This is an optimization exercise on Yosys and OpenROAD, whose aim is small area and few clock cycles per item, not a production implementation. At most, simulation tests tie the RTL to the original design; equivalence was not proved. Not every run is shown, and edits may drop behaviour that the tests do not exercise. No functional check of the RTL was part of runs 8 and 10. No activity file was given, so power comes from the tool's default toggle rates.

`design/flow/config.mk`:
```
export PLATFORM = sky130hd
export DESIGN_NAME = cmpmac
export DESIGN_NICKNAME = cmpmac
export VERILOG_FILES = /design/flow/design.v
export SDC_FILE = /design/flow/constraint.sdc
export NUM_CORES = 4
export LEC_CHECK = 0
export CAP_MARGIN = 20
export CORE_MARGIN = 2
export CORE_UTILIZATION = 40
export SLEW_MARGIN = 20
```
`design/flow/constraint.sdc`:
```
create_clock -name core_clock -period 8.0 [get_ports {wb_clk_i}]
set_input_delay 1.6000 -clock core_clock [delete_from_list [all_inputs] [get_ports {wb_clk_i}]]
set_output_delay 1.6000 -clock core_clock [all_outputs]
set_load 0.01 [all_outputs]
```
`design/flow/design.v`:
```
module cmpmac(
	input				wb_clk_i,
	input				rst_i,
	input  [2:0]	wb_adr_i,
	input  [15:0]	wb_dat_i,
	output [15:0]	wb_dat_o,
	input				wb_cyc_i,
	input				wb_we_i,
	input				wb_stb_i,
	input  [1:0]	wb_sel_i,
	output			wb_ack_o,
	input	 [1:0]	eth_pms_i,
	input				eth_macr_i,
	input  [47:0]	eth_macd_i,
	output			cmp_done_o,
	output			cmp_res_o
);
reg [47:0]	slot[0:13];        
reg [3:0]	rot;               
reg [3:0]	adr;
wire stpac   = eth_pms_i[0];
wire promisc = eth_pms_i[1] | eth_pms_i[0];
reg  [1:0]	ack;
always @(posedge wb_clk_i) begin
	ack[0] <= wb_cyc_i & wb_stb_i;
	ack[1] <= wb_cyc_i & ack[0];
end
assign wb_ack_o = wb_cyc_i & wb_stb_i & ack[1];
wire bus_write = wb_cyc_i & wb_stb_i & ~wb_ack_o & stpac & wb_we_i & wb_sel_i[1];
wire tab_write = bus_write & ~ack[0] & ~rst_i & ~wb_adr_i[2] & (wb_adr_i[1:0] != 2'b00);
wire [3:0]	rot1 = (rot >= 4'd13) ? 4'd0 : rot + 4'd1;
wire [4:0]	sum  = adr + rot1;
reg  [3:0]	sadr;
wire [3:0]	sadr1 = (sadr >= 4'd13) ? 4'd0 : sadr + 4'd1;
always @(posedge wb_clk_i) begin
	rot  <= rot1;
	sadr <= (sum >= 5'd14) ? sum - 5'd14 : sum[3:0];
end
reg [15:0]	pd;                
reg [1:0]	pw;                
reg [3:0]	pt;                
reg			pv;                
wire ins0  = pv & (pt == 4'd13);
wire ins4  = pv & (pt == 4'd3);
wire ins8  = pv & (pt == 4'd7);
wire ins11 = pv & (pt == 4'd10);
wire ins   = ins0 | ins4 | ins8 | ins11;
always @(posedge wb_clk_i) begin
	if(tab_write) begin
		pd <= wb_dat_i;
		pw <= wb_adr_i[1:0];
		pt <= sadr1;
		pv <= 1'b1;
	end
	else begin
		pt <= (pt >= 4'd13) ? 4'd0 : pt + 4'd1;
		if(ins)
			pv <= 1'b0;
	end
end
function [47:0] merge(input [47:0] e, input go);
	begin
		merge = e;
		if(go) begin
			case(pw)
				2'd1: merge[15:0]  = pd;
				2'd2: merge[31:16] = pd;
				2'd3: merge[47:32] = pd;
				default: ;
			endcase
		end
	end
endfunction
integer i;
always @(posedge wb_clk_i) begin
	for(i = 1; i < 14; i = i + 1)
		slot[i] <= slot[i-1];
	slot[0]  <= merge(slot[13], ins0);
	slot[4]  <= merge(slot[3],  ins4);
	slot[8]  <= merge(slot[7],  ins8);
	slot[11] <= merge(slot[10], ins11);
end
always @(posedge wb_clk_i, posedge rst_i) begin
	if(rst_i)
		adr <= 4'b0;
	else if(bus_write && wb_adr_i[2:0] == 3'b000)
		adr <= wb_dat_i[3:0];
end
reg [15:0] rdat;
always @(*) begin
	rdat = 16'b0;
	for(i = 0; i < 14; i = i + 1)
		if(sadr == i)
			case(wb_adr_i[1:0])
				2'b01: rdat = slot[i][15:0];
				2'b10: rdat = slot[i][31:16];
				default: rdat = slot[i][47:32];
			endcase
	if(wb_adr_i[1:0] == 2'b00)
		rdat = {12'b0, adr};
end
assign wb_dat_o = rdat;
reg hit;
always @(*) begin
	hit = 1'b0;
	for(i = 0; i < 14; i = i + 1)
		if(eth_macd_i == slot[i])
			hit = 1'b1;
end
assign cmp_done_o = promisc | ~pv;
assign cmp_res_o  = promisc | hit;
endmodule
```
`design/flow/run.sh`:
```
#!/bin/bash
# synth_recipe.tcl (not shown) runs the flow's synth.tcl, then flattens the netlist and writes it again
# the make line also repeats each setting of config.mk as NAME=value (left out here)
make -C /OpenROAD-flow-scripts/flow DESIGN_CONFIG=/design/flow/config.mk WORK_HOME=/design/flow/orfs CLKGATE_MAP_FILE= SYNTH_SCRIPT=/design/flow/synth_recipe.tcl finish
```
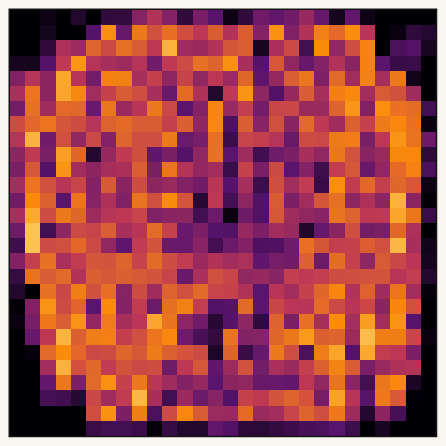
(run_1/density.png)
(1.5 px per µm) The die is cut into 28 by 28 equal tiles; black is low, pale yellow is high, 0 to 100% covered.
The fullest tile reaches 87%. The mean over all tiles is 43%. 5.0% of the tiles are over 75% full.

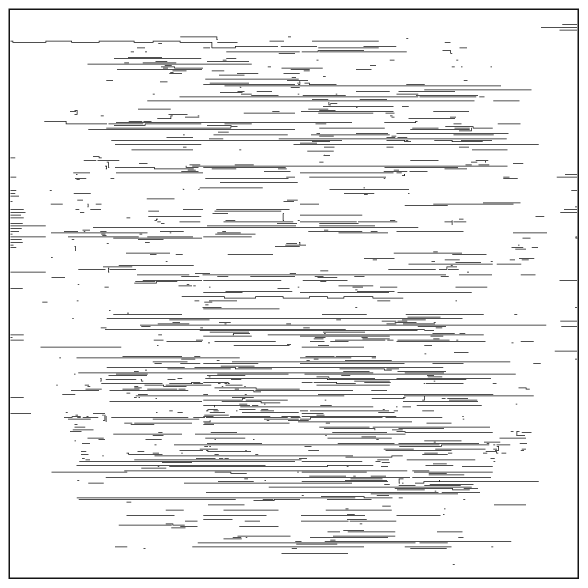
(run_1/met3.png)
(2 px per µm)
The layer holds 10% of the routed length. The longest straight run is 203 µm. 562 nets have wire on it.

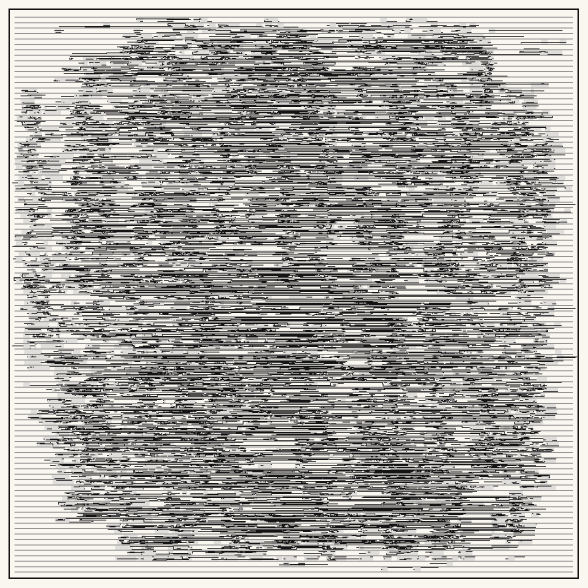
(run_1/met1.png)
(2 px per µm) Supply wires on this layer in grey.
The longest straight run is 127 µm. The wires run mostly horizontal. The layer holds 42% of the routed length. 3006 nets have wire on it.

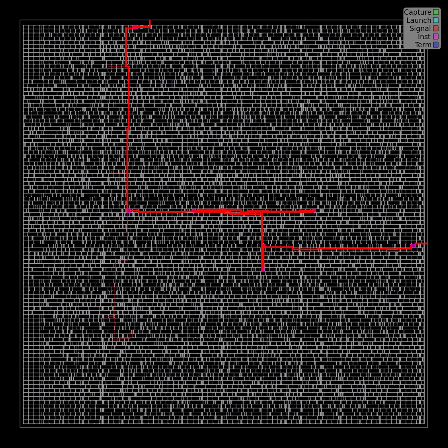
(run_1/final_worst_path.png)
post-route worst setup slack: 0.7290 ns
Final min period: 7.271 ns
Util after Layout: 0.4663

==> metrics.md, run 1 <==
| Metric | Value |
|---|---|
| Outcome | finished clean |
| Final net count | 3194 |
| Post-synth top area cell | dfxtp_1 |
| Critical path class | in -> out |
| Peak supply drop | 0.1493 mV |
| Worst-path fanout max | 11 |
| Mapped Cells | 3069 |
| Final ANT Viol Nets | 0 |
| Storage cell area | 0.01439 mm² |
| Drt drc | 0 |
| Final std cells w/o fill | 4201 |
| Most common cell after layout, fill and taps aside | dfxtp_1 |
| Worst hold slack | 0.3723 ns |
| Fin. max-slew vios | 0 |
| Total core area | 0.07747 mm² |
| Seq/Total Area, Yosys | 0.4598 |
| Final HPWL DP | 117100 µm |
| First-pass GRT wire length | 203400 µm |
| Dpl cells | 4054 |
| Worst-Skew Late Latency | 0.64 ns |
| Vias per cell | 6.165 |
| Worst setup EP type | primary output |
| Die ar. | 0.08052 mm² |
| DR WL/cell | 35.71 µm |
| Met3 Use GR | 0.08859 |
| Port Buffers | 93 |
| Number of buffers created by CTS | 81 |
| GPL Wtd Cong | 1.046 |
| Area growth syn-to-layout | 15.39% |
| Max Freq | 0.1375 GHz |
| Largest net degree at the start of global routing | 113 |
| Max-Cap Viols | 0 |
| Most frequent cells in the layout | 687 x dfxtp_1, 677 x xor2_1, 223 x a22oi_1 |
| Setup Viol. Count Final | 0 |
| P per Cell Area | 239.2 mW/mm² |
| CTS clock-pin slew for the worst setup and hold paths | 0.06 ns |
| #FFs+latches synth | 709 |
| Global routing usage on met2 | 0.5483 |
| Vias in the first global route | 24830 |
| Post-synth EDFFs | 18 |
| Post-synthesis adder-cell area fraction | 0.008233 |
| Post-CTS Setup Bufs | 0 |
| Synth top area share | 0.4393 |
| CTS Buffer Depth | 3 |
| DRT Pass-1 Iters | 6 |
| Hold Crit Class | reg -> reg |
| Synth warn | 2 |
| Synth Area in Compound Gates | 0.1369 |
| IO Pins | 96 |
| GRT busiest layer | met2 |
| Measured slew at the worst slew-check pin | 1.158 ns |
| Crit start category | input pin |
Testbench counts for the RTL of run 1, summed over its fixed seeds: cycles 18,432, lookups 9,216.
## run 1: synthesized netlist by cell type (all sizes together) (19+ instances only)
cell / count
a22oi: 223
buf: 150
ha: 19
a21oi: 110
inv: 19
nand4: 47
clkbuf: 117
dfxtp: 687
a211oi: 61
nand2: 86
xor2: 677
nor3: 32
nor2: 153
mux2: 197
o21ai: 86
o22ai: 29
nor4: 178
## run 1: flip-flops by register name, summed over array words and instances, names as in the netlist
signal / flops
slot: 672
pt: 4
pd: 16
pv: 1
rot: 4
pw: 2
adr: 4
sadr: 4
ack: 2
## run 1: per-stage QoR
step	utilization	setup slack (ns)
after floorplan	-	2.865
after global placement	0.4309	0.7595
after detailed placement	0.4309	0.8771
after CTS	0.4663	0.8537
after global routing	0.4663	0.7223
final	0.4663	0.7290
## run 1: per-layer routing
metal,vias to the layer above,share of wire
met3,293,0.10
met2,1563,0.43
li1,11010,-
met1,13020,0.42
met4,10,0.047
met5,-,0.00071
## run 1: worst max-delay path: stages
cell             delay [ns]
clkdlybuf4s50_1        1.07
xor2_1                 0.43
nor4_1                 0.87
nand4_1                0.23
o31ai_1                0.50
nor3_1                 0.11
nand4_1                0.24
clkdlybuf4s50_1        0.60
## run 1: kinds of logic (layout without fill, tap and decap cells)
kind of cell,Yosys count,in the layout
compound gates,621,621
xor+xnor,679,679
fa+ha+maj,20,20
buf+inv,286,377
flops,709,709
mux,204,204
other cells,0,1
simple gates,550,550
## run 1: report_power, final
part           internal [mW]  leakage, nW  switching [mW]
clock network           2.30         1.36            1.57
logic                  0.328         8.14           0.725
registers               3.62         5.76          0.0970
## run 1: path summary, 6_finish.rpt
kind                                      start                   end  slack, ns  depth (start not counted)
setup / recovery                 eth_macd_i[18]             cmp_res_o       0.73                          8
max in group asynchronous                 rst_i    adr[1]$_DFFE_PP0P_       6.63                          2
setup reg to reg                 rot[0]$_DFF_P_       sadr[2]$_DFF_P_       5.07                         11
hold reg to reg            slot[11][47]$_DFF_P_  slot[12][47]$_DFF_P_       0.37                          0
min in group asynchronous                 rst_i    adr[0]$_DFFE_PP0P_       1.22                          2
hold / removal             slot[11][47]$_DFF_P_  slot[12][47]$_DFF_P_       0.37                          0
## run 1: cell type report
class	count	area share
diodes	1	0.00006927
repair buffers	212	0.05258
multi-input cells	2074	0.4350
clock inverters	22	0.006893
flip-flops and latches	709	0.3984
well taps	1040	0.03602
clock buffers	124	0.06899
inverters	19	0.001974
==> run_1/cell_classes.png <==
(1.5 px per µm)
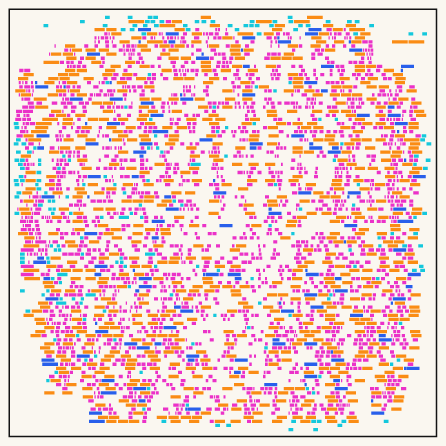

==> run 2: changes to the inputs <==
--- a/design/flow/config.mk
+++ b/design/flow/config.mk
@@ -5,6 +5,7 @@
 export SDC_FILE = /design/flow/constraint.sdc
 export NUM_CORES = 4
 export LEC_CHECK = 0
+export ABC_AREA = 1
 export CAP_MARGIN = 20
 export CORE_MARGIN = 2
 export CORE_UTILIZATION = 40
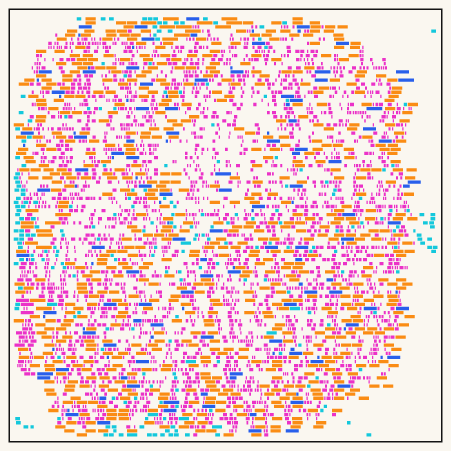
(run_2/cell_classes.png)
(1.5 px per µm)
Blue marks clock drivers and dummy loads, cells 143, share of their area 7.3%. Magenta marks all other logic, cells 2909, share of their area 46%. Orange marks flip-flops, cells 709, share of their area 40%. Cyan marks other buffers and delay cells, cells 240, share of their area 6.0%.
Util after Layout: 0.4673
total core area: 0.07926 mm²
row cnt: 103
Seq/total area: 0.3886

==> metrics.md, run 2 <==
| Metric | Value |
|---|---|
| Outcome | finished clean |
| DR WL/cell | 35.62 µm (-0.24%) |
| P per Cell Area | 251.9 mW/mm² (+5.3%) |
| CTS Buffer Depth | 3 (unchanged) |
| Final HPWL DP | 134900 µm (+15%) |
| Crit path to | wb_dat_o[11] |
| Vias in the first global route | 29090 (+17%) |
| Port Buffers | 93 (unchanged) |
| IO Pins | 96 (unchanged) |
| Synth Area in Compound Gates | 0.1682 (+0.03125) |
| Most common cell after layout, fill and taps aside | nand2_1 |
| Count leader, synth | nand2_1 |
| Post-synth EDFFs | 18 (unchanged) |
| CP startpoint | wb_adr_i[0] |
| Drt drc | 0 (unchanged) |
| Worst-path fanout max | 33 (+22) |
| GPL Wtd Cong | 1.048 (+0.15%) |
| Most frequent cells in the layout | 740 x nand2_1, 687 x dfxtp_1, 432 x xnor2_1 |
| Post-synth top area cell | dfxtp_1 |
| CTS clock-pin slew for the worst setup and hold paths | 0.06 ns (about the same) |
| Post-CTS Setup Bufs | 0 (unchanged) |
| Measured slew at the worst slew-check pin | 1.157 ns (-0.001658 ns) |
| Area growth syn-to-layout | 15.29% (about the same) |
| Biggest register | slot |
| Vias per cell | 6.237 (+1.2%) |
| #FFs+latches synth | 709 (unchanged) |
| Synth warn | 2 (unchanged) |
| Final min period | 7.658 ns (+0.3874 ns) |
| Critical path class | in -> out |
| Max Freq | 0.1306 GHz (-5.1%) |
| Worst setup EP type | primary output |
| Mapped Cells | 3882 (+26%) |
| RR Endpoint | slot[4][5]$_DFF_P_ |
| Max-Cap Viols | 0 (unchanged) |
| Worst hold slack | 0.3406 ns (-0.03170 ns) |
| Max FFs per register | 672 (unchanged) |
| Final ANT Viol Nets | 0 (unchanged) |
| Hold Crit Class | reg -> reg |
| Fin. max-slew vios | 0 (unchanged) |
| DRT Pass-1 Iters | 7 (+1) |
| Post-synth top cells | 741 x nand2_1, 687 x dfxtp_1, 432 x xnor2_1 |
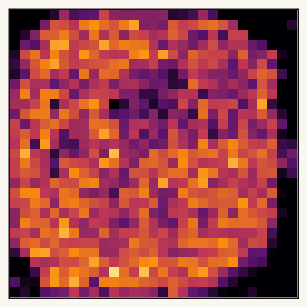
(run_2/density.png)
(1 px per µm) The die is cut into 29 by 29 equal tiles; black is low, pale yellow is high, 0 to 100% covered.
The fullest tile reaches 93%. 4.2% of the tiles are over 75% full. 9.9% of the tiles are nearly empty. The mean over all tiles is 43%.
Initial Utilization: 0.4053

-- run 2: kinds of logic after synthesis --
group	Yosys count
simple gates	1225
compound gates	886
flops	709
xor+xnor	520
buf+inv	518
fa+ha+maj	20
mux	4
-- run 2: final cells by class --
type                       instances  area share
clock buffer                     110     0.06037
antenna                            3   0.0002027
inverter                         254     0.02595
timing repair buffer             240     0.05784
clock inverter                    33    0.009966
sequential                       709      0.3886
tap                             1050     0.03547
multi-input combinational       2655      0.4216
-- run 2: worst min path at each step --
stage / end / slack, ns / cells after the start
floorplan: slot[10][27]$_DFF_P_ / 0.33 / 0
finish: slot[1][21]$_DFF_P_ / 0.34 / 0
detailed placement: slot[5][20]$_DFF_P_ / 0.34 / 0
global route: slot[1][21]$_DFF_P_ / 0.34 / 0
global placement: slot[10][9]$_DFF_P_ / 0.33 / 0
CTS: slot[1][21]$_DFF_P_ / 0.34 / 0
-- run 2: per-stage QoR --
stage | setup slack (ns) | util | std cells | cell area, µm² | total power, mW
finish | 0.3416 | 0.4673 | 5054 | 37040 | 9.328
detailed placement | 0.5808 | 0.4343 | 4908 | 34420 | 5.535
global route | 0.1772 | 0.4672 | 5051 | 37030 | 9.515
CTS | 0.5529 | 0.4672 | 5051 | 37030 | 9.219
floorplan | 2.913 | - | 3882 | 32130 | 4.774
global placement | 0.5671 | 0.4343 | 4908 | 34420 | 5.538
-- run 2: critical path, cell delays in order --
cell and delay, ns:
clkdlybuf4s50_1 0.55, inv_1 0.13, ha_4 0.41, buf_4 0.34, nand2_1 0.12, a21oi_1 0.04, o311ai_0 0.50, nand2_1 0.30
nand2_1 0.14, nand2_1 0.07, nand2_1 0.11, nand2_1 0.15, nand2_1 0.09, nand2_1 0.05, nand2_1 0.26, nand2_1 0.18
nand3_1 0.21, nand2_1 0.16, inv_1 0.09, clkdlybuf4s50_1 0.53
-- run 2: report_power, final --
group	switching (mW)	internal [mW]	leakage, nW
Combinational	1.06	0.514	7.09
Clock	1.61	2.15	1.28
Sequential	0.250	3.74	5.81
-- run 2: metal layers --
metal | track usage | vias to the layer above | part of all wire
li1 | - | 13240 | -
met3 | 0.1371 | 627 | 0.13
met5 | 0 | - | 0.00021
met1 | 0.5528 | 15050 | 0.38
met2 | 0.6044 | 2604 | 0.40
met4 | 0.2826 | 6 | 0.081
==> run_2/met3.png <==
(2 px per µm)
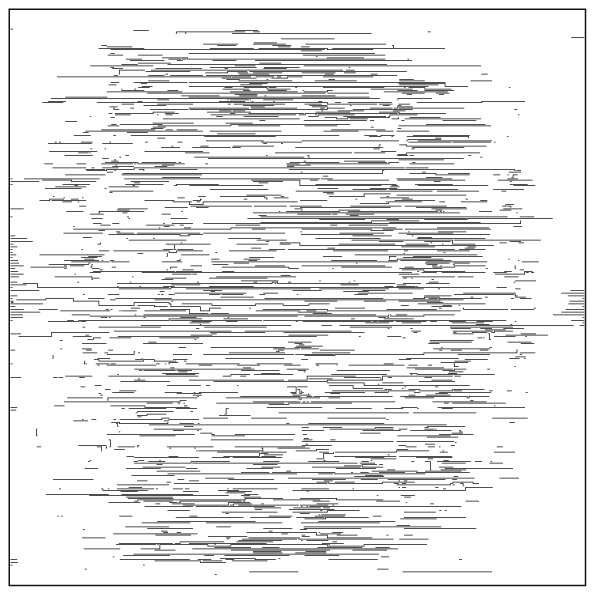

==> run 3: changes to the inputs <==
--- a/design/flow/config.mk
+++ b/design/flow/config.mk
@@ -9,4 +9,6 @@
 export CAP_MARGIN = 20
 export CORE_MARGIN = 2
 export CORE_UTILIZATION = 40
+export CTS_BUF_LIST = sky130_fd_sc_hd__clkbuf_4
+export CTS_CLUSTER_SIZE = 30
 export SLEW_MARGIN = 20
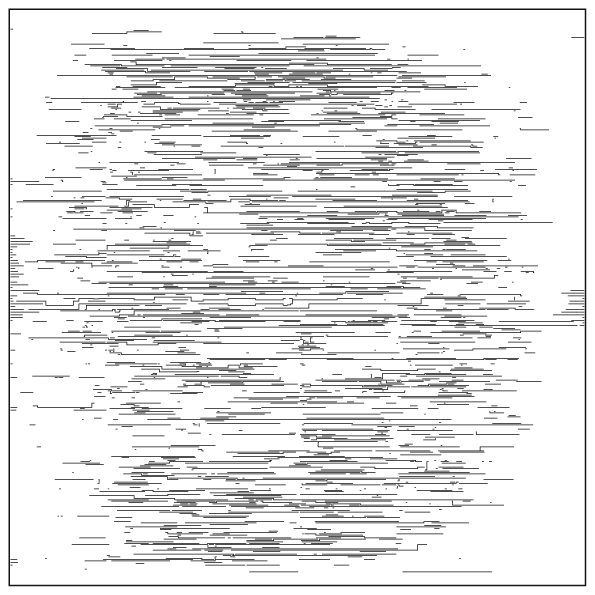
(run_3/met3.png)
(2 px per µm)
The layer holds 14% of the routed length. The longest straight run is 170 µm. The layer carries 25.0 mm of wire.
met3 Use GR: 0.1479
drt total wl: 180900 µm
vias: 32430

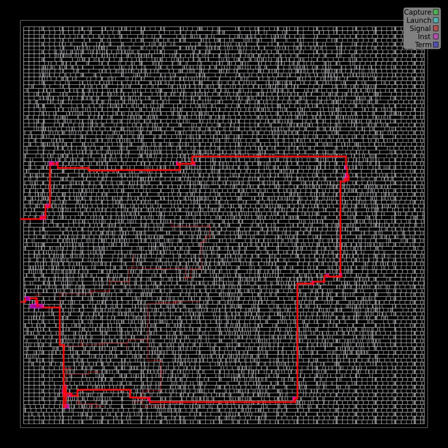
(run_3/final_worst_path.png)
setup_tns: 0 ns
final std cells w/o fill: 5242
Final min period: 7.678 ns

==> metrics.md, run 3 <==
| Metric | Value |
|---|---|
| Area growth syn-to-layout | 14.67% |
| Hold Crit Class | reg -> reg |
| RR Endpoint | slot[4][12]$_DFF_P_ |
| Post-synth EDFFs | 18 (unchanged) |
| Placed inst area | 0.03442 mm² (unchanged) |
| Util after Layout | 0.4648 (-0.002510) |
| Total core area | 0.07926 mm² (unchanged) |
| Post-synth top area cell | dfxtp_1 |
| Port Buffers | 93 (unchanged) |
| Critical path class | in -> out |
| Final ANT Viol Nets | 0 (unchanged) |
| Drt drc | 0 (unchanged) |
| Syn Std Cell Area | 0.03213 mm² |
| Count leader, synth | nand2_1 |
| Hold-fix buffer count after cts | 0 |
| Post-synth top cells | 741 x nand2_1, 687 x dfxtp_1, 432 x xnor2_1 |
| P per Cell Area | 240.6 mW/mm² (-4.5%) |
| Pre-CTS WS | 0.5808 ns (unchanged) |
| Measured slew at the worst slew-check pin | 1.199 ns (+0.04229 ns) |
| Biggest register | slot |
| GPL Wtd Cong | 1.048 (unchanged) |
| Worst setup EP type | primary output |
| Post-CTS Setup Bufs | 0 (unchanged) |
| Synth warn | 2 (unchanged) |
| Most common cell after layout, fill and taps aside | nand2_1 |
| Initial Utilization | 0.4053 (unchanged) |
| Worst Hold Depth | 0 (unchanged) |
| Worst-path fanout max | 27 (-18%) |
| Max-Cap Viols | 0 (unchanged) |
| Worst hold slack | 0.2973 ns (-0.04330 ns) |
| Outcome | finished clean |
| Max FFs per register | 672 (unchanged) |
| CTS Buffer Depth | 3 (unchanged) |
| Dpl cells | 4908 (unchanged) |
| CTS clock-pin slew for the worst setup and hold paths | 0.06 ns (about the same) |
| Routing usage on met1 | 0.5499 (-0.002860) |
| Post-route worst setup slack | 0.3221 ns (-0.01958 ns) |
| DR WL/cell | 34.51 µm (-3.1%) |
| DRT Pass-1 Iters | 6 (-1) |
| Pwr Total | 8.864 mW (-5.0%) |
| Max Freq | 0.1302 GHz (-0.26%) |
| Row cnt | 103 (unchanged) |
| Worst Hold End | slot[1][21]$_DFF_P_ |
| Fin. max-slew vios | 0 (unchanged) |
| IO Pins | 96 (unchanged) |
| #FFs+latches synth | 709 (unchanged) |
| Global routing usage on met2 | 0.5996 (-0.004748) |
| Vias in the first global route | 30000 (+3.1%) |
| Most frequent cells in the layout | 740 x nand2_1, 687 x dfxtp_1, 432 x xnor2_1 |
| Final HPWL DP | 134900 µm (unchanged) |
| GRT busiest layer | met2 |
| Mapped Cells | 3882 (unchanged) |
| Vias per cell | 6.186 (-0.82%) |
| Final instance area | 0.03684 mm² (-0.54%) |
-- run 3: cell counts after synthesis --
No cell type changed its count.
-- run 3: power by group --
part,internal (mW),total (mW),switching (mW),leakage [nW]
Sequential,3.73,3.98,0.249,5.81
Combinational,0.514,1.58,1.07,7.09
Clock,1.66,3.30,1.63,1.42
-- run 3: worst max path at each step --
stage               slack, ns            to  cells past startpoint        start
global placement         0.57   wb_dat_o[0]                     20  wb_adr_i[0]
detailed placement       0.58   wb_dat_o[0]                     20  wb_adr_i[0]
CTS                      0.55   wb_dat_o[0]                     20  wb_adr_i[0]
global route             0.16   wb_dat_o[6]                     22  wb_adr_i[0]
floorplan                2.91  wb_dat_o[12]                     15  wb_adr_i[0]
finish                   0.32   wb_dat_o[2]                     23  wb_adr_i[0]
-- run 3: cell families after synthesis --
group | after synthesis | synth area share
simple gates | 1225 | 0.1649
compound gates | 886 | 0.1682
flops | 709 | 0.4480
xor+xnor | 520 | 0.1418
buf+inv | 518 | 0.06765
fa+ha+maj | 20 | 0.008023
mux | 4 | 0.001402
-- run 3: layout make-up --
class | instances | share of cell area
clock inverter | 45 | 0.007031
multi-input combinational | 2655 | 0.4238
inverter | 254 | 0.02609
tap | 1050 | 0.03566
timing repair buffer | 240 | 0.05815
clock buffer | 286 | 0.05828
antenna | 3 | 0.0002038
sequential | 709 | 0.3907
-- run 3: critical path, stage by stage --
cell and delay [ns]:
clkdlybuf4s50_1 0.48, inv_1 0.19, ha_4 0.48, buf_4 0.27
nand2_1 0.07, nand3_1 0.06, nand3_1 0.08, nand3_1 0.19
nand3_1 0.28, nand3_1 0.31, nand2_1 0.11, nand3_1 0.11
nand2_1 0.13, nand3_1 0.10, nand2_1 0.06, nand2_1 0.26
nand2_1 0.11, nand2_1 0.20, nand2_1 0.08, nand3_1 0.10
nand2_1 0.07, a21oi_1 0.18, clkdlybuf4s50_1 0.57
-- run 3: routing by layer --
metal / part of all wire / wire, µm / up-vias
met5: 0.00060 / 108 / -
met4: 0.084 / 15270 / 16
met3: 0.14 / 25020 / 665
met2: 0.40 / 71730 / 2695
met1: 0.38 / 68760 / 15500
li1: - / - / 13550
==> run_3/met1.png <==
(2 px per µm) Supply wires on this layer in grey.
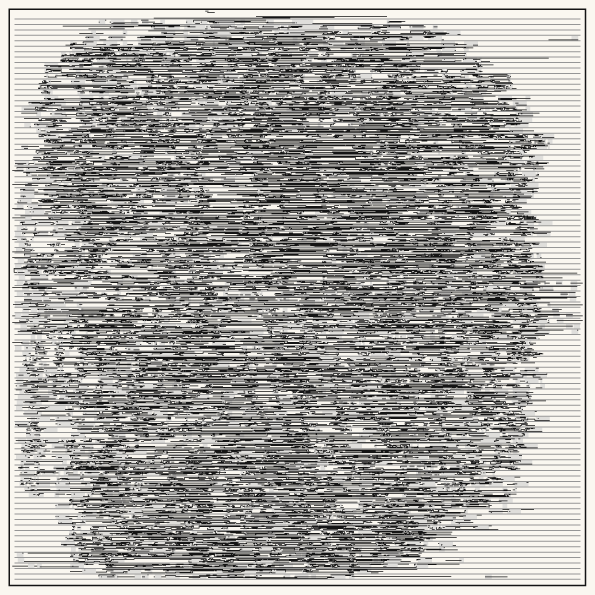

==> run 4: changes to the inputs <==
==> design/flow/config.mk (replaced) <==
export PLATFORM = sky130hd
export DESIGN_NAME = cmpmac
export DESIGN_NICKNAME = cmpmac
export VERILOG_FILES = /design/flow/design.v
export SDC_FILE = /design/flow/constraint.sdc
export NUM_CORES = 4
export LEC_CHECK = 0
export CAP_MARGIN = 20
export CORE_MARGIN = 2
export CORE_UTILIZATION = 60
export CTS_BUF_LIST = sky130_fd_sc_hd__clkbuf_16
export CTS_CLUSTER_DIAMETER = 80
export CTS_CLUSTER_SIZE = 22
export SLEW_MARGIN = 20
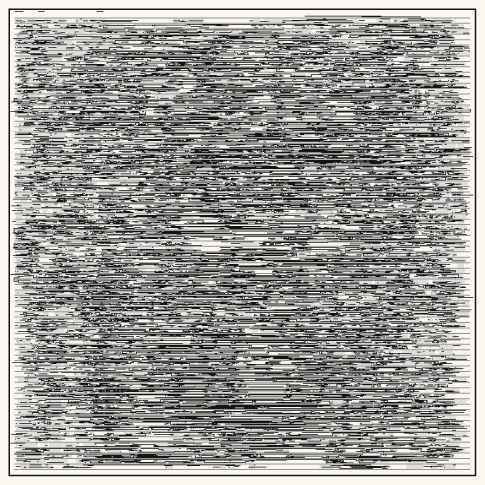
(run_4/met1.png)
(2 px per µm) Supply wires on this layer in grey.
The longest straight run is 118 µm. The layer carries 50.4 mm of wire. 2936 nets have wire on it. The wires run mostly horizontal. The layer holds 37% of the routed length.

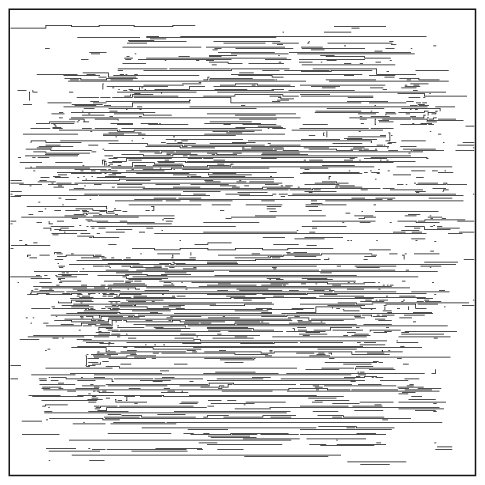
(run_4/met3.png)
(2 px per µm)
The layer holds 16% of the routed length. 788 nets have wire on it. The wires run mostly horizontal. The longest straight run is 158 µm. The layer carries 22.1 mm of wire.
met3 Use GR: 0.2241
vias: 26710

==> metrics.md, run 4 <==
| Metric | Value |
|---|---|
| Outcome | finished clean |
| Biggest register | slot |
| Crit-path leading delay family | simple AND/OR/NAND/NOR gates |
| #FFs+latches synth | 709 (unchanged) |
| Final net count | 3138 |
| Post-synth top area cell | dfxtp_1 |
| Drt drc | 0 (unchanged) |
| Sw frac | 0.2954 (-0.03769) |
| Seq. pwr | 3.71 mW (-6.8%) |
| Initial antenna violation count | 9 |
| Synth warn | 2 (unchanged) |
| Combinational power | 1.03 mW (-35%) |
| Post-synth top cells | 687 x dfxtp_1, 677 x xor2_1, 223 x a22oi_1 |
| CTS clock-pin slew for the worst setup and hold paths | 0.09 ns (+0.03 ns) |
| Count leader, synth | dfxtp_1 |
| Fin. max-slew vios | 0 (unchanged) |
| Largest Pwr Group | sequential cells |
| Critical path buffer and inverter count | 2 (-2) |
| Hold Crit Class | reg -> reg |
| CP startpoint | eth_macd_i[19] |
| Worst-path fanout max | 9 (-67%) |
| Worst setup EP type | primary output |
| Measured slew at the worst slew-check pin | 1.277 ns (+0.07750 ns) |
| Seq pwr share | 0.537 (+0.088) |
| Max-Cap Viols | 0 (unchanged) |
| Setup_tns | 0 ns (unchanged) |
| DRT Pass-1 Iters | 8 (+2) |
| CTS Buffer Depth | 3 (unchanged) |
| Vias in the first global route | 24770 (-17%) |
| Worst path max stage delay | 0.93 ns (+0.36 ns) |
| Initial Utilization | 0.6090 (+0.2037) |
| Post-synth EDFFs | 18 (unchanged) |
| CP max-delay cell | clkdlybuf4s50_1 |
| Placed inst area | 0.03285 mm² (-4.6%) |
| Clk pwr share | 0.315 (-0.057) |
| P per Cell Area | 203.7 mW/mm² (-15%) |
| Total core area | 0.05141 mm² (-35%) |
| Logic pwr share | 0.148 (-0.031) |
| GPL Wtd Cong | 1.134 (+8.3%) |
| Syn Std Cell Area | 0.03131 mm² (-2.5%) |
| Max FFs per register | 672 (unchanged) |
| Crit-path cells | clkdlybuf4s50_1, xor2_1, nor4_1, nand4_1, nor3_1, nor4_1, nand4_1, clkdlybuf4s50_1 |
| Port Buffers | 93 (unchanged) |
| Critical path class | in -> out |
| Final HPWL DP | 104900 µm (-22%) |
| Vias per cell | 7.145 (+16%) |
| Max Freq | 0.1366 GHz (+4.9%) |
| IO Pins | 96 (unchanged) |
| Post-CTS Setup Bufs | 0 (unchanged) |
| Int Pwr | 4.875 mW (-18%) |
## run 4: cell count changes after synthesis, sizes merged, moves of 110 or more
| cell | delta |
|---|---|
| nand2 | -660 |
| xor2 | +589 |
| inv | -229 |
| a22oi | +223 |
| xnor2 | -430 |
| o21ai | -308 |
| nand3 | -110 |
| mux2 | +193 |
| nor4 | +136 |
## run 4: worst paths after layout
| path | to | slack [ns] | depth (start not counted) |
|---|---|---|---|
| max | cmp_res_o | 0.68 | 8 |
| min | slot[2][16]$_DFF_P_ | 0.38 | 0 |
| max reg2reg | sadr[2]$_DFF_P_ | 4.92 | 11 |
| min reg2reg | slot[2][16]$_DFF_P_ | 0.38 | 0 |
| max in group asynchronous | adr[1]$_DFFE_PP0P_ | 6.64 | 2 |
| min in group asynchronous | adr[3]$_DFFE_PP0P_ | 1.22 | 2 |
## run 4: cells by family (layout without fill, tap and decap cells)
kind of cell	count (synthesis)	count (layout)	synth area share
buffers and inverters	286	273	0.04008
AOI/OAI and AO/OA	621	621	0.1369
muxes	204	204	0.07310
xor gates and xnor gates	679	679	0.1900
adders and majority gates	20	20	0.008233
DFF	709	709	0.4598
and+or+nand+nor	550	550	0.09196
other	0	2	0
## run 4: final cells by class
class | count | area, µm²
fill | 4100 | 17440
multi-input combinational | 2074 | 15720
sequential | 709 | 14390
timing repair buffer | 198 | 1819
clock buffer | 41 | 1026
tap | 680 | 850.8
clock inverter | 15 | 85.08
inverter | 19 | 71.32
antenna | 2 | 5.005
## run 4: stage by stage
step / hold WS [ns] / setup slack [ns] / std cells / util
floorplan: 0.3575 / 2.865 / 3069 / -
global placement: 0.3655 / 0.9169 / 3680 / 0.6390
detailed placement: 0.3667 / 0.8436 / 3680 / 0.6390
CTS: 0.3781 / 0.8117 / 3736 / 0.6607
global route: 0.3865 / 0.6259 / 3736 / 0.6607
finish: 0.3793 / 0.6812 / 3738 / 0.6608
## run 4: layer usage
| metal | wire length (µm) | vias up | share of wire | global-route usage |
|---|---|---|---|---|
| met4 | 7786 | 14 | 0.057 | 0.2190 |
| met2 | 56050 | 2371 | 0.41 | 0.7138 |
| met5 | 90 | - | 0.00066 | 0 |
| met1 | 50400 | 12980 | 0.37 | 0.6326 |
| met3 | 22140 | 511 | 0.16 | 0.2241 |
| li1 | - | 10830 | - | - |
==> run_4/cell_classes.png <==
(2 px per µm)
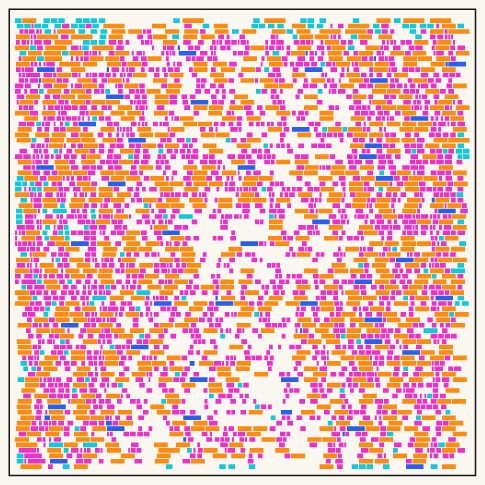

==> run 5: changes to the inputs <==
==> design/flow/flow/run.sh (new file) <==
#!/bin/bash
# Standard layout with smaller port buffers, larger clock-sink clusters
# without dummy loads, and power recovery (downsizing) after global route.
bash standard.sh \
  BUFFER_PORTS_ARGS="-buffer_cell sky130_fd_sc_hd__buf_2" \
  CTS_ARGS="-sink_clustering_enable -repair_clock_nets -buf_list sky130_fd_sc_hd__clkbuf_16 -sink_clustering_size 30 -sink_clustering_max_diameter 100 -dont_use_dummy_load" \
  RECOVER_POWER=100 \
  finish > standard.log 2>&1
==> design/flow/standard.sh (new file) <==
#!/bin/bash
# synth_recipe.tcl (not shown) runs the flow's synth.tcl, then flattens the netlist and writes it again
# the make line also repeats each setting of config.mk as NAME=value (left out here)
make -C /OpenROAD-flow-scripts/flow DESIGN_CONFIG=/design/flow/config.mk WORK_HOME=/design/flow/orfs CLKGATE_MAP_FILE= SYNTH_SCRIPT=/design/flow/synth_recipe.tcl "${@:-finish}"
==> design/flow/config.mk (replaced) <==
export PLATFORM = sky130hd
export DESIGN_NAME = cmpmac
export DESIGN_NICKNAME = cmpmac
export VERILOG_FILES = /design/flow/design.v
export SDC_FILE = /design/flow/constraint.sdc
export NUM_CORES = 4
export LEC_CHECK = 0
export CAP_MARGIN = 20
export CORE_MARGIN = 2
export CORE_UTILIZATION = 40
export SLEW_MARGIN = 20
removed: design/flow/run.sh
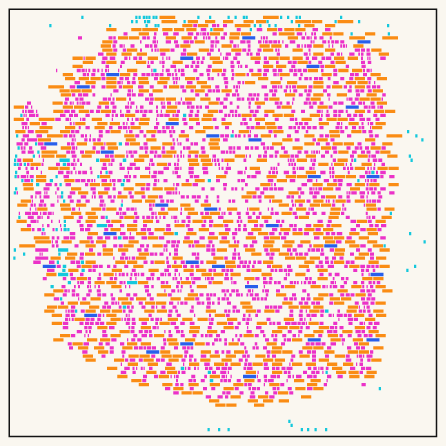
(run_5/cell_classes.png)
(1.5 px per µm)
Magenta marks all other logic, cells 2093, share of their area 50%. Blue marks cells driving clock nets, cells 30, share of their area 2.4%. Orange marks flip-flops, cells 709, share of their area 45%. Cyan marks other buffers and delay cells, cells 138, share of their area 2.5%.

==> metrics.md, run 5 <==
| Metric | Value |
|---|---|
| Count leader, synth | dfxtp_1 |
| Top layer in use | met5 |
| DRT Pass-1 Iters | 6 (-2) |
| Vias per cell | 6.240 (-13%) |
| Post-synth EDFFs | 18 (unchanged) |
| GPL Wtd Cong | 1.040 (-8.3%) |
| Outcome | finished with violations |
| Crit-path cells | clkbuf_1, inv_1, ha_4, clkbuf_2, a2111oi_0, nor3_1, o21ai_0, a221o_1, a41o_1, buf_2 |
| Critical path class | in -> out |
| Max-Cap Viols | 7 (+7) |
| Worst path max stage delay | 0.97 ns (+0.04 ns) |
| Mux contribution to synthesized area | 0.07310 (unchanged) |
| Hold Crit Class | reg -> reg |
| Post-synthesis adder-cell area fraction | 0.008233 (unchanged) |
| Total core area | 0.07747 mm² (+51%) |
| Area of the multi-input gates | 0.01569 mm² (-0.19%) |
| Fin. max-slew vios | 101 (+101) |
| Final std cells w/o fill | 4013 (+7.4%) |
| Layout Check Failures | max-capacitance violations, max-slew violations |
| Post-CTS Setup Bufs | 0 (unchanged) |
| IO Pins | 96 (unchanged) |
| #FFs+latches synth | 709 (unchanged) |
| Worst setup EP type | primary output |
| Vias in the first global route | 22850 (-7.7%) |
| Vias | 25040 (-6.2%) |
| Syn Std Cell Area | 0.03131 mm² (unchanged) |
| Final HPWL DP | 101000 µm (-3.7%) |
| Biggest register | slot |
| Met2 Wirelength | 57900 µm (+3.3%) |
| Worst r2r path cells | 5 (-6) |
| Storage cell area | 0.01439 mm² (unchanged) |
| Port Buffers | 93 (unchanged) |
| CTS clock-pin slew for the worst setup and hold paths | 0.11 ns (+0.02 ns) |
| Max Freq | 0.1481 GHz (+8.4%) |
| CTS Buffer Depth | 3 (unchanged) |
| Worst Hold End | slot[12][41]$_DFF_P_ |
| Post-synth top area cell | dfxtp_1 |
| Util after Layout | 0.4261 (-0.2347) |
| Final net count | 3069 (-2.2%) |
| Initial antenna violation count | 9 (unchanged) |
| XOR/XNOR share of the synthesized area | 0.1900 (unchanged) |
| Synth warn | 2 (unchanged) |
| Worst-path fanout max | 77 (+68) |
| CP max-delay cell | clkbuf_2 |
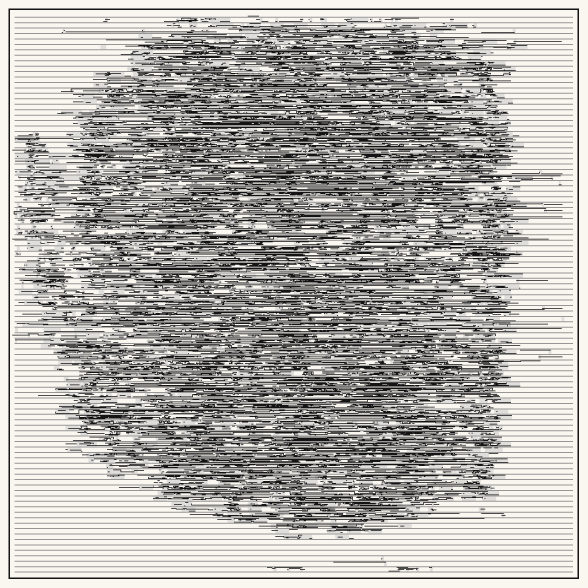
(run_5/met1.png)
(2 px per µm) Supply wires on this layer in grey.
2887 nets have wire on it. The layer holds 42% of the routed length. The wires run mostly horizontal. The longest straight run is 138 µm.

## run 5: worst max-delay path by stage
stage | start | endpoint | slack (ns) | cells after the start
2_1_floorplan | wb_adr_i[0] | wb_dat_o[13] | 2.87 | 11
3_3_place_gp | wb_adr_i[0] | wb_dat_o[13] | 1.56 | 11
3_5_place_dp | wb_adr_i[0] | wb_dat_o[13] | 1.50 | 11
4_1_cts | wb_adr_i[0] | wb_dat_o[13] | 1.49 | 11
5_1_grt | wb_adr_i[0] | wb_dat_o[2] | 1.00 | 11
6_report | wb_adr_i[0] | wb_dat_o[3] | 1.25 | 10
## run 5: critical path: cells and delay by family
| kind | cells | cell delay [ns] |
|---|---|---|
| and+or+nand+nor | 1 | 0.24 |
| AOI/OAI and AO/OA | 4 | 1.00 |
| adders and majority gates | 1 | 0.85 |
| buffers and inverters | 4 | 1.44 |
## run 5: cell families after synthesis
kind of cell | Yosys count
AO/OA/AOI/OAI | 621
buffers and inverters | 286
flip-flops | 709
XOR/XNOR | 679
adder cells (fa/ha/maj) | 20
multiplexers | 204
AND/OR/NAND/NOR | 550
## run 5: layout make-up
class                           instances  area share
Tap cell                             1040     0.03942
Multi-Input combinational cell       2074      0.4752
Inverter                               19    0.002161
Timing Repair Buffer                  138     0.02418
Antenna cell                            3   0.0002274
Sequential cell                       709      0.4361
Clock buffer                           30     0.02274
## run 5: power breakdown
| group | switching (mW) | internal, mW |
|---|---|---|
| clock | 1.15 | 0.672 |
| combinational | 0.659 | 0.270 |
| sequential | 0.0945 | 3.62 |
## run 5: through the flow
step	instance area [µm²]	worst slack [ns]	total power [mW]
detailed placement	32350	1.495	4.668
global route	33000	1.000	6.612
floorplan	31310	2.865	4.314
finish	33010	1.248	6.463
global placement	32350	1.556	4.667
CTS	33100	1.493	6.414
## run 5: routing by layer
layer  GRT usage  vias up
met5           0        -
met4     0.07011       14
met3     0.07757      206
met2      0.4877     1629
met1      0.4325    12530
li1            -    10660
==> run_5/density.png <==
(1.5 px per µm) The die is cut into 28 by 28 equal tiles; black is low, pale yellow is high, 0 to 100% covered.
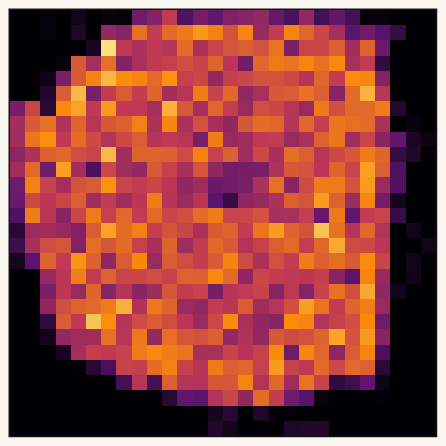

==> run 6: changes to the inputs <==
==> design/flow/flow/run.sh (replaced) <==
#!/bin/bash
# Standard layout with smaller port buffers, larger clock-sink clusters
# without dummy loads, and synthesis buffers removed before placement.
bash standard.sh \
  BUFFER_PORTS_ARGS="-buffer_cell sky130_fd_sc_hd__buf_2" \
  CTS_ARGS="-sink_clustering_enable -repair_clock_nets -buf_list sky130_fd_sc_hd__clkbuf_16 -sink_clustering_size 25 -sink_clustering_max_diameter 100 -dont_use_dummy_load" \
  REMOVE_ABC_BUFFERS=1 \
  finish > standard.log 2>&1
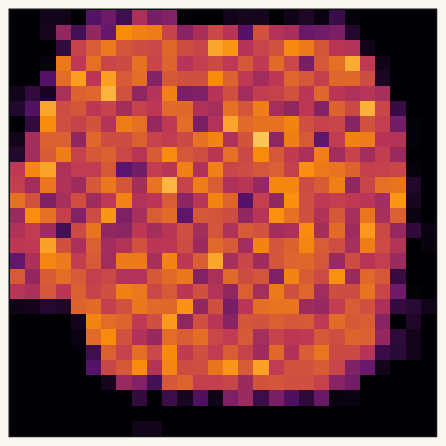
(run_6/density.png)
(1.5 px per µm) The die is cut into 28 by 28 equal tiles; black is low, pale yellow is high, 0 to 100% covered.
The fullest tile reaches 88%. The emptiest ninth of the die: south-west. The mean over all tiles is 40%. 21% of the tiles are nearly empty.
Initial Utilization: 0.4041
total core area: 0.07747 mm²
Util after Layout: 0.4293

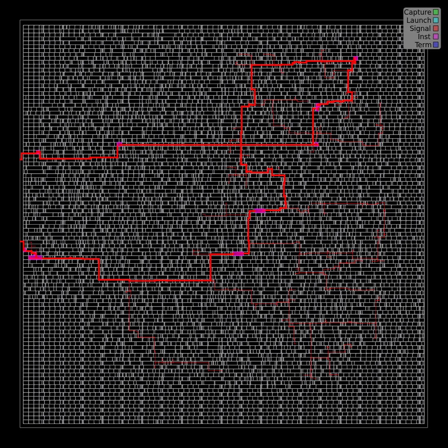
(run_6/final_worst_path.png)
post-route worst setup slack: 1.203 ns
Final min period: 6.797 ns
final std cells w/o fill: 4015

==> metrics.md, run 6 <==
| Metric | Value |
|---|---|
| Fin. max-slew vios | 0 (-100%) |
| Vias | 25520 (+1.9%) |
| Number of buffers created by CTS | 34 |
| Post-synth top area cell | dfxtp_1 |
| Outcome | finished clean |
| Most common cell after layout, fill and taps aside | dfxtp_1 |
| DRT Pass-1 Iters | 7 (+1) |
| Post-synth EDFFs | 18 (unchanged) |
| Port Buffers | 93 (unchanged) |
| Post-CTS Setup Bufs | 0 (unchanged) |
| XOR/XNOR share of the synthesized area | 0.1900 (unchanged) |
| Final Hold Fails | 0 |
| Worst setup EP type | primary output |
| #FFs+latches synth | 709 (unchanged) |
| Crit-path cells | buf_2, inv_1, ha_4, buf_12, buf_12, buf_4, nor2_1, a21oi_1, a21oi_1, a31oi_1, o31a_1, buf_2 |
| Layout cells sized above 1 | 0.1298 |
| Vias in the first global route | 23850 (+4.3%) |
| Final HPWL DP | 98320 µm (-2.6%) |
| Vias per cell | 6.356 (+1.9%) |
| Worst-path fanout max | 82 (+6.5%) |
| Critical path class | in -> out |
| Skew final | 0.06945 ns |
| Final net count | 3072 (+0.098%) |
| Mux contribution to synthesized area | 0.07310 (unchanged) |
| Count leader, synth | dfxtp_1 |
| CP startpoint | wb_adr_i[0] |
| IO Pins | 96 (unchanged) |
| Placed inst area | 0.03237 mm² (about the same) |
| Worst path max stage delay | 0.78 ns (-0.19 ns) |
| Synth warn | 2 (unchanged) |
| Post-synthesis adder-cell area fraction | 0.008233 (unchanged) |
| Pre-CTS WS | 1.400 ns (-0.09528 ns) |
| Biggest register | slot |
| CP max-delay cell | ha_4 |
| CTS Buffer Depth | 3 (unchanged) |
| Final instance area | 0.03326 mm² (+0.75%) |
| Row cnt | 102 |
| CTS clock-pin slew for the worst setup and hold paths | 0.10 ns (about the same) |
| Syn Std Cell Area | 0.03131 mm² (unchanged) |
| Max Freq | 0.1471 GHz (-0.65%) |
| Hold Crit Class | reg -> reg |
| Synth Flop Type | dfxtp_1 |
| Critical path buffer and inverter count | 6 (+2) |
| Crit-path leading delay family | buffers and inverters |
| GPL Wtd Cong | 0.9913 (-4.7%) |
| Initial antenna violation count | 4 (-5) |
| Max-Cap Viols | 0 (-7) |
==> run 6: kinds of logic after synthesis <==
family / count (synthesis)
buf+inv: 286
compound gates: 621
fa+ha+maj: 20
mux: 204
xor+xnor: 679
flops: 709
simple gates: 550
==> run 6: path summary, 6_finish.rpt <==
kind                                            end  slack (ns)  depth (start not counted)
min in group asynchronous        adr[2]$_DFFE_PP0P_        0.87                          2
max in group asynchronous        adr[0]$_DFFE_PP0P_        6.95                          2
worst max-delay path                    wb_dat_o[7]        1.20                         12
worst min-delay path            slot[3][19]$_DFF_P_        0.36                          0
worst min register to register  slot[3][19]$_DFF_P_        0.36                          0
worst max register to register   slot[4][2]$_DFF_P_        4.89                          5
==> run 6: area by class of cell <==
cell class	count	area [µm²]
Inverter	19	71.32
Sequential cell	709	14390
Multi-Input combinational cell	2074	15710
Tap cell	1040	1301
Fill cell	7580	44210
Clock buffer	34	850.8
Antenna cell	2	5.005
Timing Repair Buffer	137	928.4
==> run 6: metrics by stage <==
stage                     hold WS (ns)  instances  power, mW
after floorplan                 0.3575       2802      4.270
after global placement          0.3674       3978      4.666
after detailed placement        0.3678       3978      4.668
after CTS                       0.3601       4012      6.539
after global routing            0.3621       4013      6.740
final                           0.3587       4015      6.596
==> run 6: metal layers <==
layer  vias to the layer above  share of wire  GRT usage
met3                       379           0.13    0.09646
met2                      1993           0.40     0.4816
met1                     12480           0.40     0.4587
met5                         -              0          0
met4                         0          0.072     0.1996
li1                      10670              -          -
==> run 6: power by group <==
part	switching (mW)	internal, mW
combinational	0.630	0.276
clock	1.19	0.770
sequential	0.114	3.62
total	1.94	4.66
==> run_6/met3.png <==
(2 px per µm)
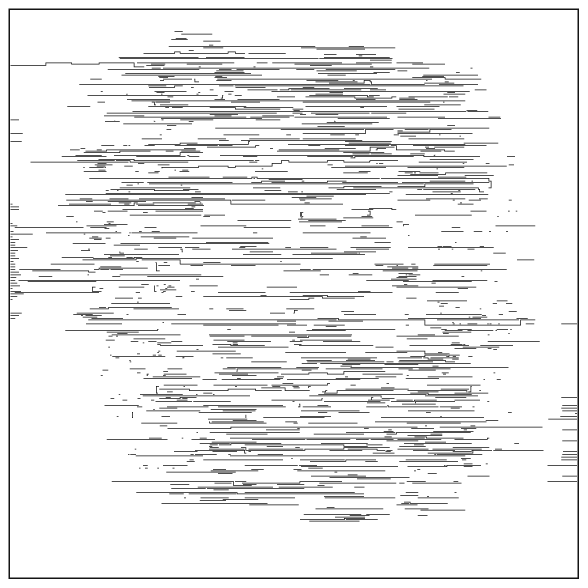

==> run 7: changes to the inputs <==
==> design/flow/flow/run.sh (replaced) <==
#!/bin/bash
# Standard layout with smaller port buffers and larger clock-sink clusters
# without dummy loads.
bash standard.sh \
  BUFFER_PORTS_ARGS="-buffer_cell sky130_fd_sc_hd__buf_2" \
  CTS_ARGS="-sink_clustering_enable -repair_clock_nets -buf_list sky130_fd_sc_hd__clkbuf_16 -sink_clustering_size 25 -sink_clustering_max_diameter 100 -dont_use_dummy_load" \
  finish > standard.log 2>&1
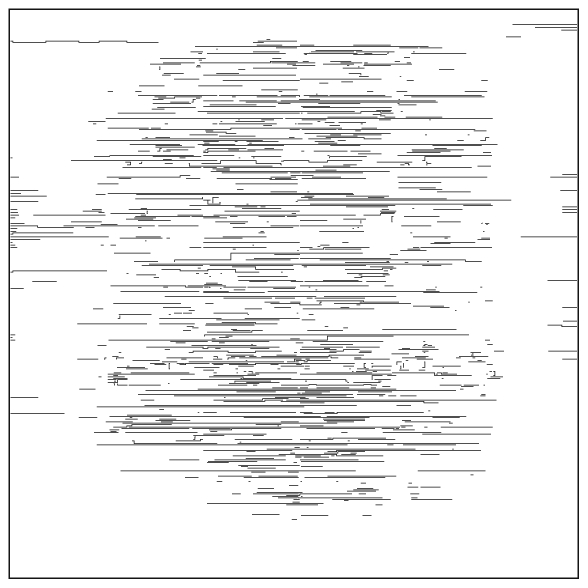
(run_7/met3.png)
(2 px per µm)
The layer holds 11% of the routed length. 595 nets have wire on it. The layer carries 15000 µm of wire. The wires run mostly horizontal. The longest straight run is 155 µm.
vias: 25180
met3 Use GR: 0.08006
drt total wl: 131700 µm

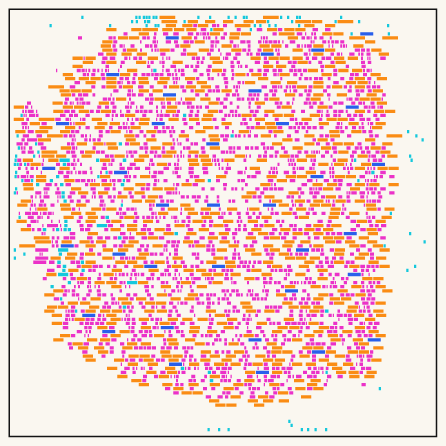
(run_7/cell_classes.png)
(1.5 px per µm)
Cyan marks other buffers and delay cells, cells 138, share of their area 2.7%. Magenta marks all other logic, cells 2093, share of their area 49%. Blue marks cells driving clock nets, cells 35, share of their area 2.7%. Orange marks flip-flops, cells 709, share of their area 45%.

==> metrics.md, run 7 <==
| Metric | Value |
|---|---|
| Sw frac | 0.2936 (about the same) |
| Mux contribution to synthesized area | 0.07310 (unchanged) |
| DRT Pass-1 Iters | 6 (-1) |
| Layout cells sized above 1 | 0.1314 (+0.001593) |
| Synth Flop Type | dfxtp_1 |
| Outcome | finished clean |
| Most common cell after layout, fill and taps aside | dfxtp_1 |
| Count leader, synth | dfxtp_1 |
| Hold Crit Class | reg -> reg |
| GPL Wtd Cong | 1.040 (+4.9%) |
| Post-synthesis adder-cell area fraction | 0.008233 (unchanged) |
| RR Endpoint | sadr[2]$_DFF_P_ |
| Vias per cell | 6.270 (-1.3%) |
| Worst-path fanout max | 101 (+23%) |
| Reg2reg setup slack | 5.09 ns (+0.20 ns) |
| Post-synth top area cell | dfxtp_1 |
| Final Hold Fails | 0 (unchanged) |
| Biggest register | slot |
| Seq pwr share | 0.560 (-0.005) |
| Final HPWL DP | 101000 µm (+2.7%) |
| IO Pins | 96 (unchanged) |
| Worst r2r path cells | 11 (+6) |
| Critical path class | in -> out |
| Logic pwr share | 0.141 (+0.004) |
| XOR/XNOR share of the synthesized area | 0.1900 (unchanged) |
| CTS clock-pin slew for the worst setup and hold paths | 0.09 ns (about the same) |
| #FFs+latches synth | 709 (unchanged) |
| Post-synth EDFFs | 18 (unchanged) |
| Final min period | 6.640 ns (-0.1571 ns) |
| Port Buffers | 93 (unchanged) |
| Syn Std Cell Area | 0.03131 mm² (unchanged) |
| Post-CTS Setup Bufs | 0 (unchanged) |
| Final net count | 3074 (+0.065%) |
| Max Freq | 0.1506 GHz (+2.4%) |
| Worst Hold Depth | 0 (unchanged) |
| Row cnt | 102 (unchanged) |
| Pwr Total | 6.623 mW (+0.40%) |
| Int Pwr | 4.678 mW (+0.37%) |
| Total core area | 0.07747 mm² (unchanged) |
| Number of buffers created by CTS | 35 (+2.9%) |
| Initial Utilization | 0.4041 (unchanged) |
| Synth warn | 2 (unchanged) |
| Clk pwr share | 0.299 (+0.002) |
==> run 7: cell counts after synthesis <==
No cell type changed its count.
==> run 7: power by group through the flow <==
stage | logic (mW) | clock network [mW] | registers [mW]
floorplan | 0.571 | 0 | 3.74
global placement | 0.880 | 0 | 3.79
detailed placement | 0.879 | 0 | 3.79
CTS | 0.885 | 1.98 | 3.71
global route | 0.963 | 2.10 | 3.72
finish | 0.931 | 1.98 | 3.71
==> run 7: routing by layer <==
layer,vias up,GRT usage,share of wire
li1,10670,-,-
met1,12640,0.4364,0.42
met2,1640,0.4856,0.44
met3,221,0.08006,0.11
met4,16,0.07685,0.030
met5,-,0,0.00068
==> run 7: logic make-up after synthesis <==
logic type      Yosys count
buf+inv                 286
fa+ha+maj                20
xor+xnor                679
simple gates            550
mux                     204
compound gates          621
flops                   709
==> run 7: through the flow <==
stage / instances / setup slack, ns / hold slack (ns) / instance area (µm²) / utilization
5_1_grt: 4015 / 1.142 / 0.3392 / 33230 / 0.4289
3_5_place_dp: 3980 / 1.495 / 0.3669 / 32350 / 0.4176
2_1_floorplan: 3069 / 2.865 / 0.3575 / 31310 / -
3_3_place_gp: 3980 / 1.556 / 0.3675 / 32350 / 0.4176
4_1_cts: 4015 / 1.493 / 0.3407 / 33230 / 0.4289
6_report: 4016 / 1.360 / 0.3417 / 33230 / 0.4289
==> run 7: cell type report <==
cell class                      instances  area [µm²]
Fill cell                            7592       44240
Multi-Input combinational cell       2074       15720
Sequential cell                       709       14390
Tap cell                             1040        1301
Clock buffer                           35       875.8
Timing Repair Buffer                  138       865.8
Inverter                               19       71.32
Antenna cell                            1       2.502
==> run 7: worst max path at each step <==
stage                        end  cells after the start
finish              wb_dat_o[13]                     11
global route        wb_dat_o[13]                     11
CTS                 wb_dat_o[13]                     11
detailed placement  wb_dat_o[13]                     11
global placement    wb_dat_o[13]                     11
floorplan           wb_dat_o[13]                     11
==> run 7: critical path, cell delays in order <==
cell     delay, ns
buf_2         0.13
inv_1         0.11
ha_4          0.86
buf_4         0.87
nor2_1        0.11
a21oi_1       0.15
nor3_1        0.07
nor4b_1       0.32
o21ai_0       0.13
a21oi_1       0.39
buf_2         0.22
==> run_7/final_worst_path.png <==
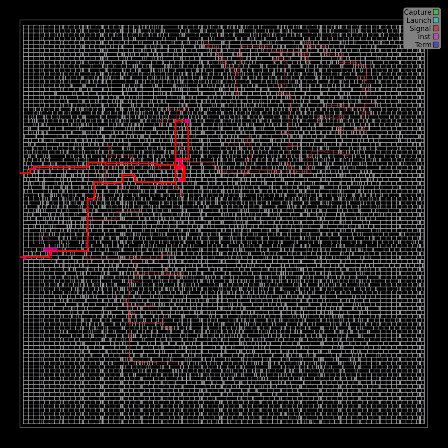

--- run 8 (changed files replaced; the others as in run 7) ---
==> design/flow/design.v <==
module cmpmac(
	input				wb_clk_i,
	input				rst_i,
	input  [2:0]	wb_adr_i,
	input  [15:0]	wb_dat_i,
	output [15:0]	wb_dat_o,
	input				wb_cyc_i,
	input				wb_we_i,
	input				wb_stb_i,
	input  [1:0]	wb_sel_i,
	output			wb_ack_o,
	input	 [1:0]	eth_pms_i,
	input				eth_macr_i,
	input  [47:0]	eth_macd_i,
	output			cmp_done_o,
	output			cmp_res_o
);
localparam [13:0] INV = 14'b00_0111_0000_1111;	 
reg [47:0]	slot[0:13];        
reg [3:0]	rot;               
reg [3:0]	adr;
wire stpac   = eth_pms_i[0];
wire promisc = eth_pms_i[1] | eth_pms_i[0];
reg  [1:0]	ack;
always @(posedge wb_clk_i) begin
	ack[0] <= wb_cyc_i & wb_stb_i;
	ack[1] <= wb_cyc_i & ack[0];
end
assign wb_ack_o = wb_cyc_i & wb_stb_i & ack[1];
wire bus_write = wb_cyc_i & wb_stb_i & ~wb_ack_o & stpac & wb_we_i & wb_sel_i[1];
wire tab_write = bus_write & ~ack[0] & ~rst_i & ~wb_adr_i[2] & (wb_adr_i[1:0] != 2'b00);
wire [3:0]	rot1 = (rot >= 4'd13) ? 4'd0 : rot + 4'd1;
wire [4:0]	sum  = adr + rot1;
reg  [3:0]	sadr;
always @(posedge wb_clk_i) begin
	rot  <= rot1;
	sadr <= (sum >= 5'd14) ? sum - 5'd14 : sum[3:0];
end
wire		c0  = (sadr == 4'd13);
wire		c4  = (sadr == 4'd3);
wire		c8  = (sadr == 4'd7);
wire		c11 = (sadr == 4'd10);
reg [15:0]	pd;                
reg [1:0]	pw;                
reg			pv;                
wire ins0  = pv & c0;
wire ins4  = pv & c4;
wire ins8  = pv & c8;
wire ins11 = pv & c11;
wire ins   = ins0 | ins4 | ins8 | ins11;
always @(posedge wb_clk_i) begin
	if(tab_write) begin
		pd <= wb_dat_i;
		pw <= wb_adr_i[1:0];
		pv <= 1'b1;
	end
	else if(ins)
		pv <= 1'b0;
end
wire [2:0] pwh = {pw == 2'd3, pw == 2'd2, pw == 2'd1};
wire [47:0] sel0  = {{16{ins0  & pwh[2]}}, {16{ins0  & pwh[1]}}, {16{ins0  & pwh[0]}}};
wire [47:0] sel4  = {{16{ins4  & pwh[2]}}, {16{ins4  & pwh[1]}}, {16{ins4  & pwh[0]}}};
wire [47:0] sel8  = {{16{ins8  & pwh[2]}}, {16{ins8  & pwh[1]}}, {16{ins8  & pwh[0]}}};
wire [47:0] sel11 = {{16{ins11 & pwh[2]}}, {16{ins11 & pwh[1]}}, {16{ins11 & pwh[0]}}};
wire [47:0] seln0 = ~sel0, seln4 = ~sel4, seln8 = ~sel8, seln11 = ~sel11;
wire [47:0] pd3  = {3{pd}};
wire [47:0] d0, d4, d8, d11;
cmpmac_imux #(48) m0 (.a(slot[13]), .b(pd3),  .s(sel0),  .sn(seln0),  .y(d0));
cmpmac_imux #(48) m4 (.a(slot[3]),  .b(~pd3), .s(sel4),  .sn(seln4),  .y(d4));
cmpmac_imux #(48) m8 (.a(slot[7]),  .b(pd3),  .s(sel8),  .sn(seln8),  .y(d8));
cmpmac_imux #(48) m11(.a(slot[10]), .b(~pd3), .s(sel11), .sn(seln11), .y(d11));
integer i;
always @(posedge wb_clk_i) begin
	for(i = 1; i < 14; i = i + 1)
		slot[i] <= slot[i-1];
	slot[0]  <= d0;
	slot[4]  <= d4;
	slot[8]  <= d8;
	slot[11] <= d11;
end
always @(posedge wb_clk_i, posedge rst_i) begin
	if(rst_i)
		adr <= 4'b0;
	else if(bus_write && wb_adr_i[2:0] == 3'b000)
		adr <= wb_dat_i[3:0];
end
reg  [47:0]	shadow;
always @(posedge wb_clk_i)
	if(c0 | c4 | c8 | c11)
		shadow <= ({48{c0}} & ~d0) | ({48{c4}} & d4) | ({48{c8}} & ~d8) | ({48{c11}} & d11);
reg [15:0] rdat;
always @(*) begin
	case(wb_adr_i[1:0])
		2'b00: rdat = {12'b0, adr};
		2'b01: rdat = shadow[15:0];
		2'b10: rdat = shadow[31:16];
		default: rdat = shadow[47:32];
	endcase
end
assign wb_dat_o = rdat;
wire [47:0]	macn = ~eth_macd_i;
wire [13:0]	match;
genvar s;
generate
	for(s = 0; s < 14; s = s + 1) begin : cmp
		cmpmac_eq u(.t(slot[s]), .mn(INV[s] ? eth_macd_i : macn), .eq(match[s]));
	end
endgenerate
wire hit = |match;
assign cmp_done_o = promisc | ~pv;
assign cmp_res_o  = promisc | hit;
endmodule
module cmpmac_imux #(parameter W = 1) (
	input  [W-1:0]	a,
	input  [W-1:0]	b,
	input  [W-1:0]	s,
	input  [W-1:0]	sn,
	output [W-1:0]	y
);
genvar k;
generate
	for(k = 0; k < W; k = k + 1) begin : b1
		cmpmac_imux1 u(.a(a[k]), .b(b[k]), .s(s[k]), .sn(sn[k]), .y(y[k]));
	end
endgenerate
endmodule
module cmpmac_imux1(input a, input b, input s, input sn, output y);
assign y = ~((a | s) & (b | sn));
endmodule
module cmpmac_eq(
	input  [47:0]	t,
	input  [47:0]	mn,
	output			eq
);
wire [15:0] q;      
wire [23:0] np;     
genvar k;
generate
	for(k = 0; k < 16; k = k + 1) begin : t3
		cmpmac_q3 u(.t(t[3*k+2:3*k]), .mn(mn[3*k+2:3*k]), .q(q[k]));
	end
	for(k = 0; k < 24; k = k + 1) begin : pair
		cmpmac_p2 u(.t(t[2*k+1:2*k]), .mn(mn[2*k+1:2*k]), .np(np[k]));
	end
endgenerate
assign eq = &q & ~|np;
endmodule
module cmpmac_q3(input [2:0] t, input [2:0] mn, output q);
assign q = ~((t[0] & mn[0]) | (t[1] & mn[1]) | (t[2] & mn[2]));
endmodule
module cmpmac_p2(input [1:0] t, input [1:0] mn, output np);
assign np = ~((t[0] | mn[0]) & (t[1] | mn[1]));
endmodule
==> design/flow/flow/run.sh <==
#!/bin/bash
# Standard synthesis, but ABC maps with the ORFS speed script minus its
# upsizing pass (flow/abc_area_nosize.script); registers are untouched.
# Layout: smaller port buffers, larger clock-sink clusters without dummy
# loads, synthesis buffers removed before placement.
here=$(pwd)
{ head -n 1 synth_recipe.tcl
  echo "proc abc {args} { set i [lsearch \$args -script]; if {\$i >= 0} { lset args [expr {\$i+1}] $here/flow/abc_area_nosize.script }; yosys abc {*}\$args }"
  tail -n +2 synth_recipe.tcl; } > my_synth.tcl
bash standard.sh \
  SYNTH_SCRIPT=$here/my_synth.tcl \
  BUFFER_PORTS_ARGS="-buffer_cell sky130_fd_sc_hd__buf_2" \
  CTS_ARGS="-sink_clustering_enable -repair_clock_nets -buf_list sky130_fd_sc_hd__clkbuf_16 -sink_clustering_size 25 -sink_clustering_max_diameter 100 -dont_use_dummy_load" \
  REMOVE_ABC_BUFFERS=1 \
  finish > standard.log 2>&1
==> design/flow/flow/abc_area_nosize.script <==
&get -n
&st
&dch
&nf
&st
&syn2
&if -g -K 6
&synch2
&nf
&st
&syn2
&if -g -K 6
&synch2
&nf
&put
buffer -c
topo
stime -c
dnsize -c
==> design/flow/config.mk <==
export PLATFORM = sky130hd
export DESIGN_NAME = cmpmac
export DESIGN_NICKNAME = cmpmac
export VERILOG_FILES = /design/flow/design.v
export SDC_FILE = /design/flow/constraint.sdc
export NUM_CORES = 4
export LEC_CHECK = 0
export CAP_MARGIN = 20
export CORE_MARGIN = 2
export CORE_UTILIZATION = 40
export SLEW_MARGIN = 20
export SYNTH_HIERARCHICAL = 1
export SYNTH_MINIMUM_KEEP_SIZE = 0
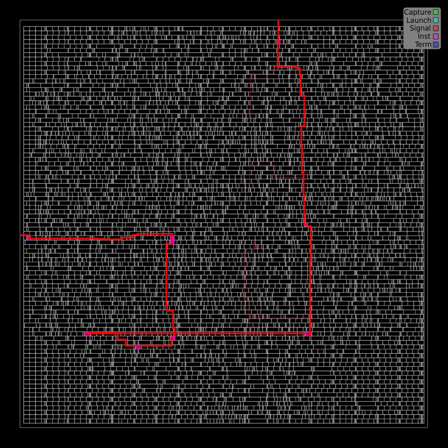
(run_8/final_worst_path.png)
post-route worst setup slack: 1.290 ns
Util after Layout: 0.4450
final std cells w/o fill: 3094
Final min period: 6.710 ns

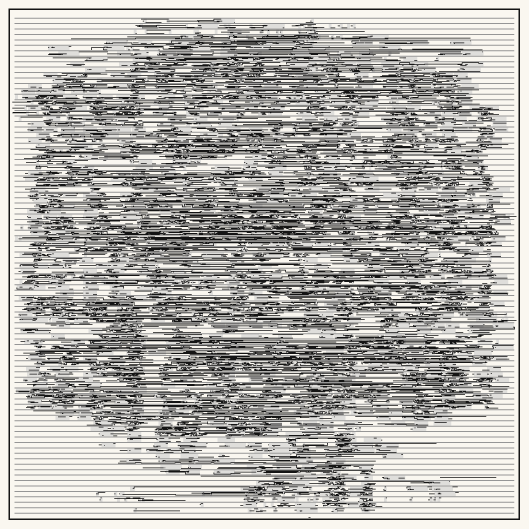
(run_8/met1.png)
(2 px per µm) Supply wires on this layer in grey.
The layer holds 37% of the routed length. The wires run mostly horizontal. The longest straight run is 79.6 µm. The layer carries 42.5 mm of wire. 2236 nets have wire on it.

==> metrics.md, run 8 <==
| Metric | Value |
|---|---|
| Outcome | finished clean |
| Row cnt | 91 (-11%) |
| # diodes | 7 (+6) |
| Biggest register | slot |
| Storage cell area | 0.01576 mm² (+9.5%) |
| Tap cells | 837 (-20%) |
| Post-synth top area cell | dfxtp_1 |
| Vias | 22150 (-12%) |
| CP max-delay cell | a222oi_1 |
| RR Endpoint | shadow[12]$_DFFE_PP_ |
| Final net count | 2338 (-24%) |
| Syn Std Cell Area | 0.02506 mm² (-20%) |
| Final HPWL DP | 87190 µm (-14%) |
| Worst r2r path cells | 6 (-5) |
| DRT Pass-1 Iters | 10 (+4) |
| Multi-input gate share of total cell area | 0.3231 (-0.1499) |
| Synth warn | 9 (+7) |
| Seq/total area | 0.5728 (+0.1396) |
| Buffers, non-clock | 109 (-21%) |
| Non-Clock Buffer Area Fraction | 0.02128 (-0.004773) |
| Crit-path cells | buf_2, inv_1, a222oi_1, nor4b_1, nand4_1, nor4_1, nor4_1, nand4_1, buf_2 |
| Sequential cell count | 753 (+6.2%) |
| Worst-path fanout max | 15 (-85%) |
| Port Buffers | 93 (unchanged) |
| CLK BUF | 36 (+2.9%) |
| Count leader, synth | dfxtp_1 |
| Total core area | 0.06183 mm² (-20%) |
| # fillers | 5824 (-23%) |
| Number of buffers created by CTS | 36 (+2.9%) |
| Critical path buffer and inverter count | 3 (-1) |
| Worst Hold Depth | 0 (unchanged) |
| Crit-path leading delay family | simple AND/OR/NAND/NOR gates |
| Post-synth EDFFs | 66 (+48) |
| Worst path max stage delay | 0.99 ns (+0.12 ns) |
## run 8: cell count changes after synthesis, sizes merged, moves of 103 or more
| cell | before | now |
|---|---|---|
| a21oi | 110 | 3 |
| a222oi | 0 | 224 |
| a22oi | 223 | 0 |
| buf | 150 | 1 |
| mux2 | 197 | 17 |
| nor4 | 178 | 75 |
| o22ai | 29 | 528 |
| xor2 | 677 | 2 |
## run 8: where the power goes
| part | total [mW] | internal, mW | switching (mW) |
|---|---|---|---|
| Sequential | 3.83 | 3.81 | 0.0233 |
| Clock | 2.00 | 0.812 | 1.18 |
| Combinational | 0.333 | 0.0998 | 0.233 |
| Total | 6.16 | 4.72 | 1.44 |
## run 8: worst max path at each step
stage	start	end	slack [ns]	cells after the start
3_3_place_gp	eth_macd_i[32]	cmp_res_o	1.58	9
3_5_place_dp	eth_macd_i[32]	cmp_res_o	1.60	9
4_1_cts	eth_macd_i[32]	cmp_res_o	1.60	9
2_1_floorplan	sadr[0]$_DFF_P_	shadow[46]$_DFFE_PP_	2.31	7
6_report	eth_macd_i[32]	cmp_res_o	1.29	9
5_1_grt	eth_macd_i[32]	cmp_res_o	1.31	9
## run 8: per-layer routing
layer,track usage,wire [µm]
met1,0.4264,42490
met2,0.5194,49520
met3,0.09675,13490
met4,0.2104,7837
met5,0,23
## run 8: stage by stage
stage | cells | setup WS (ns) | instance area [µm²] | power, mW | hold WS, ns
finish | 3094 | 1.290 | 27510 | 6.160 | 0.3442
global route | 3087 | 1.313 | 27490 | 6.321 | 0.3480
CTS | 3087 | 1.600 | 27490 | 6.166 | 0.3430
detailed placement | 3051 | 1.599 | 26590 | 4.239 | 0.3557
global placement | 3051 | 1.582 | 26590 | 4.236 | 0.3544
floorplan | 2105 | 2.305 | 24930 | 4.066 | 0.3502
## run 8: logic make-up (layout without fill, tap and decap cells)
logic type / after synthesis / after routing / synth area share
XOR/XNOR: 3 / 3 / 0.001049
adder cells (fa/ha/maj): 9 / 9 / 0.004793
buffers and inverters: 117 / 228 / 0.01752
multiplexers: 21 / 21 / 0.01123
AND/OR/NAND/NOR: 360 / 360 / 0.07848
other: 0 / 7 / 0
flip-flops: 753 / 753 / 0.6287
AO/OA/AOI/OAI: 876 / 876 / 0.2583
==> run_8/density.png <==
(1.5 px per µm) The die is cut into 25 by 25 equal tiles; black is low, pale yellow is high, 0 to 100% covered.
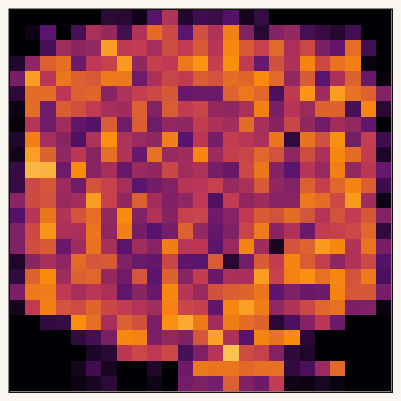

==> run 9: changes to the inputs <==
--- a/design/flow/design.v
+++ b/design/flow/design.v
@@ -32,30 +32,32 @@
 wire [3:0]	rot1 = (rot >= 4'd13) ? 4'd0 : rot + 4'd1;
 wire [4:0]	sum  = adr + rot1;
 reg  [3:0]	sadr;
+wire [3:0]	sadr1 = (sadr >= 4'd13) ? 4'd0 : sadr + 4'd1;
 always @(posedge wb_clk_i) begin
 	rot  <= rot1;
 	sadr <= (sum >= 5'd14) ? sum - 5'd14 : sum[3:0];
 end
-wire		c0  = (sadr == 4'd13);
-wire		c4  = (sadr == 4'd3);
-wire		c8  = (sadr == 4'd7);
-wire		c11 = (sadr == 4'd10);
 reg [15:0]	pd;                
 reg [1:0]	pw;                
+reg [3:0]	pt;                
 reg			pv;                
-wire ins0  = pv & c0;
-wire ins4  = pv & c4;
-wire ins8  = pv & c8;
-wire ins11 = pv & c11;
+wire ins0  = pv & (pt == 4'd13);
+wire ins4  = pv & (pt == 4'd3);
+wire ins8  = pv & (pt == 4'd7);
+wire ins11 = pv & (pt == 4'd10);
 wire ins   = ins0 | ins4 | ins8 | ins11;
 always @(posedge wb_clk_i) begin
 	if(tab_write) begin
 		pd <= wb_dat_i;
 		pw <= wb_adr_i[1:0];
+		pt <= sadr1;
 		pv <= 1'b1;
 	end
-	else if(ins)
-		pv <= 1'b0;
+	else begin
+		pt <= (pt >= 4'd13) ? 4'd0 : pt + 4'd1;
+		if(ins)
+			pv <= 1'b0;
+	end
 end
 wire [2:0] pwh = {pw == 2'd3, pw == 2'd2, pw == 2'd1};
 wire [47:0] sel0  = {{16{ins0  & pwh[2]}}, {16{ins0  & pwh[1]}}, {16{ins0  & pwh[0]}}};
@@ -84,6 +86,10 @@
 	else if(bus_write && wb_adr_i[2:0] == 3'b000)
 		adr <= wb_dat_i[3:0];
 end
+wire		c0  = (sadr == 4'd13);
+wire		c4  = (sadr == 4'd3);
+wire		c8  = (sadr == 4'd7);
+wire		c11 = (sadr == 4'd10);
 reg  [47:0]	shadow;
 always @(posedge wb_clk_i)
 	if(c0 | c4 | c8 | c11)
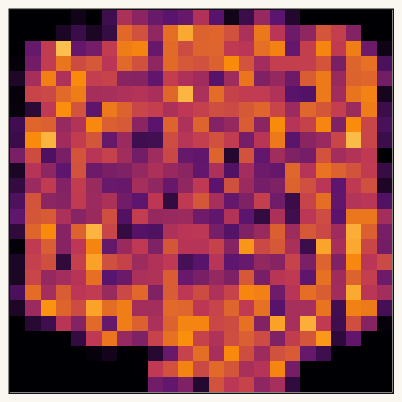
(run_9/density.png)
(1.5 px per µm) The die is cut into 25 by 25 equal tiles; black is low, pale yellow is high, 0 to 100% covered.
12% of the tiles are nearly empty. The fullest tile reaches 86%. The mean over all tiles is 41%.
total core area: 0.06262 mm²
Util after Layout: 0.4431
Initial Utilization: 0.4024

==> metrics.md, run 9 <==
| Metric | Value |
|---|---|
| DRT Pass-1 Iters | 11 (+1) |
| Final net count | 2383 (+1.9%) |
| Seq pwr share | 0.620 (-0.002) |
| Final min period | 6.703 ns (-0.006310 ns) |
| Syn Std Cell Area | 0.02520 mm² (+0.54%) |
| RR Endpoint | shadow[33]$_DFFE_PP_ |
| Worst r2r path cells | 9 (+3) |
| Layout cells sized above 1 | 0.08745 |
| Clk pwr share | 0.316 (-0.008) |
| Peak supply drop | 0.1469 mV |
| Sw power | 1.516 mW (+5.3%) |
| Post-synth top area cell | dfxtp_1 |
| Final HPWL DP | 88740 µm (+1.8%) |
| Vias | 21980 (-0.73%) |
| Crit start category | input pin |
| TritonCTS clock tree | built |
| Die ar. | 0.06501 mm² |
| Seq. pwr | 3.93 mW (+3%) |
| Final Cycle Share | 0.8379 |
| Count leader, synth | dfxtp_1 |
| Worst hold slack | 0.3515 ns (+0.007331 ns) |
| Critical path buffer and inverter count | 3 (unchanged) |
| Crit-path leading delay family | simple AND/OR/NAND/NOR gates |
| Lkg Pwr | 9.651 nW |
| Post-synth EDFFs | 66 (unchanged) |
| Storage cell area | 0.01584 mm² (+0.48%) |
| Row cnt | 92 (+1.1%) |
| Worst Hold Depth | 0 (unchanged) |
| Max-Cap Viols | 0 |
| Mapped Cells | 2160 |
| Worst path arrival time | 5.10 ns |
| Synth warn | 9 (unchanged) |
| Worst path max stage delay | 0.91 ns (-0.08 ns) |
| Port Buffers | 93 (unchanged) |
| First-pass GRT wire length | 155900 µm |
| Outcome | finished clean |
| # fillers | 5962 (+2.4%) |
| Crit-path cells | buf_2, inv_1, a222oi_1, nor4b_1, nand4_1, nor4_1, nor4_1, nand4_1, buf_2 |
| Sw frac | 0.2394 (+0.005722) |
| Logic pwr share | 0.064 (+0.010) |
| Most common cell after layout, fill and taps aside | dfxtp_1 |
| Int Pwr | 4.817 mW (+2.0%) |
| RSZ-0062 raised after global routing | no |
| Number of buffers created by CTS | 36 (unchanged) |
| Largest Pwr Group | sequential cells |
| Combinational power | 0.405 mW (+22%) |
| Clock net power | 2.00 mW (about the same) |
| Worst-path fanout max | 15 (unchanged) |
| Biggest register | slot |
| CP max-delay cell | a222oi_1 |
Testbench counts for the RTL of run 9, summed over its fixed seeds: cycles 18,432, lookups 9,216.
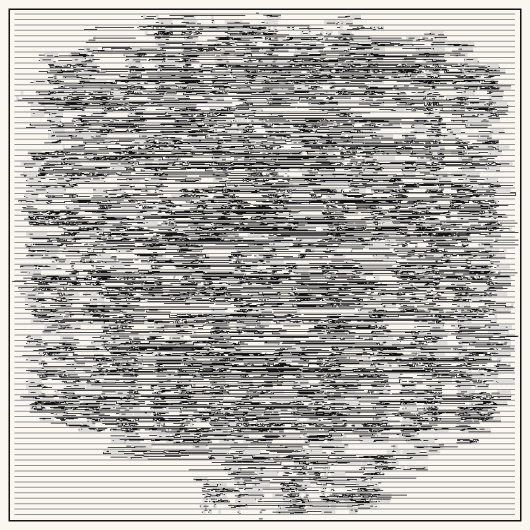
(run_9/met1.png)
(2 px per µm) Supply wires on this layer in grey.
The layer carries 44.1 mm of wire. The layer holds 39% of the routed length. 2290 nets have wire on it.

==> run 9: cell types whose count changed in the layout (fill, tap and decap cells not counted), sizes merged, moves of 8 or more <==
cell    previous run  this run
o21ai             53         3
o211ai             0        50
buf              109       117
ha                 8        16
a221o             48         0
a21oi              3        51
==> run 9: per-layer routing <==
layer | wire, µm | track usage | part of all wire | vias to the layer above
li1 | - | - | - | 9350
met2 | 50030 | 0.5285 | 0.44 | 1450
met4 | 7528 | 0.1963 | 0.066 | 4
met3 | 12040 | 0.07597 | 0.11 | 306
met1 | 44110 | 0.4422 | 0.39 | 10870
met5 | 29 | 0 | 0.00025 | -
==> run 9: cell type report <==
class | instances | share of cell area
inverters | 89 | 0.01204
well taps | 846 | 0.03815
repair buffers | 117 | 0.02327
diodes | 4 | 0.0003608
clock buffers | 36 | 0.03247
flip-flops and latches | 757 | 0.5707
multi-input cells | 1288 | 0.3230
==> run 9: how the worst max path moves through the flow <==
stage	to	startpoint	cells after the start	slack (ns)
2_1_floorplan	cmp_res_o	eth_macd_i[27]	7	3.20
3_3_place_gp	cmp_res_o	eth_macd_i[24]	8	1.60
3_5_place_dp	cmp_res_o	eth_macd_i[24]	8	1.58
4_1_cts	cmp_res_o	eth_macd_i[24]	8	1.57
5_1_grt	cmp_res_o	eth_macd_i[30]	9	1.37
6_report	cmp_res_o	eth_macd_i[30]	9	1.30
==> run 9: cells by family (layout without fill, tap and decap cells) <==
| logic type | after synthesis | count (layout) | synth area share |
|---|---|---|---|
| multiplexers | 22 | 22 | 0.01162 |
| XOR/XNOR | 7 | 7 | 0.002433 |
| buffers and inverters | 115 | 242 | 0.01738 |
| AO/OA/AOI/OAI | 882 | 882 | 0.2539 |
| flip-flops | 757 | 757 | 0.6285 |
| other | 0 | 4 | 0 |
| AND/OR/NAND/NOR | 360 | 360 | 0.07747 |
| adder cells (fa/ha/maj) | 17 | 17 | 0.008740 |
==> run 9: per-stage QoR <==
| stage | std cells | setup WS [ns] | power, mW | area (µm²) |
|---|---|---|---|---|
| after global routing | 3134 | 1.366 | 6.506 | 27740 |
| final | 3137 | 1.297 | 6.333 | 27750 |
| after global placement | 3097 | 1.595 | 4.394 | 26820 |
| after detailed placement | 3097 | 1.581 | 4.403 | 26820 |
| after floorplan | 2134 | 3.197 | 4.195 | 25090 |
| after CTS | 3133 | 1.569 | 6.342 | 27720 |
==> run_9/met3.png <==
(2 px per µm)
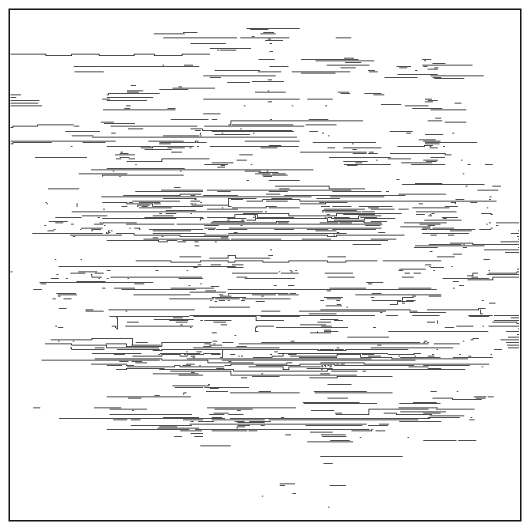

==> run 10: changes to the inputs <==
--- a/design/flow/design.v
+++ b/design/flow/design.v
@@ -29,35 +29,54 @@
 assign wb_ack_o = wb_cyc_i & wb_stb_i & ack[1];
 wire bus_write = wb_cyc_i & wb_stb_i & ~wb_ack_o & stpac & wb_we_i & wb_sel_i[1];
 wire tab_write = bus_write & ~ack[0] & ~rst_i & ~wb_adr_i[2] & (wb_adr_i[1:0] != 2'b00);
-wire [3:0]	rot1 = (rot >= 4'd13) ? 4'd0 : rot + 4'd1;
+function [3:0] next14(input [3:0] r);
+	case(r)
+		4'd0:  next14 = 4'd1;
+		4'd1:  next14 = 4'd2;
+		4'd2:  next14 = 4'd3;
+		4'd3:  next14 = 4'd4;
+		4'd4:  next14 = 4'd5;
+		4'd5:  next14 = 4'd6;
+		4'd6:  next14 = 4'd7;
+		4'd7:  next14 = 4'd8;
+		4'd8:  next14 = 4'd9;
+		4'd9:  next14 = 4'd10;
+		4'd10: next14 = 4'd11;
+		4'd11: next14 = 4'd12;
+		4'd12: next14 = 4'd13;
+		default: next14 = 4'd0;
+	endcase
+endfunction
+wire [3:0]	rot1 = next14(rot);
 wire [4:0]	sum  = adr + rot1;
 reg  [3:0]	sadr;
-wire [3:0]	sadr1 = (sadr >= 4'd13) ? 4'd0 : sadr + 4'd1;
 always @(posedge wb_clk_i) begin
 	rot  <= rot1;
 	sadr <= (sum >= 5'd14) ? sum - 5'd14 : sum[3:0];
 end
+wire		c0  = (sadr == 4'd13);
+wire		c4  = (sadr == 4'd3);
+wire		c8  = (sadr == 4'd7);
+wire		c11 = (sadr == 4'd10);
 reg [15:0]	pd;                
 reg [1:0]	pw;                
-reg [3:0]	pt;                
 reg			pv;                
-wire ins0  = pv & (pt == 4'd13);
-wire ins4  = pv & (pt == 4'd3);
-wire ins8  = pv & (pt == 4'd7);
-wire ins11 = pv & (pt == 4'd10);
+wire ins0  = pv & c0;
+wire ins4  = pv & c4;
+wire ins8  = pv & c8;
+wire ins11 = pv & c11;
 wire ins   = ins0 | ins4 | ins8 | ins11;
 always @(posedge wb_clk_i) begin
 	if(tab_write) begin
 		pd <= wb_dat_i;
 		pw <= wb_adr_i[1:0];
-		pt <= sadr1;
-		pv <= 1'b1;
 	end
-	else begin
-		pt <= (pt >= 4'd13) ? 4'd0 : pt + 4'd1;
-		if(ins)
-			pv <= 1'b0;
-	end
+	case({tab_write, ins})
+		2'b00: pv <= pv;
+		2'b01: pv <= 1'b0;
+		2'b10, 2'b11: pv <= 1'b1;
+		default: pv <= 1'b0;	 
+	endcase
 end
 wire [2:0] pwh = {pw == 2'd3, pw == 2'd2, pw == 2'd1};
 wire [47:0] sel0  = {{16{ins0  & pwh[2]}}, {16{ins0  & pwh[1]}}, {16{ins0  & pwh[0]}}};
@@ -86,10 +105,6 @@
 	else if(bus_write && wb_adr_i[2:0] == 3'b000)
 		adr <= wb_dat_i[3:0];
 end
-wire		c0  = (sadr == 4'd13);
-wire		c4  = (sadr == 4'd3);
-wire		c8  = (sadr == 4'd7);
-wire		c11 = (sadr == 4'd10);
 reg  [47:0]	shadow;
 always @(posedge wb_clk_i)
 	if(c0 | c4 | c8 | c11)
--- a/design/flow/flow/run.sh
+++ b/design/flow/flow/run.sh
@@ -9,7 +9,7 @@
   tail -n +2 synth_recipe.tcl; } > my_synth.tcl
 bash standard.sh \
   SYNTH_SCRIPT=$here/my_synth.tcl \
-  BUFFER_PORTS_ARGS="-buffer_cell sky130_fd_sc_hd__buf_2" \
-  CTS_ARGS="-sink_clustering_enable -repair_clock_nets -buf_list sky130_fd_sc_hd__clkbuf_16 -sink_clustering_size 25 -sink_clustering_max_diameter 100 -dont_use_dummy_load" \
+  BUFFER_PORTS_ARGS="-buffer_cell sky130_fd_sc_hd__buf_1" \
+  CTS_ARGS="-sink_clustering_enable -repair_clock_nets -buf_list sky130_fd_sc_hd__clkbuf_8 -sink_clustering_size 14 -sink_clustering_max_diameter 60 -dont_use_dummy_load" \
   REMOVE_ABC_BUFFERS=1 \
   finish > standard.log 2>&1
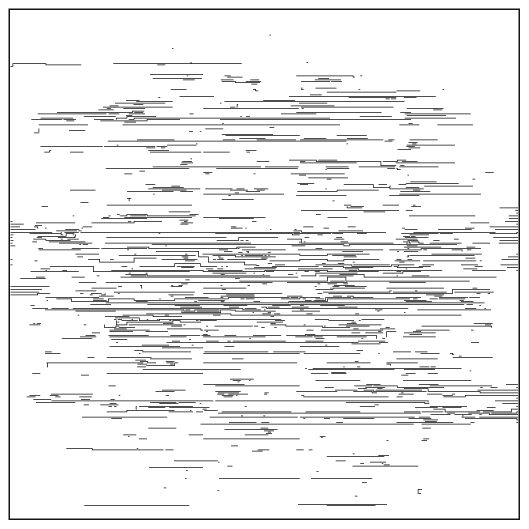
(run_10/met3.png)
(2 px per µm)
625 nets have wire on it. The layer holds 12% of the routed length. The wires run mostly horizontal. The longest straight run is 158 µm.

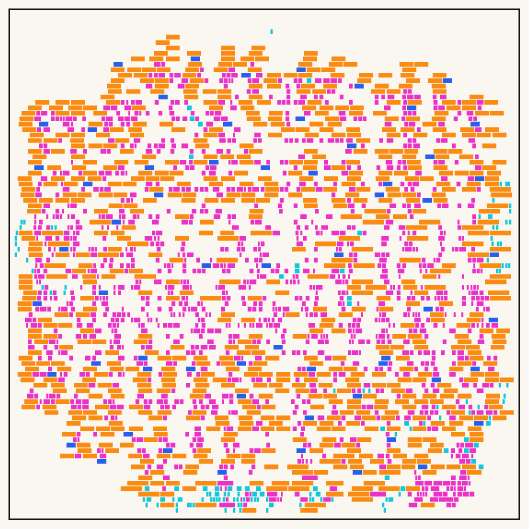
(run_10/cell_classes.png)
(2 px per µm)
Cyan marks other buffers and delay cells, cells 137, share of their area 2.6%. Orange marks flip-flops, cells 753, share of their area 60%. Magenta marks all other logic, cells 1351, share of their area 35%. Blue marks cells driving clock nets, cells 61, share of their area 3.2%.
Util after Layout: 0.4453
final instance area: 0.02753 mm²
total core area: 0.06183 mm²

==> metrics.md, run 10 <==
| Metric | Value |
|---|---|
| Final Cycle Share | 0.8451 (+0.007139) |
| Outcome | finished clean |
| Max-Cap Viols | 0 (unchanged) |
| Row cnt | 91 (-1.1%) |
| Sw frac | 0.2422 (+0.002796) |
| Post-synth top area cell | dfxtp_1 |
| Int Pwr | 4.596 mW (-4.6%) |
| Final HPWL DP | 88440 µm (-0.34%) |
| Biggest register | slot |
| Synth Area in Compound Gates | 0.2580 (+0.004116) |
| Logic pwr share | 0.058 (-0.006) |
| TritonCTS clock tree | built |
| Synth warn | 9 (unchanged) |
| Worst-path fanout max | 15 (unchanged) |
| First-pass GRT wire length | 157200 µm (+0.85%) |
| Final net count | 2389 (+0.25%) |
| Worst path arrival time | 5.16 ns (+0.06 ns) |
| # fillers | 5775 (-3.1%) |
| Vias | 22450 (+2.1%) |
| DRT Pass-1 Iters | 13 (+2) |
| Mapped Cells | 2138 (-1.0%) |
| XOR/XNOR share of the synthesized area | 0.001049 (-0.001385) |
| Port Buffers | 93 (unchanged) |
| RSZ-0062 raised after global routing | no |
| Seq. pwr | 3.84 mW (-2%) |
| Clock net power | 1.88 mW (-6%) |
| Mux contribution to synthesized area | 0.01168 (+0.00006499) |
| Post-synthesis adder-cell area fraction | 0.004294 (-0.004445) |
| Sw power | 1.469 mW (-3.1%) |
| Layout cells sized above 1 | 0.06386 (-0.02359) |
| Seq pwr share | 0.632 (+0.012) |
| Peak supply drop | 0.1331 mV (-9.4%) |
| Largest family of logic cells by synthesized area | compound AO/OA/AOI/OAI gates |
| Pwr Total | 6.065 mW (-4.2%) |
| Combinational power | 0.353 mW (-13%) |
| Crit start category | input pin |
| Post-synth EDFFs | 67 (+1.5%) |
| Most common cell after layout, fill and taps aside | dfxtp_1 |
| Initial Utilization | 0.4053 (+0.002904) |
| Syn Std Cell Area | 0.02506 mm² (-0.56%) |
| Dpl cells | 3078 (-0.61%) |
| Simple-gate portion of the synthesized area | 0.07870 (+0.001232) |
| Final std cells w/o fill | 3144 (+0.22%) |
==> run 10: through the flow <==
stage	util	hold slack (ns)	cell area, µm²	setup slack (ns)
floorplan	-	0.3502	24930	2.147
global placement	0.4315	0.3540	26680	1.496
detailed placement	0.4315	0.3561	26680	1.508
CTS	0.4451	0.3305	27520	1.416
global route	0.4451	0.3319	27520	1.094
finish	0.4453	0.3321	27530	1.240
==> run 10: modules after synthesis (local to each module, per instance), a selection <==
| module | cell area, µm² | cells inside | flops+latches |
|---|---|---|---|
| cmpmac | 18200 | 1176 | 753 |
| cmpmac_p2 | 6.256 | 1 | 0 |
| cmpmac_eq | 93.84 | 15 | 0 |
| cmpmac_q3 | 10.01 | 1 | 0 |
| cmpmac_imux1 | 6.256 | 1 | 0 |
==> run 10: per-layer routing <==
metal | up-vias | part of all wire | global-route usage
li1 | 9376 | - | -
met1 | 11060 | 0.38 | 0.4481
met2 | 1676 | 0.44 | 0.5260
met3 | 332 | 0.12 | 0.08440
met4 | 10 | 0.062 | 0.1877
met5 | - | 0.00071 | 0
==> run 10: worst max-delay path, cell delays in order <==
cell and delay [ns]:
buf_1 0.54, inv_1 0.48, a222oi_1 0.88, nor4b_1 0.51, nand4_1 0.23, nor4_1 0.30
nor4_1 0.24, nand4_1 0.20, buf_1 0.17
==> run 10: final cells by class <==
type / count / area [µm²] / share of cell area
diodes: 5 / 12.51 / 0.0004544
clock buffers: 61 / 839.6 / 0.03049
inverters: 80 / 300.3 / 0.01091
multi-input cells: 1271 / 8887 / 0.3228
flip-flops and latches: 753 / 15770 / 0.5726
well taps: 837 / 1047 / 0.03804
repair buffers: 137 / 679.4 / 0.02468
==> run 10: final timing paths <==
kind / end / from / slack, ns / depth (start not counted)
max: cmp_res_o / eth_macd_i[32] / 1.24 / 9
min: slot[10][0]$_DFF_P_ / slot[9][0]$_DFF_P_ / 0.33 / 0
max reg2reg: shadow[0]$_DFFE_PP_ / sadr[3]$_DFF_P_ / 3.79 / 7
min reg2reg: slot[10][0]$_DFF_P_ / slot[9][0]$_DFF_P_ / 0.33 / 0
max in group asynchronous: adr[0]$_DFFE_PP0P_ / rst_i / 7.06 / 2
min in group asynchronous: adr[3]$_DFFE_PP0P_ / rst_i / 0.78 / 2
==> run_10/met1.png <==
(2 px per µm) Supply wires on this layer in grey.
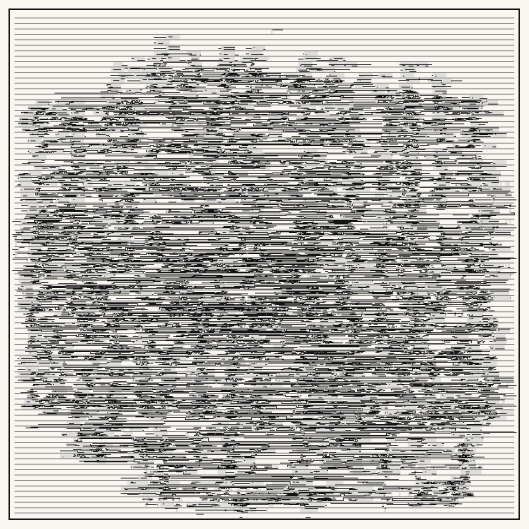

==> run 11: changes to the inputs <==
--- a/design/flow/design.v
+++ b/design/flow/design.v
@@ -106,9 +106,17 @@
 		adr <= wb_dat_i[3:0];
 end
 reg  [47:0]	shadow;
+wire [47:0]	shadow_d;
+wire		hold = ~(c0 | c4 | c8 | c11);
+genvar n;
+generate
+	for(n = 0; n < 48; n = n + 1) begin : sh
+		cmpmac_shbit u(.i0(d0[n]), .i4(d4[n]), .i8(d8[n]), .i11(d11[n]), .q(shadow[n]),
+			.c0n(~c0), .c4(c4), .c8n(~c8), .c11(c11), .h(hold), .d(shadow_d[n]));
+	end
+endgenerate
 always @(posedge wb_clk_i)
-	if(c0 | c4 | c8 | c11)
-		shadow <= ({48{c0}} & ~d0) | ({48{c4}} & d4) | ({48{c8}} & ~d8) | ({48{c11}} & d11);
+	shadow <= shadow_d;
 reg [15:0] rdat;
 always @(*) begin
 	case(wb_adr_i[1:0])
@@ -172,3 +180,12 @@
 module cmpmac_p2(input [1:0] t, input [1:0] mn, output np);
 assign np = ~((t[0] | mn[0]) & (t[1] | mn[1]));
 endmodule
+module cmpmac_shbit(
+	input	i0, i4, i8, i11, q,
+	input	c0n, c4, c8n, c11, h,
+	output	d
+);
+wire x = ~((c0n | i0) & (c8n | i8));           
+wire y = ~((c4 & i4) | (c11 & i11) | (h & q));  
+assign d = x | ~y;
+endmodule
--- a/design/flow/flow/run.sh
+++ b/design/flow/flow/run.sh
@@ -10,6 +10,6 @@
 bash standard.sh \
   SYNTH_SCRIPT=$here/my_synth.tcl \
   BUFFER_PORTS_ARGS="-buffer_cell sky130_fd_sc_hd__buf_1" \
-  CTS_ARGS="-sink_clustering_enable -repair_clock_nets -buf_list sky130_fd_sc_hd__clkbuf_8 -sink_clustering_size 14 -sink_clustering_max_diameter 60 -dont_use_dummy_load" \
+  CTS_ARGS="-sink_clustering_enable -repair_clock_nets -buf_list sky130_fd_sc_hd__clkbuf_16 -sink_clustering_size 25 -sink_clustering_max_diameter 100 -dont_use_dummy_load" \
   REMOVE_ABC_BUFFERS=1 \
   finish > standard.log 2>&1
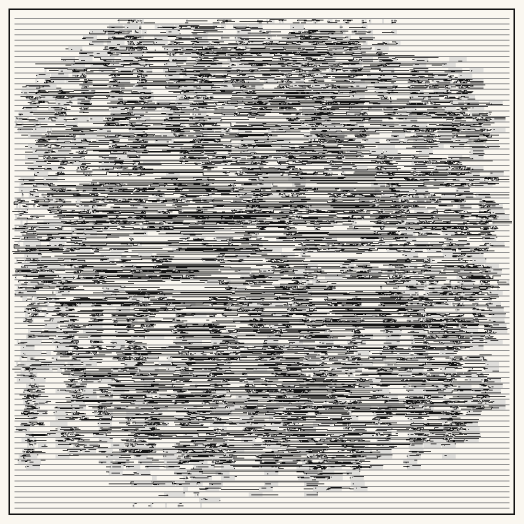
(run_11/met1.png)
(2 px per µm) Supply wires on this layer in grey.
The longest straight run is 129 µm. The layer holds 39% of the routed length. 2257 nets have wire on it.

==> metrics.md, run 11 <==
| Metric | Value |
|---|---|
| Routing usage on met1 | 0.4475 (-0.0006049) |
| Post-synth EDFFs | 19 (-72%) |
| Outcome | finished clean |
| Biggest register | slot |
| Post-synth top area cell | dfxtp_1 |
| Dpl cells | 3004 (-2.4%) |
| Met2 Wirelength | 49490 µm (-0.22%) |
| # fillers | 5730 (-0.78%) |
| Syn Std Cell Area | 0.02456 mm² (-2.0%) |
| Synth warn | 9 (unchanged) |
| Pwr Total | 6.321 mW (+4.2%) |
| Combinational power | 0.421 mW (+19%) |
| Crit start category | input pin |
| Seq pwr share | 0.616 (-0.016) |
| Simple-gate portion of the synthesized area | 0.06760 (-0.01109) |
| Logic pwr share | 0.067 (+0.009) |
| Total core area | 0.06058 mm² (-2.0%) |
| Max-Cap Viols | 0 (unchanged) |
| Sw power | 1.520 mW (+3.5%) |
| Clock net power | 2.01 mW (+7%) |
| First-pass GRT wire length | 156300 µm (-0.55%) |
| Layout cells sized above 1 | 0.06463 (+0.0007729) |
| GRT busiest layer | met2 |
| Top layer in use | met5 |
| Storage cell area | 0.01528 mm² (-3.1%) |
| WL met3 | 11590 µm (-12%) |
| Post-synthesis adder-cell area fraction | 0.004381 (+0.00008686) |
| Final net count | 2346 (-1.8%) |
| Peak supply drop | 0.1270 mV (-4.5%) |
| Final Cycle Share | 0.8762 (+0.03115) |
| Area of the multi-input gates | 0.008962 mm² (+0.84%) |
| Final HPWL DP | 90230 µm (+2.0%) |
| Row cnt | 90 (-1.1%) |
| Worst path arrival time | 5.41 ns (+0.25 ns) |
| Int Pwr | 4.801 mW (+4.4%) |
| XOR/XNOR share of the synthesized area | 0.0007132 (-0.0003354) |
| TritonCTS clock tree | built |
| Synth Area in Compound Gates | 0.2798 (+0.02183) |
| Util after Layout | 0.4508 (+0.005457) |
| Worst-path fanout max | 15 (unchanged) |
| Largest family of logic cells by synthesized area | compound AO/OA/AOI/OAI gates |
| Worst path max stage delay | 0.73 ns (-0.15 ns) |
| Most common cell after layout, fill and taps aside | dfxtp_1 |
Testbench counts for the RTL of run 11, summed over its fixed seeds: cycles 18,432, lookups 9,216.
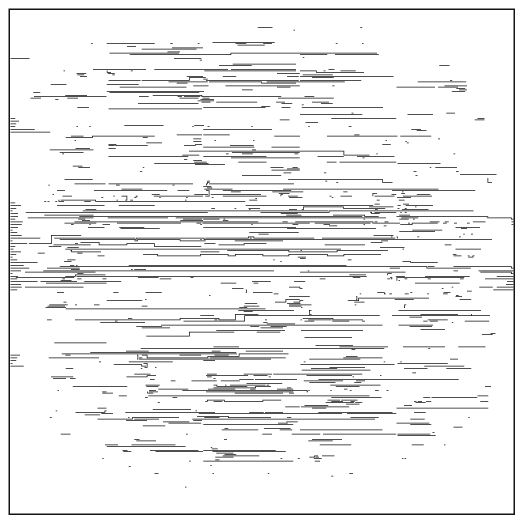
(run_11/met3.png)
(2 px per µm)
The longest straight run is 183 µm. 544 nets have wire on it. The layer holds 10% of the routed length. The wires run mostly horizontal. The layer carries 11600 µm of wire.
met3 Use GR: 0.07923
drt total wl: 113800 µm
vias: 21860

## run 11: cell types whose count changed in the layout (fill, tap and decap cells not counted), sizes merged, moves of 45 or more
cell     delta
o211ai     +49
a221o      -48
a22oi      +48
a2bb2oi    +48
dfxtp      +48
edfxtp     -48
o21ai      -47
nand2      -45
nor2       -45
## run 11: area by class of cell
class                           count  share of cell area
Multi-Input combinational cell   1230              0.3282
Antenna cell                        2           0.0001833
Clock buffer                       37             0.03390
Sequential cell                   753              0.5597
Timing Repair Buffer              161             0.03152
Tap cell                          782             0.03583
Inverter                           78             0.01072
## run 11: path summary, 6_finish.rpt
check,from,to,slack (ns),depth (start not counted)
worst max-delay path,eth_macd_i[20],cmp_res_o,0.99,9
min in group asynchronous,rst_i,adr[0]$_DFFE_PP0P_,0.88,2
worst max register to register,sadr[2]$_DFF_P_,shadow[15]$_DFF_P_,4.51,8
worst min-delay path,slot[5][1]$_DFF_P_,slot[6][1]$_DFF_P_,0.34,0
worst min register to register,slot[5][1]$_DFF_P_,slot[6][1]$_DFF_P_,0.34,0
max in group asynchronous,rst_i,adr[3]$_DFFE_PP0P_,6.95,2
## run 11: cells by family (layout without fill, tap and decap cells)
family	after synthesis	in the layout
adder cells (fa/ha/maj)	8	8
AND/OR/NAND/NOR	276	276
AO/OA/AOI/OAI	922	922
other	0	2
flip-flops	753	753
multiplexers	22	22
XOR/XNOR	2	2
buffers and inverters	85	276
## run 11: modules after synthesis, one instance, submodules excluded, excerpt
| module | cells inside | flops+latches | copies in the design |
|---|---|---|---|
| cmpmac | 962 | 753 | 1 |
| cmpmac_q3 | 1 | 0 | 224 |
| cmpmac_eq | 15 | 0 | 14 |
| cmpmac_imux1 | 1 | 0 | 192 |
| cmpmac_shbit | 3 | 0 | 48 |
| cmpmac_p2 | 1 | 0 | 336 |
## run 11: metrics by stage
step / cell area [µm²] / hold slack, ns / worst slack (ns)
after floorplan: 24530 / 0.3502 / 3.197
after global placement: 26380 / 0.3522 / 1.234
after detailed placement: 26380 / 0.3566 / 1.119
after CTS: 27300 / 0.3381 / 1.120
after global routing: 27300 / 0.3450 / 0.8905
final: 27310 / 0.3403 / 0.9903
## run 11: worst max-delay path: cells and delay by family
| family | cells | cell delay [ns] |
|---|---|---|
| AO/OA/AOI/OAI | 1 | 0.48 |
| AND/OR/NAND/NOR | 5 | 2.12 |
| buffers and inverters | 3 | 1.19 |
==> run_11/density.png <==
(1.5 px per µm) The die is cut into 25 by 25 equal tiles; black is low, pale yellow is high, 0 to 100% covered.
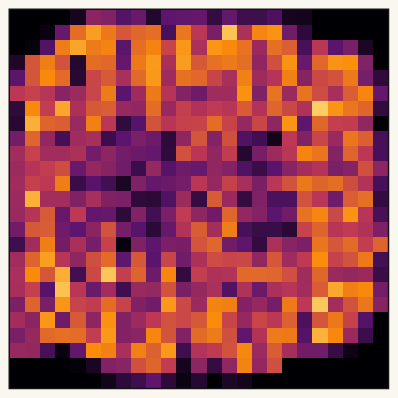

==> run 12: changes to the inputs <==
--- a/design/flow/flow/run.sh
+++ b/design/flow/flow/run.sh
@@ -9,7 +9,7 @@
   tail -n +2 synth_recipe.tcl; } > my_synth.tcl
 bash standard.sh \
   SYNTH_SCRIPT=$here/my_synth.tcl \
-  BUFFER_PORTS_ARGS="-buffer_cell sky130_fd_sc_hd__buf_1" \
+  BUFFER_PORTS_ARGS="-buffer_cell sky130_fd_sc_hd__buf_2" \
   CTS_ARGS="-sink_clustering_enable -repair_clock_nets -buf_list sky130_fd_sc_hd__clkbuf_16 -sink_clustering_size 25 -sink_clustering_max_diameter 100 -dont_use_dummy_load" \
   REMOVE_ABC_BUFFERS=1 \
   finish > standard.log 2>&1
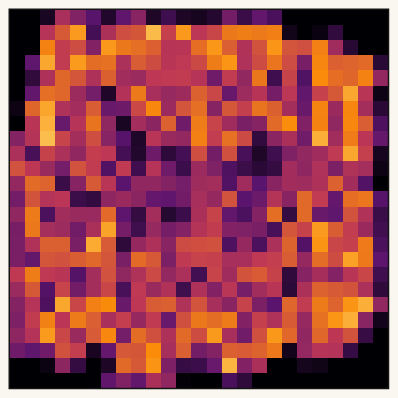
(run_12/density.png)
(1.5 px per µm) The die is cut into 25 by 25 equal tiles; black is low, pale yellow is high, 0 to 100% covered.
The mean over all tiles is 41%. 8.6% of the tiles are nearly empty. 5.1% of the tiles are over 75% full. The densest ninth of the die: north.
total core area: 0.06058 mm²
Initial Utilization: 0.4054
Util after Layout: 0.4477

==> metrics.md, run 12 <==
| Metric | Value |
|---|---|
| Peak supply drop | 0.1901 mV (+50%) |
| Row cnt | 90 (unchanged) |
| Most frequent cells in the layout | 730 x dfxtp_1, 529 x o22ai_1, 224 x a222oi_1 |
| Distinct cells, synth | 39 |
| Post-route worst setup slack | 1.350 ns (+0.3599 ns) |
| Final std cells w/o fill | 3003 |
| Setup Viol. Count Final | 0 |
| CTS Buffer Depth | 3 |
| Dpl cells | 2962 (-1.4%) |
| Synth top area share | 0.5950 |
| Number of buffers created by CTS | 37 |
| Outcome | finished clean |
| Vias per cell | 7.257 |
| Pwr Total | 6.329 mW (+0.13%) |
| Most common cell after layout, fill and taps aside | dfxtp_1 |
| Lkg Pwr | 9.810 nW |
| Syn Std Cell Area | 0.02456 mm² (unchanged) |
| Placed inst area | 0.02618 mm² (-0.75%) |
| Biggest regs | slot (672), shadow (48), pd (16) |
| Vias | 21790 (-0.32%) |
| # clock sinks | 753 |
| Worst hold slack | 0.3188 ns (-0.02154 ns) |
| Worst-path fanout max | 15 (unchanged) |
| Hold Crit Class | reg -> reg |
| Final Cycle Share | 0.8312 (-0.04498) |
| Crit start category | input pin |
| Post-synth EDFFs | 19 (unchanged) |
| TritonCTS clock tree | built |
| Setup_tns | 0 ns |
| Drt drc | 0 |
| Iter 0 DRT Violations | 3960 |
| Post-synth top area cell | dfxtp_1 |
| Max-Cap Viols | 0 (unchanged) |
| Final HPWL DP | 90570 µm (+0.38%) |
| Worst path arrival time | 5.05 ns (-0.36 ns) |
| Worst setup EP type | primary output |
| IO Pins | 96 |
| Initial antenna violation count | 8 |
| Fin. max-slew vios | 0 |
| GPL Wtd Cong | 1.028 |
| Count leader, synth | dfxtp_1 |
| Skew final | 0.04957 ns |
| Layout cells sized above 1 | 0.08976 (+0.02513) |
| Final net count | 2304 (-1.8%) |
| Max FFs per register | 672 |
| Vias in the first global route | 20560 |
| Pre-CTS WS | 1.514 ns (+0.3948 ns) |
| Max Freq | 0.1504 GHz |
| Final instance area | 0.02712 mm² (-0.69%) |
| First-pass GRT wire length | 155500 µm (-0.52%) |
| Die Width | 251.8 µm |
| Final min period | 6.650 ns |
| Biggest register | slot |
| DR WL/cell | 38.21 µm |
| Worst EP required | 6.40 ns |
| Drt total wl | 114700 µm (+0.81%) |
| Synth warn | 9 (unchanged) |
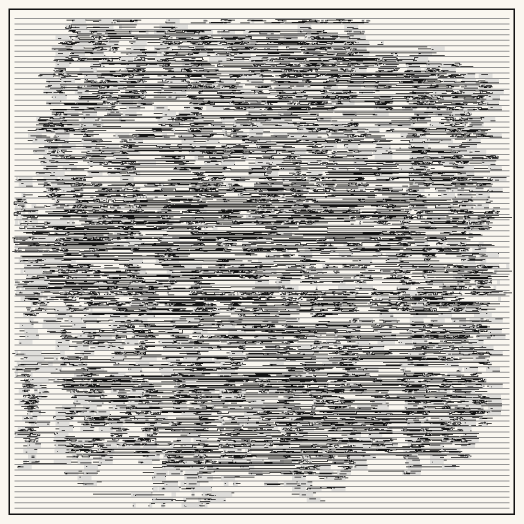
(run_12/met1.png)
(2 px per µm) Supply wires on this layer in grey.
2203 nets have wire on it. The wires run mostly horizontal. The layer holds 38% of the routed length.

## run 12: cell count changes in the layout (fill, tap and decap cells not counted)
cell	before	now
buf_2	0	93
buf_1	92	0
buf_4	68	26
nor2_1	24	21
nor2_2	0	3
diode_2	2	4
clkbuf_2	1	0
## run 12: power by group
| part | internal (mW) | switching, mW | leakage (nW) | total (mW) |
|---|---|---|---|---|
| registers | 3.82 | 0.0719 | 6.29 | 3.89 |
| logic | 0.142 | 0.274 | 3.06 | 0.416 |
| clock network | 0.833 | 1.19 | 0.456 | 2.02 |
| total | 4.80 | 1.53 | 9.81 | 6.33 |
## run 12: cell type report
cell class	instances	area, µm²
diodes	4	10.01
multi-input cells	1230	8970
flip-flops and latches	753	15280
well taps	782	978.4
inverters	78	292.8
repair buffers	119	660.6
fillers	5756	33460
clock buffers	37	925.9
## run 12: routing by layer
| metal | track usage | vias up | wire [µm] |
|---|---|---|---|
| met5 | 0 | - | 33 |
| met1 | 0.4316 | 10780 | 43810 |
| li1 | - | 9228 | - |
| met2 | 0.5520 | 1461 | 51040 |
| met4 | 0.2030 | 6 | 7638 |
| met3 | 0.09522 | 314 | 12220 |
## run 12: logic make-up (layout without fill, tap and decap cells)
| family | count (synthesis) | count (layout) | share of synthesized area |
|---|---|---|---|
| compound gates | 922 | 922 | 0.2798 |
| buf+inv | 85 | 234 | 0.01319 |
| simple gates | 276 | 276 | 0.06760 |
| fa+ha+maj | 8 | 8 | 0.004381 |
| xor+xnor | 2 | 2 | 0.0007134 |
| other cells | 0 | 4 | 0 |
| mux | 22 | 22 | 0.01192 |
| flops | 753 | 753 | 0.6223 |
## run 12: worst paths after layout
kind	startpoint	end	slack (ns)	cells past startpoint
worst min register to register	slot[5][9]$_DFF_P_	slot[6][9]$_DFF_P_	0.32	0
min in group asynchronous	rst_i	adr[0]$_DFFE_PP0P_	0.89	2
worst max-delay path	eth_macd_i[32]	cmp_res_o	1.35	9
worst max register to register	sadr[2]$_DFF_P_	shadow[7]$_DFF_P_	4.64	8
worst min-delay path	slot[5][9]$_DFF_P_	slot[6][9]$_DFF_P_	0.32	0
max in group asynchronous	rst_i	adr[1]$_DFFE_PP0P_	6.96	2
## run 12: critical path, cell delays in order
cell,delay [ns]
buf_2,0.30
inv_1,0.37
a222oi_1,0.89
nor4b_1,0.45
nand4_1,0.20
nor4_1,0.65
nor4_1,0.10
nand4_1,0.27
buf_2,0.20
==> run_12/met3.png <==
(2 px per µm)
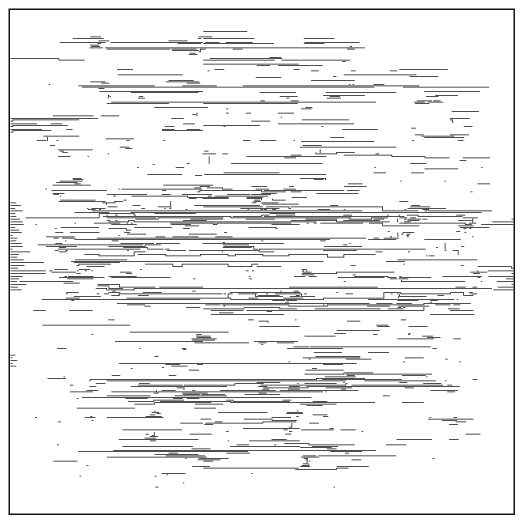

==> run 13: changes to the inputs <==
--- a/design/flow/flow/run.sh
+++ b/design/flow/flow/run.sh
@@ -10,6 +10,6 @@
 bash standard.sh \
   SYNTH_SCRIPT=$here/my_synth.tcl \
   BUFFER_PORTS_ARGS="-buffer_cell sky130_fd_sc_hd__buf_2" \
-  CTS_ARGS="-sink_clustering_enable -repair_clock_nets -buf_list sky130_fd_sc_hd__clkbuf_16 -sink_clustering_size 25 -sink_clustering_max_diameter 100 -dont_use_dummy_load" \
+  CTS_ARGS="-sink_clustering_enable -repair_clock_nets -buf_list sky130_fd_sc_hd__clkbuf_16 -sink_clustering_size 28 -sink_clustering_max_diameter 90 -dont_use_dummy_load" \
   REMOVE_ABC_BUFFERS=1 \
   finish > standard.log 2>&1
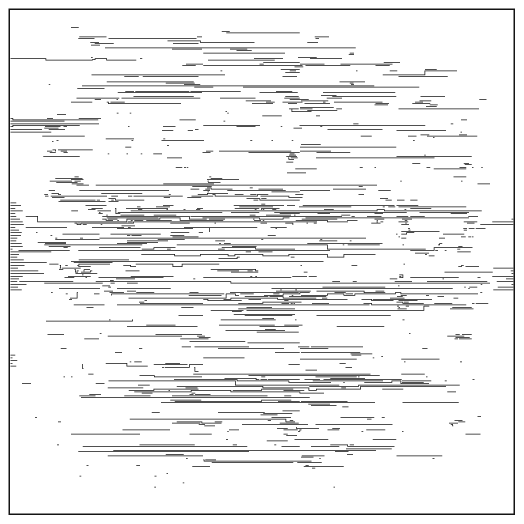
(run_13/met3.png)
(2 px per µm)
The layer carries 12100 µm of wire. The wires run mostly horizontal. The layer holds 11% of the routed length. The longest straight run is 146 µm. 569 nets have wire on it.
met3 Use GR: 0.08893
drt total wl: 114800 µm
vias: 21690

==> metrics.md, run 13 <==
| Metric | Value |
|---|---|
| Drt drc | 0 (unchanged) |
| Post-synth top area cell | dfxtp_1 |
| # fillers | 5764 (+0.14%) |
| Crit-path cells | buf_2, inv_1, a222oi_1, nand4_1, or4b_2, nor4_1, nor4_1, nand4_1, buf_2 |
| Distinct cells, synth | 39 (unchanged) |
| Fin. max-slew vios | 0 (unchanged) |
| Crit start category | input pin |
| Final min period | 6.614 ns (-0.03576 ns) |
| Crit path to | cmp_res_o |
| Crit-path leading delay family | simple AND/OR/NAND/NOR gates |
| Sw power | 1.523 mW (-0.66%) |
| Initial Utilization | 0.4054 (unchanged) |
| RR Endpoint | shadow[2]$_DFF_P_ |
| Sw frac | 0.2418 (-0.0003907) |
| WP depth | 9 (unchanged) |
| Storage cell area | 0.01528 mm² (unchanged) |
| Post-synth EDFFs | 19 (unchanged) |
| GPL Wtd Cong | 1.028 (unchanged) |
| Combinational power | 0.414 mW (about the same) |
| Count leader, synth | dfxtp_1 |
| Die Width | 251.8 µm (unchanged) |
| Iter 0 DRT Violations | 4079 (+3.0%) |
| Worst path max stage delay | 0.68 ns (-0.21 ns) |
| Reg2reg setup slack | 4.60 ns (-0.04 ns) |
| IO Pins | 96 (unchanged) |
| Int Pwr | 4.775 mW (-0.44%) |
| Final Cycle Share | 0.8268 (-0.004470) |
| Final HPWL DP | 90570 µm (unchanged) |
| Worst setup EP type | primary output |
| Biggest regs | slot (672), shadow (48), pd (16) |
| Skew final | 0.08261 ns (+0.03305 ns) |
| CTS Buffer Depth | 3 (unchanged) |
| Seq pwr share | 0.618 (+0.003) |
| TritonCTS clock tree | built |
| Seq. pwr | 3.89 mW (about the same) |
| Outcome | finished clean |
| Max FFs per register | 672 (unchanged) |
| Logic pwr share | 0.066 (about the same) |
| Worst r2r path cells | 8 (unchanged) |
| Clk pwr share | 0.316 (-0.003) |
| Layout cells sized above 1 | 0.08935 (-0.0004108) |
| Peak supply drop | 0.1868 mV (-1.7%) |
| Crit Reg-Reg Startpoint | sadr[2]$_DFF_P_ |
| DR WL/cell | 38.18 µm (about the same) |
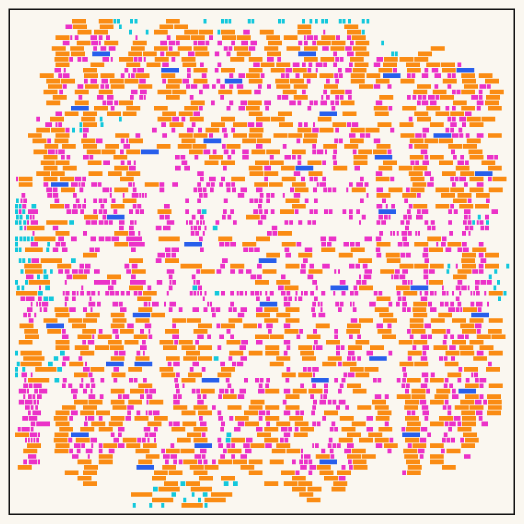
(run_13/cell_classes.png)
(2 px per µm)
Cyan marks other buffers and delay cells, cells 119, share of their area 2.5%. Orange marks flip-flops, cells 753, share of their area 59%. Blue marks cells driving clock nets, cells 36, share of their area 3.5%. Magenta marks all other logic, cells 1308, share of their area 35%.
row cnt: 90
final instance area: 0.02711 mm²
Util after Layout: 0.4474
Seq/total area: 0.5639

==> run 13: cell counts after synthesis <==
No cell type changed its count.
==> run 13: logic make-up (layout without fill, tap and decap cells) <==
kind of cell               count (synthesis)  count (layout)  share of synthesized area
and+or+nand+nor                          276             276                    0.06760
DFF                                      753             753                     0.6223
buffers and inverters                     85             233                    0.01319
AOI/OAI and AO/OA                        922             922                     0.2798
other                                      0               8                          0
adders and majority gates                  8               8                   0.004381
muxes                                     22              22                    0.01192
xor gates and xnor gates                   2               2                  0.0007134
==> run 13: metal layers <==
layer	share of wire	global-route usage
met5	0.00073	0
met4	0.070	0.2108
met3	0.11	0.08893
met2	0.44	0.5483
met1	0.38	0.4348
==> run 13: cell type report <==
type | count | area share
flip-flops and latches | 753 | 0.5639
multi-input cells | 1230 | 0.3309
well taps | 782 | 0.03610
clock buffers | 36 | 0.03323
repair buffers | 119 | 0.02437
inverters | 78 | 0.01080
diodes | 8 | 0.0007385
==> run 13: worst min path at each step <==
stage                   startpoint  cells after the start  slack [ns]                   end
3_5_place_dp   slot[11][6]$_DFF_P_                      0        0.36   slot[12][6]$_DFF_P_
5_1_grt        slot[11][5]$_DFF_P_                      0        0.30   slot[12][5]$_DFF_P_
3_3_place_gp   slot[8][34]$_DFF_P_                      0        0.35   slot[9][34]$_DFF_P_
2_1_floorplan  slot[9][10]$_DFF_P_                      0        0.35  slot[10][10]$_DFF_P_
4_1_cts        slot[11][5]$_DFF_P_                      0        0.30   slot[12][5]$_DFF_P_
6_report       slot[11][5]$_DFF_P_                      0        0.29   slot[12][5]$_DFF_P_
==> run 13: modules after synthesis, one instance, submodules excluded, excerpt <==
module / flip-flops and latches / area [µm²] / cells
cmpmac: 753 / 16560 / 962
cmpmac_eq: 0 / 93.84 / 15
cmpmac_imux1: 0 / 6.256 / 1
cmpmac_p2: 0 / 6.256 / 1
cmpmac_q3: 0 / 10.01 / 1
cmpmac_shbit: 0 / 23.77 / 3
==> run 13: through the flow <==
stage	power (mW)	cell area, µm²	hold slack [ns]	setup slack, ns	std cells
after floorplan	4.139	24530	0.3502	3.197	2061
after global placement	4.359	26180	0.3545	1.505	2962
after detailed placement	4.366	26180	0.3561	1.514	2962
after CTS	6.291	27080	0.2956	1.499	2998
after global routing	6.458	27090	0.3035	1.294	3000
final	6.298	27110	0.2944	1.386	3006

==> notes/layouts.md <==
Pictures saved along the way, in no particular order.

Cell classes on the final placement.
picture 1
(2 px per µm)
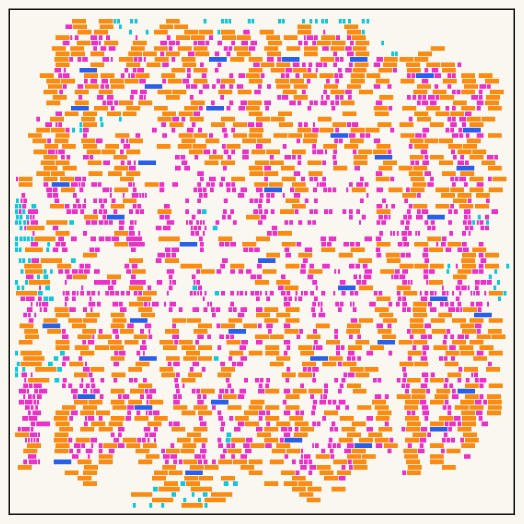
picture 2
(1.5 px per µm)
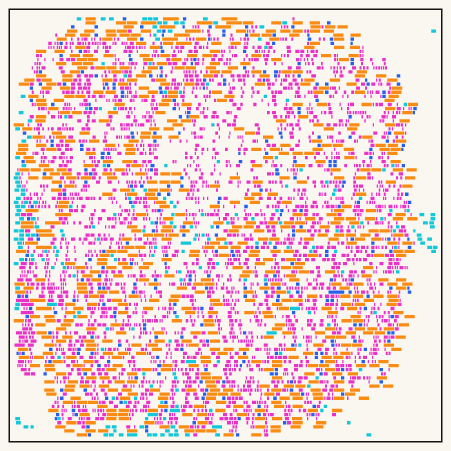
picture 3
(2 px per µm)
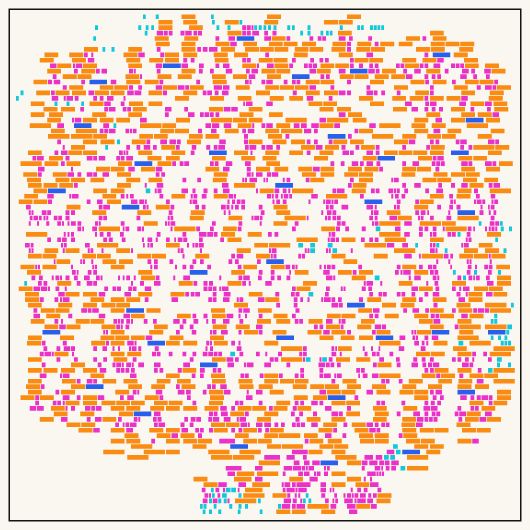
picture 4
(1.5 px per µm)
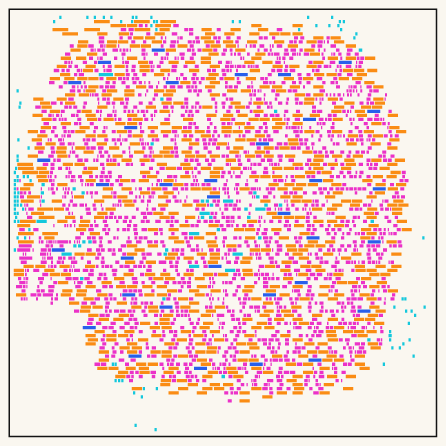
picture 5
(2 px per µm)
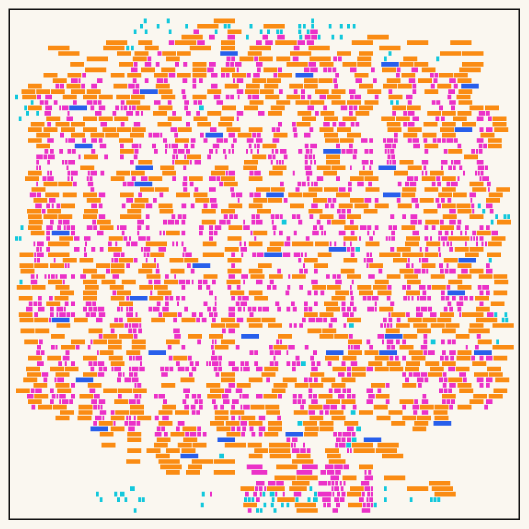
| picture | from |
|---|---|
| picture 4 | run 6 |
| picture 5 | run 8 |
| picture 2 | run 3 |
| picture 1 | run 12 |
| picture 3 | run 9 |
Of these, most cells: picture 2

Key to picture 2:
Orange marks flip-flops, cells 709, share of their area 41%. Magenta marks all other logic, cells 2909, share of their area 47%. Cyan marks other buffers and delay cells, cells 240, share of their area 6.0%. Blue marks clock drivers and dummy loads, cells 331, share of their area 6.8%.


==> screenshots <==
Cell density map.
panel A
(1.5 px per µm) The die is cut into 25 by 25 equal tiles; black is low, pale yellow is high, 0 to 100% covered.
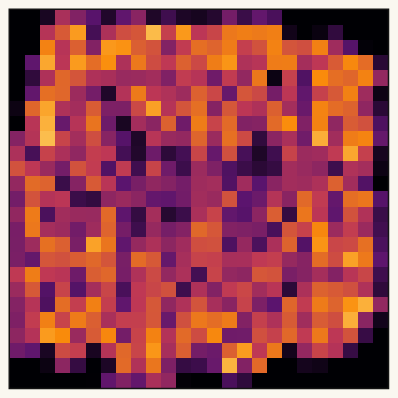
panel B
(1.5 px per µm) The die is cut into 28 by 28 equal tiles; black is low, pale yellow is high, 0 to 100% covered.
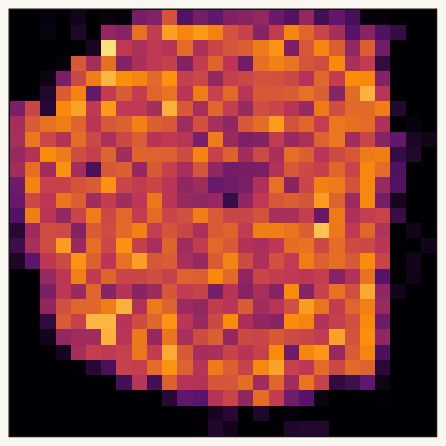
panel C
(1.5 px per µm) The die is cut into 25 by 25 equal tiles; black is low, pale yellow is high, 0 to 100% covered.
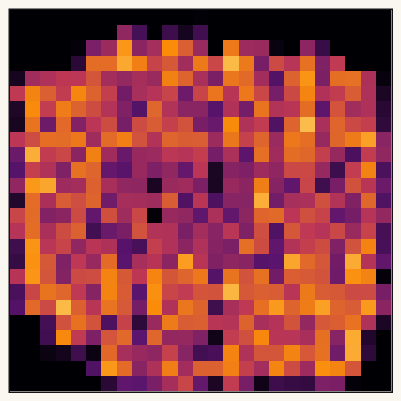
panel D
(1 px per µm) The die is cut into 29 by 29 equal tiles; black is low, pale yellow is high, 0 to 100% covered.
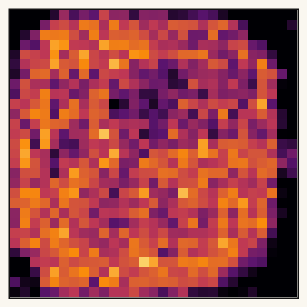
panel E
(1.5 px per µm) The die is cut into 23 by 23 equal tiles; black is low, pale yellow is high, 0 to 100% covered.
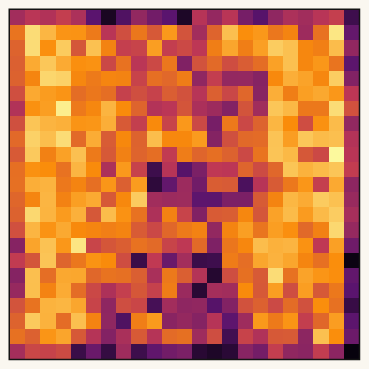
Of these, highest utilization: panel E
Of these, smallest die: panel E
panel B: run 7
panel D: run 3
panel C: run 10
panel E: run 4
panel A: run 13

Key to panel B:
The fullest tile reaches 94%. 22% of the tiles are nearly empty. 4.2% of the tiles are over 75% full. The emptiest ninth of the die: south-west. The mean over all tiles is 40%.

what the ideal ports hide:
The flow's constraints put no driver on any port. The routed layouts listed below were extracted and timed again, unchanged, in two steps.
Step 1, drivers: a clkbuf_16 drives wb_clk_i and a buf_2 each remaining input, both assumed.
Step 2 moves the port delays by t, midway between the first and last clock arrival at a register: inputs arrive t later, outputs are due t later. That takes back most of the time a late clock gives input paths.
Slacks: ideal ports / drivers / drivers and shift; pairs: ideal ports / drivers.
| run | t (ns) | setup slack, ns | worst setup path at the end | slew at the worst register clock pin (ns) | worst data-port slew with drivers (ns) |
|---|---|---|---|---|---|
| run 1 | 0.704 | 0.729 / 0.695 / 0.695 | input to output | 0.06 / 0.06 | 0.06 |
| run 2 | 0.717 | 0.342 / 0.319 / 0.319 | input to output | 0.06 / 0.06 | 0.06 |
| run 3 | 1.115 | 0.322 / 0.301 / 0.301 | input to output | 0.08 / 0.08 | 0.06 |
| run 4 | 0.672 | 0.681 / 0.646 / 0.646 | input to output | 0.10 / 0.10 | 0.05 |
| run 5 | 0.702 | 1.248 / 1.227 / 1.227 | input to output | 0.12 / 0.12 | 0.08 |
| run 6 | 0.654 | 1.203 / 1.181 / 1.181 | input to output | 0.11 / 0.11 | 0.05 |
| run 7 | 0.643 | 1.360 / 1.341 / 1.341 | input to output | 0.11 / 0.11 | 0.08 |
| run 8 | 0.649 | 1.290 / 1.264 / 1.264 | input to output | 0.11 / 0.11 | 0.05 |
| run 9 | 0.652 | 1.297 / 1.272 / 1.272 | input to output | 0.11 / 0.11 | 0.07 |
| run 10 | 0.766 | 1.240 / 1.129 / 1.129 | input to output | 0.11 / 0.11 | 0.11 |
| run 11 | 0.646 | 0.990 / 0.965 / 0.965 | input to output | 0.10 / 0.10 | 0.06 |
| run 12 | 0.637 | 1.350 / 1.323 / 1.323 | input to output | 0.10 / 0.10 | 0.07 |
| run 13 | 0.632 | 1.386 / 1.361 / 1.361 | input to output | 0.11 / 0.11 | 0.08 |
For run 10, which loses most, drivers alone change the setup slack by -0.111 ns; drivers and shift together by -0.111 ns.
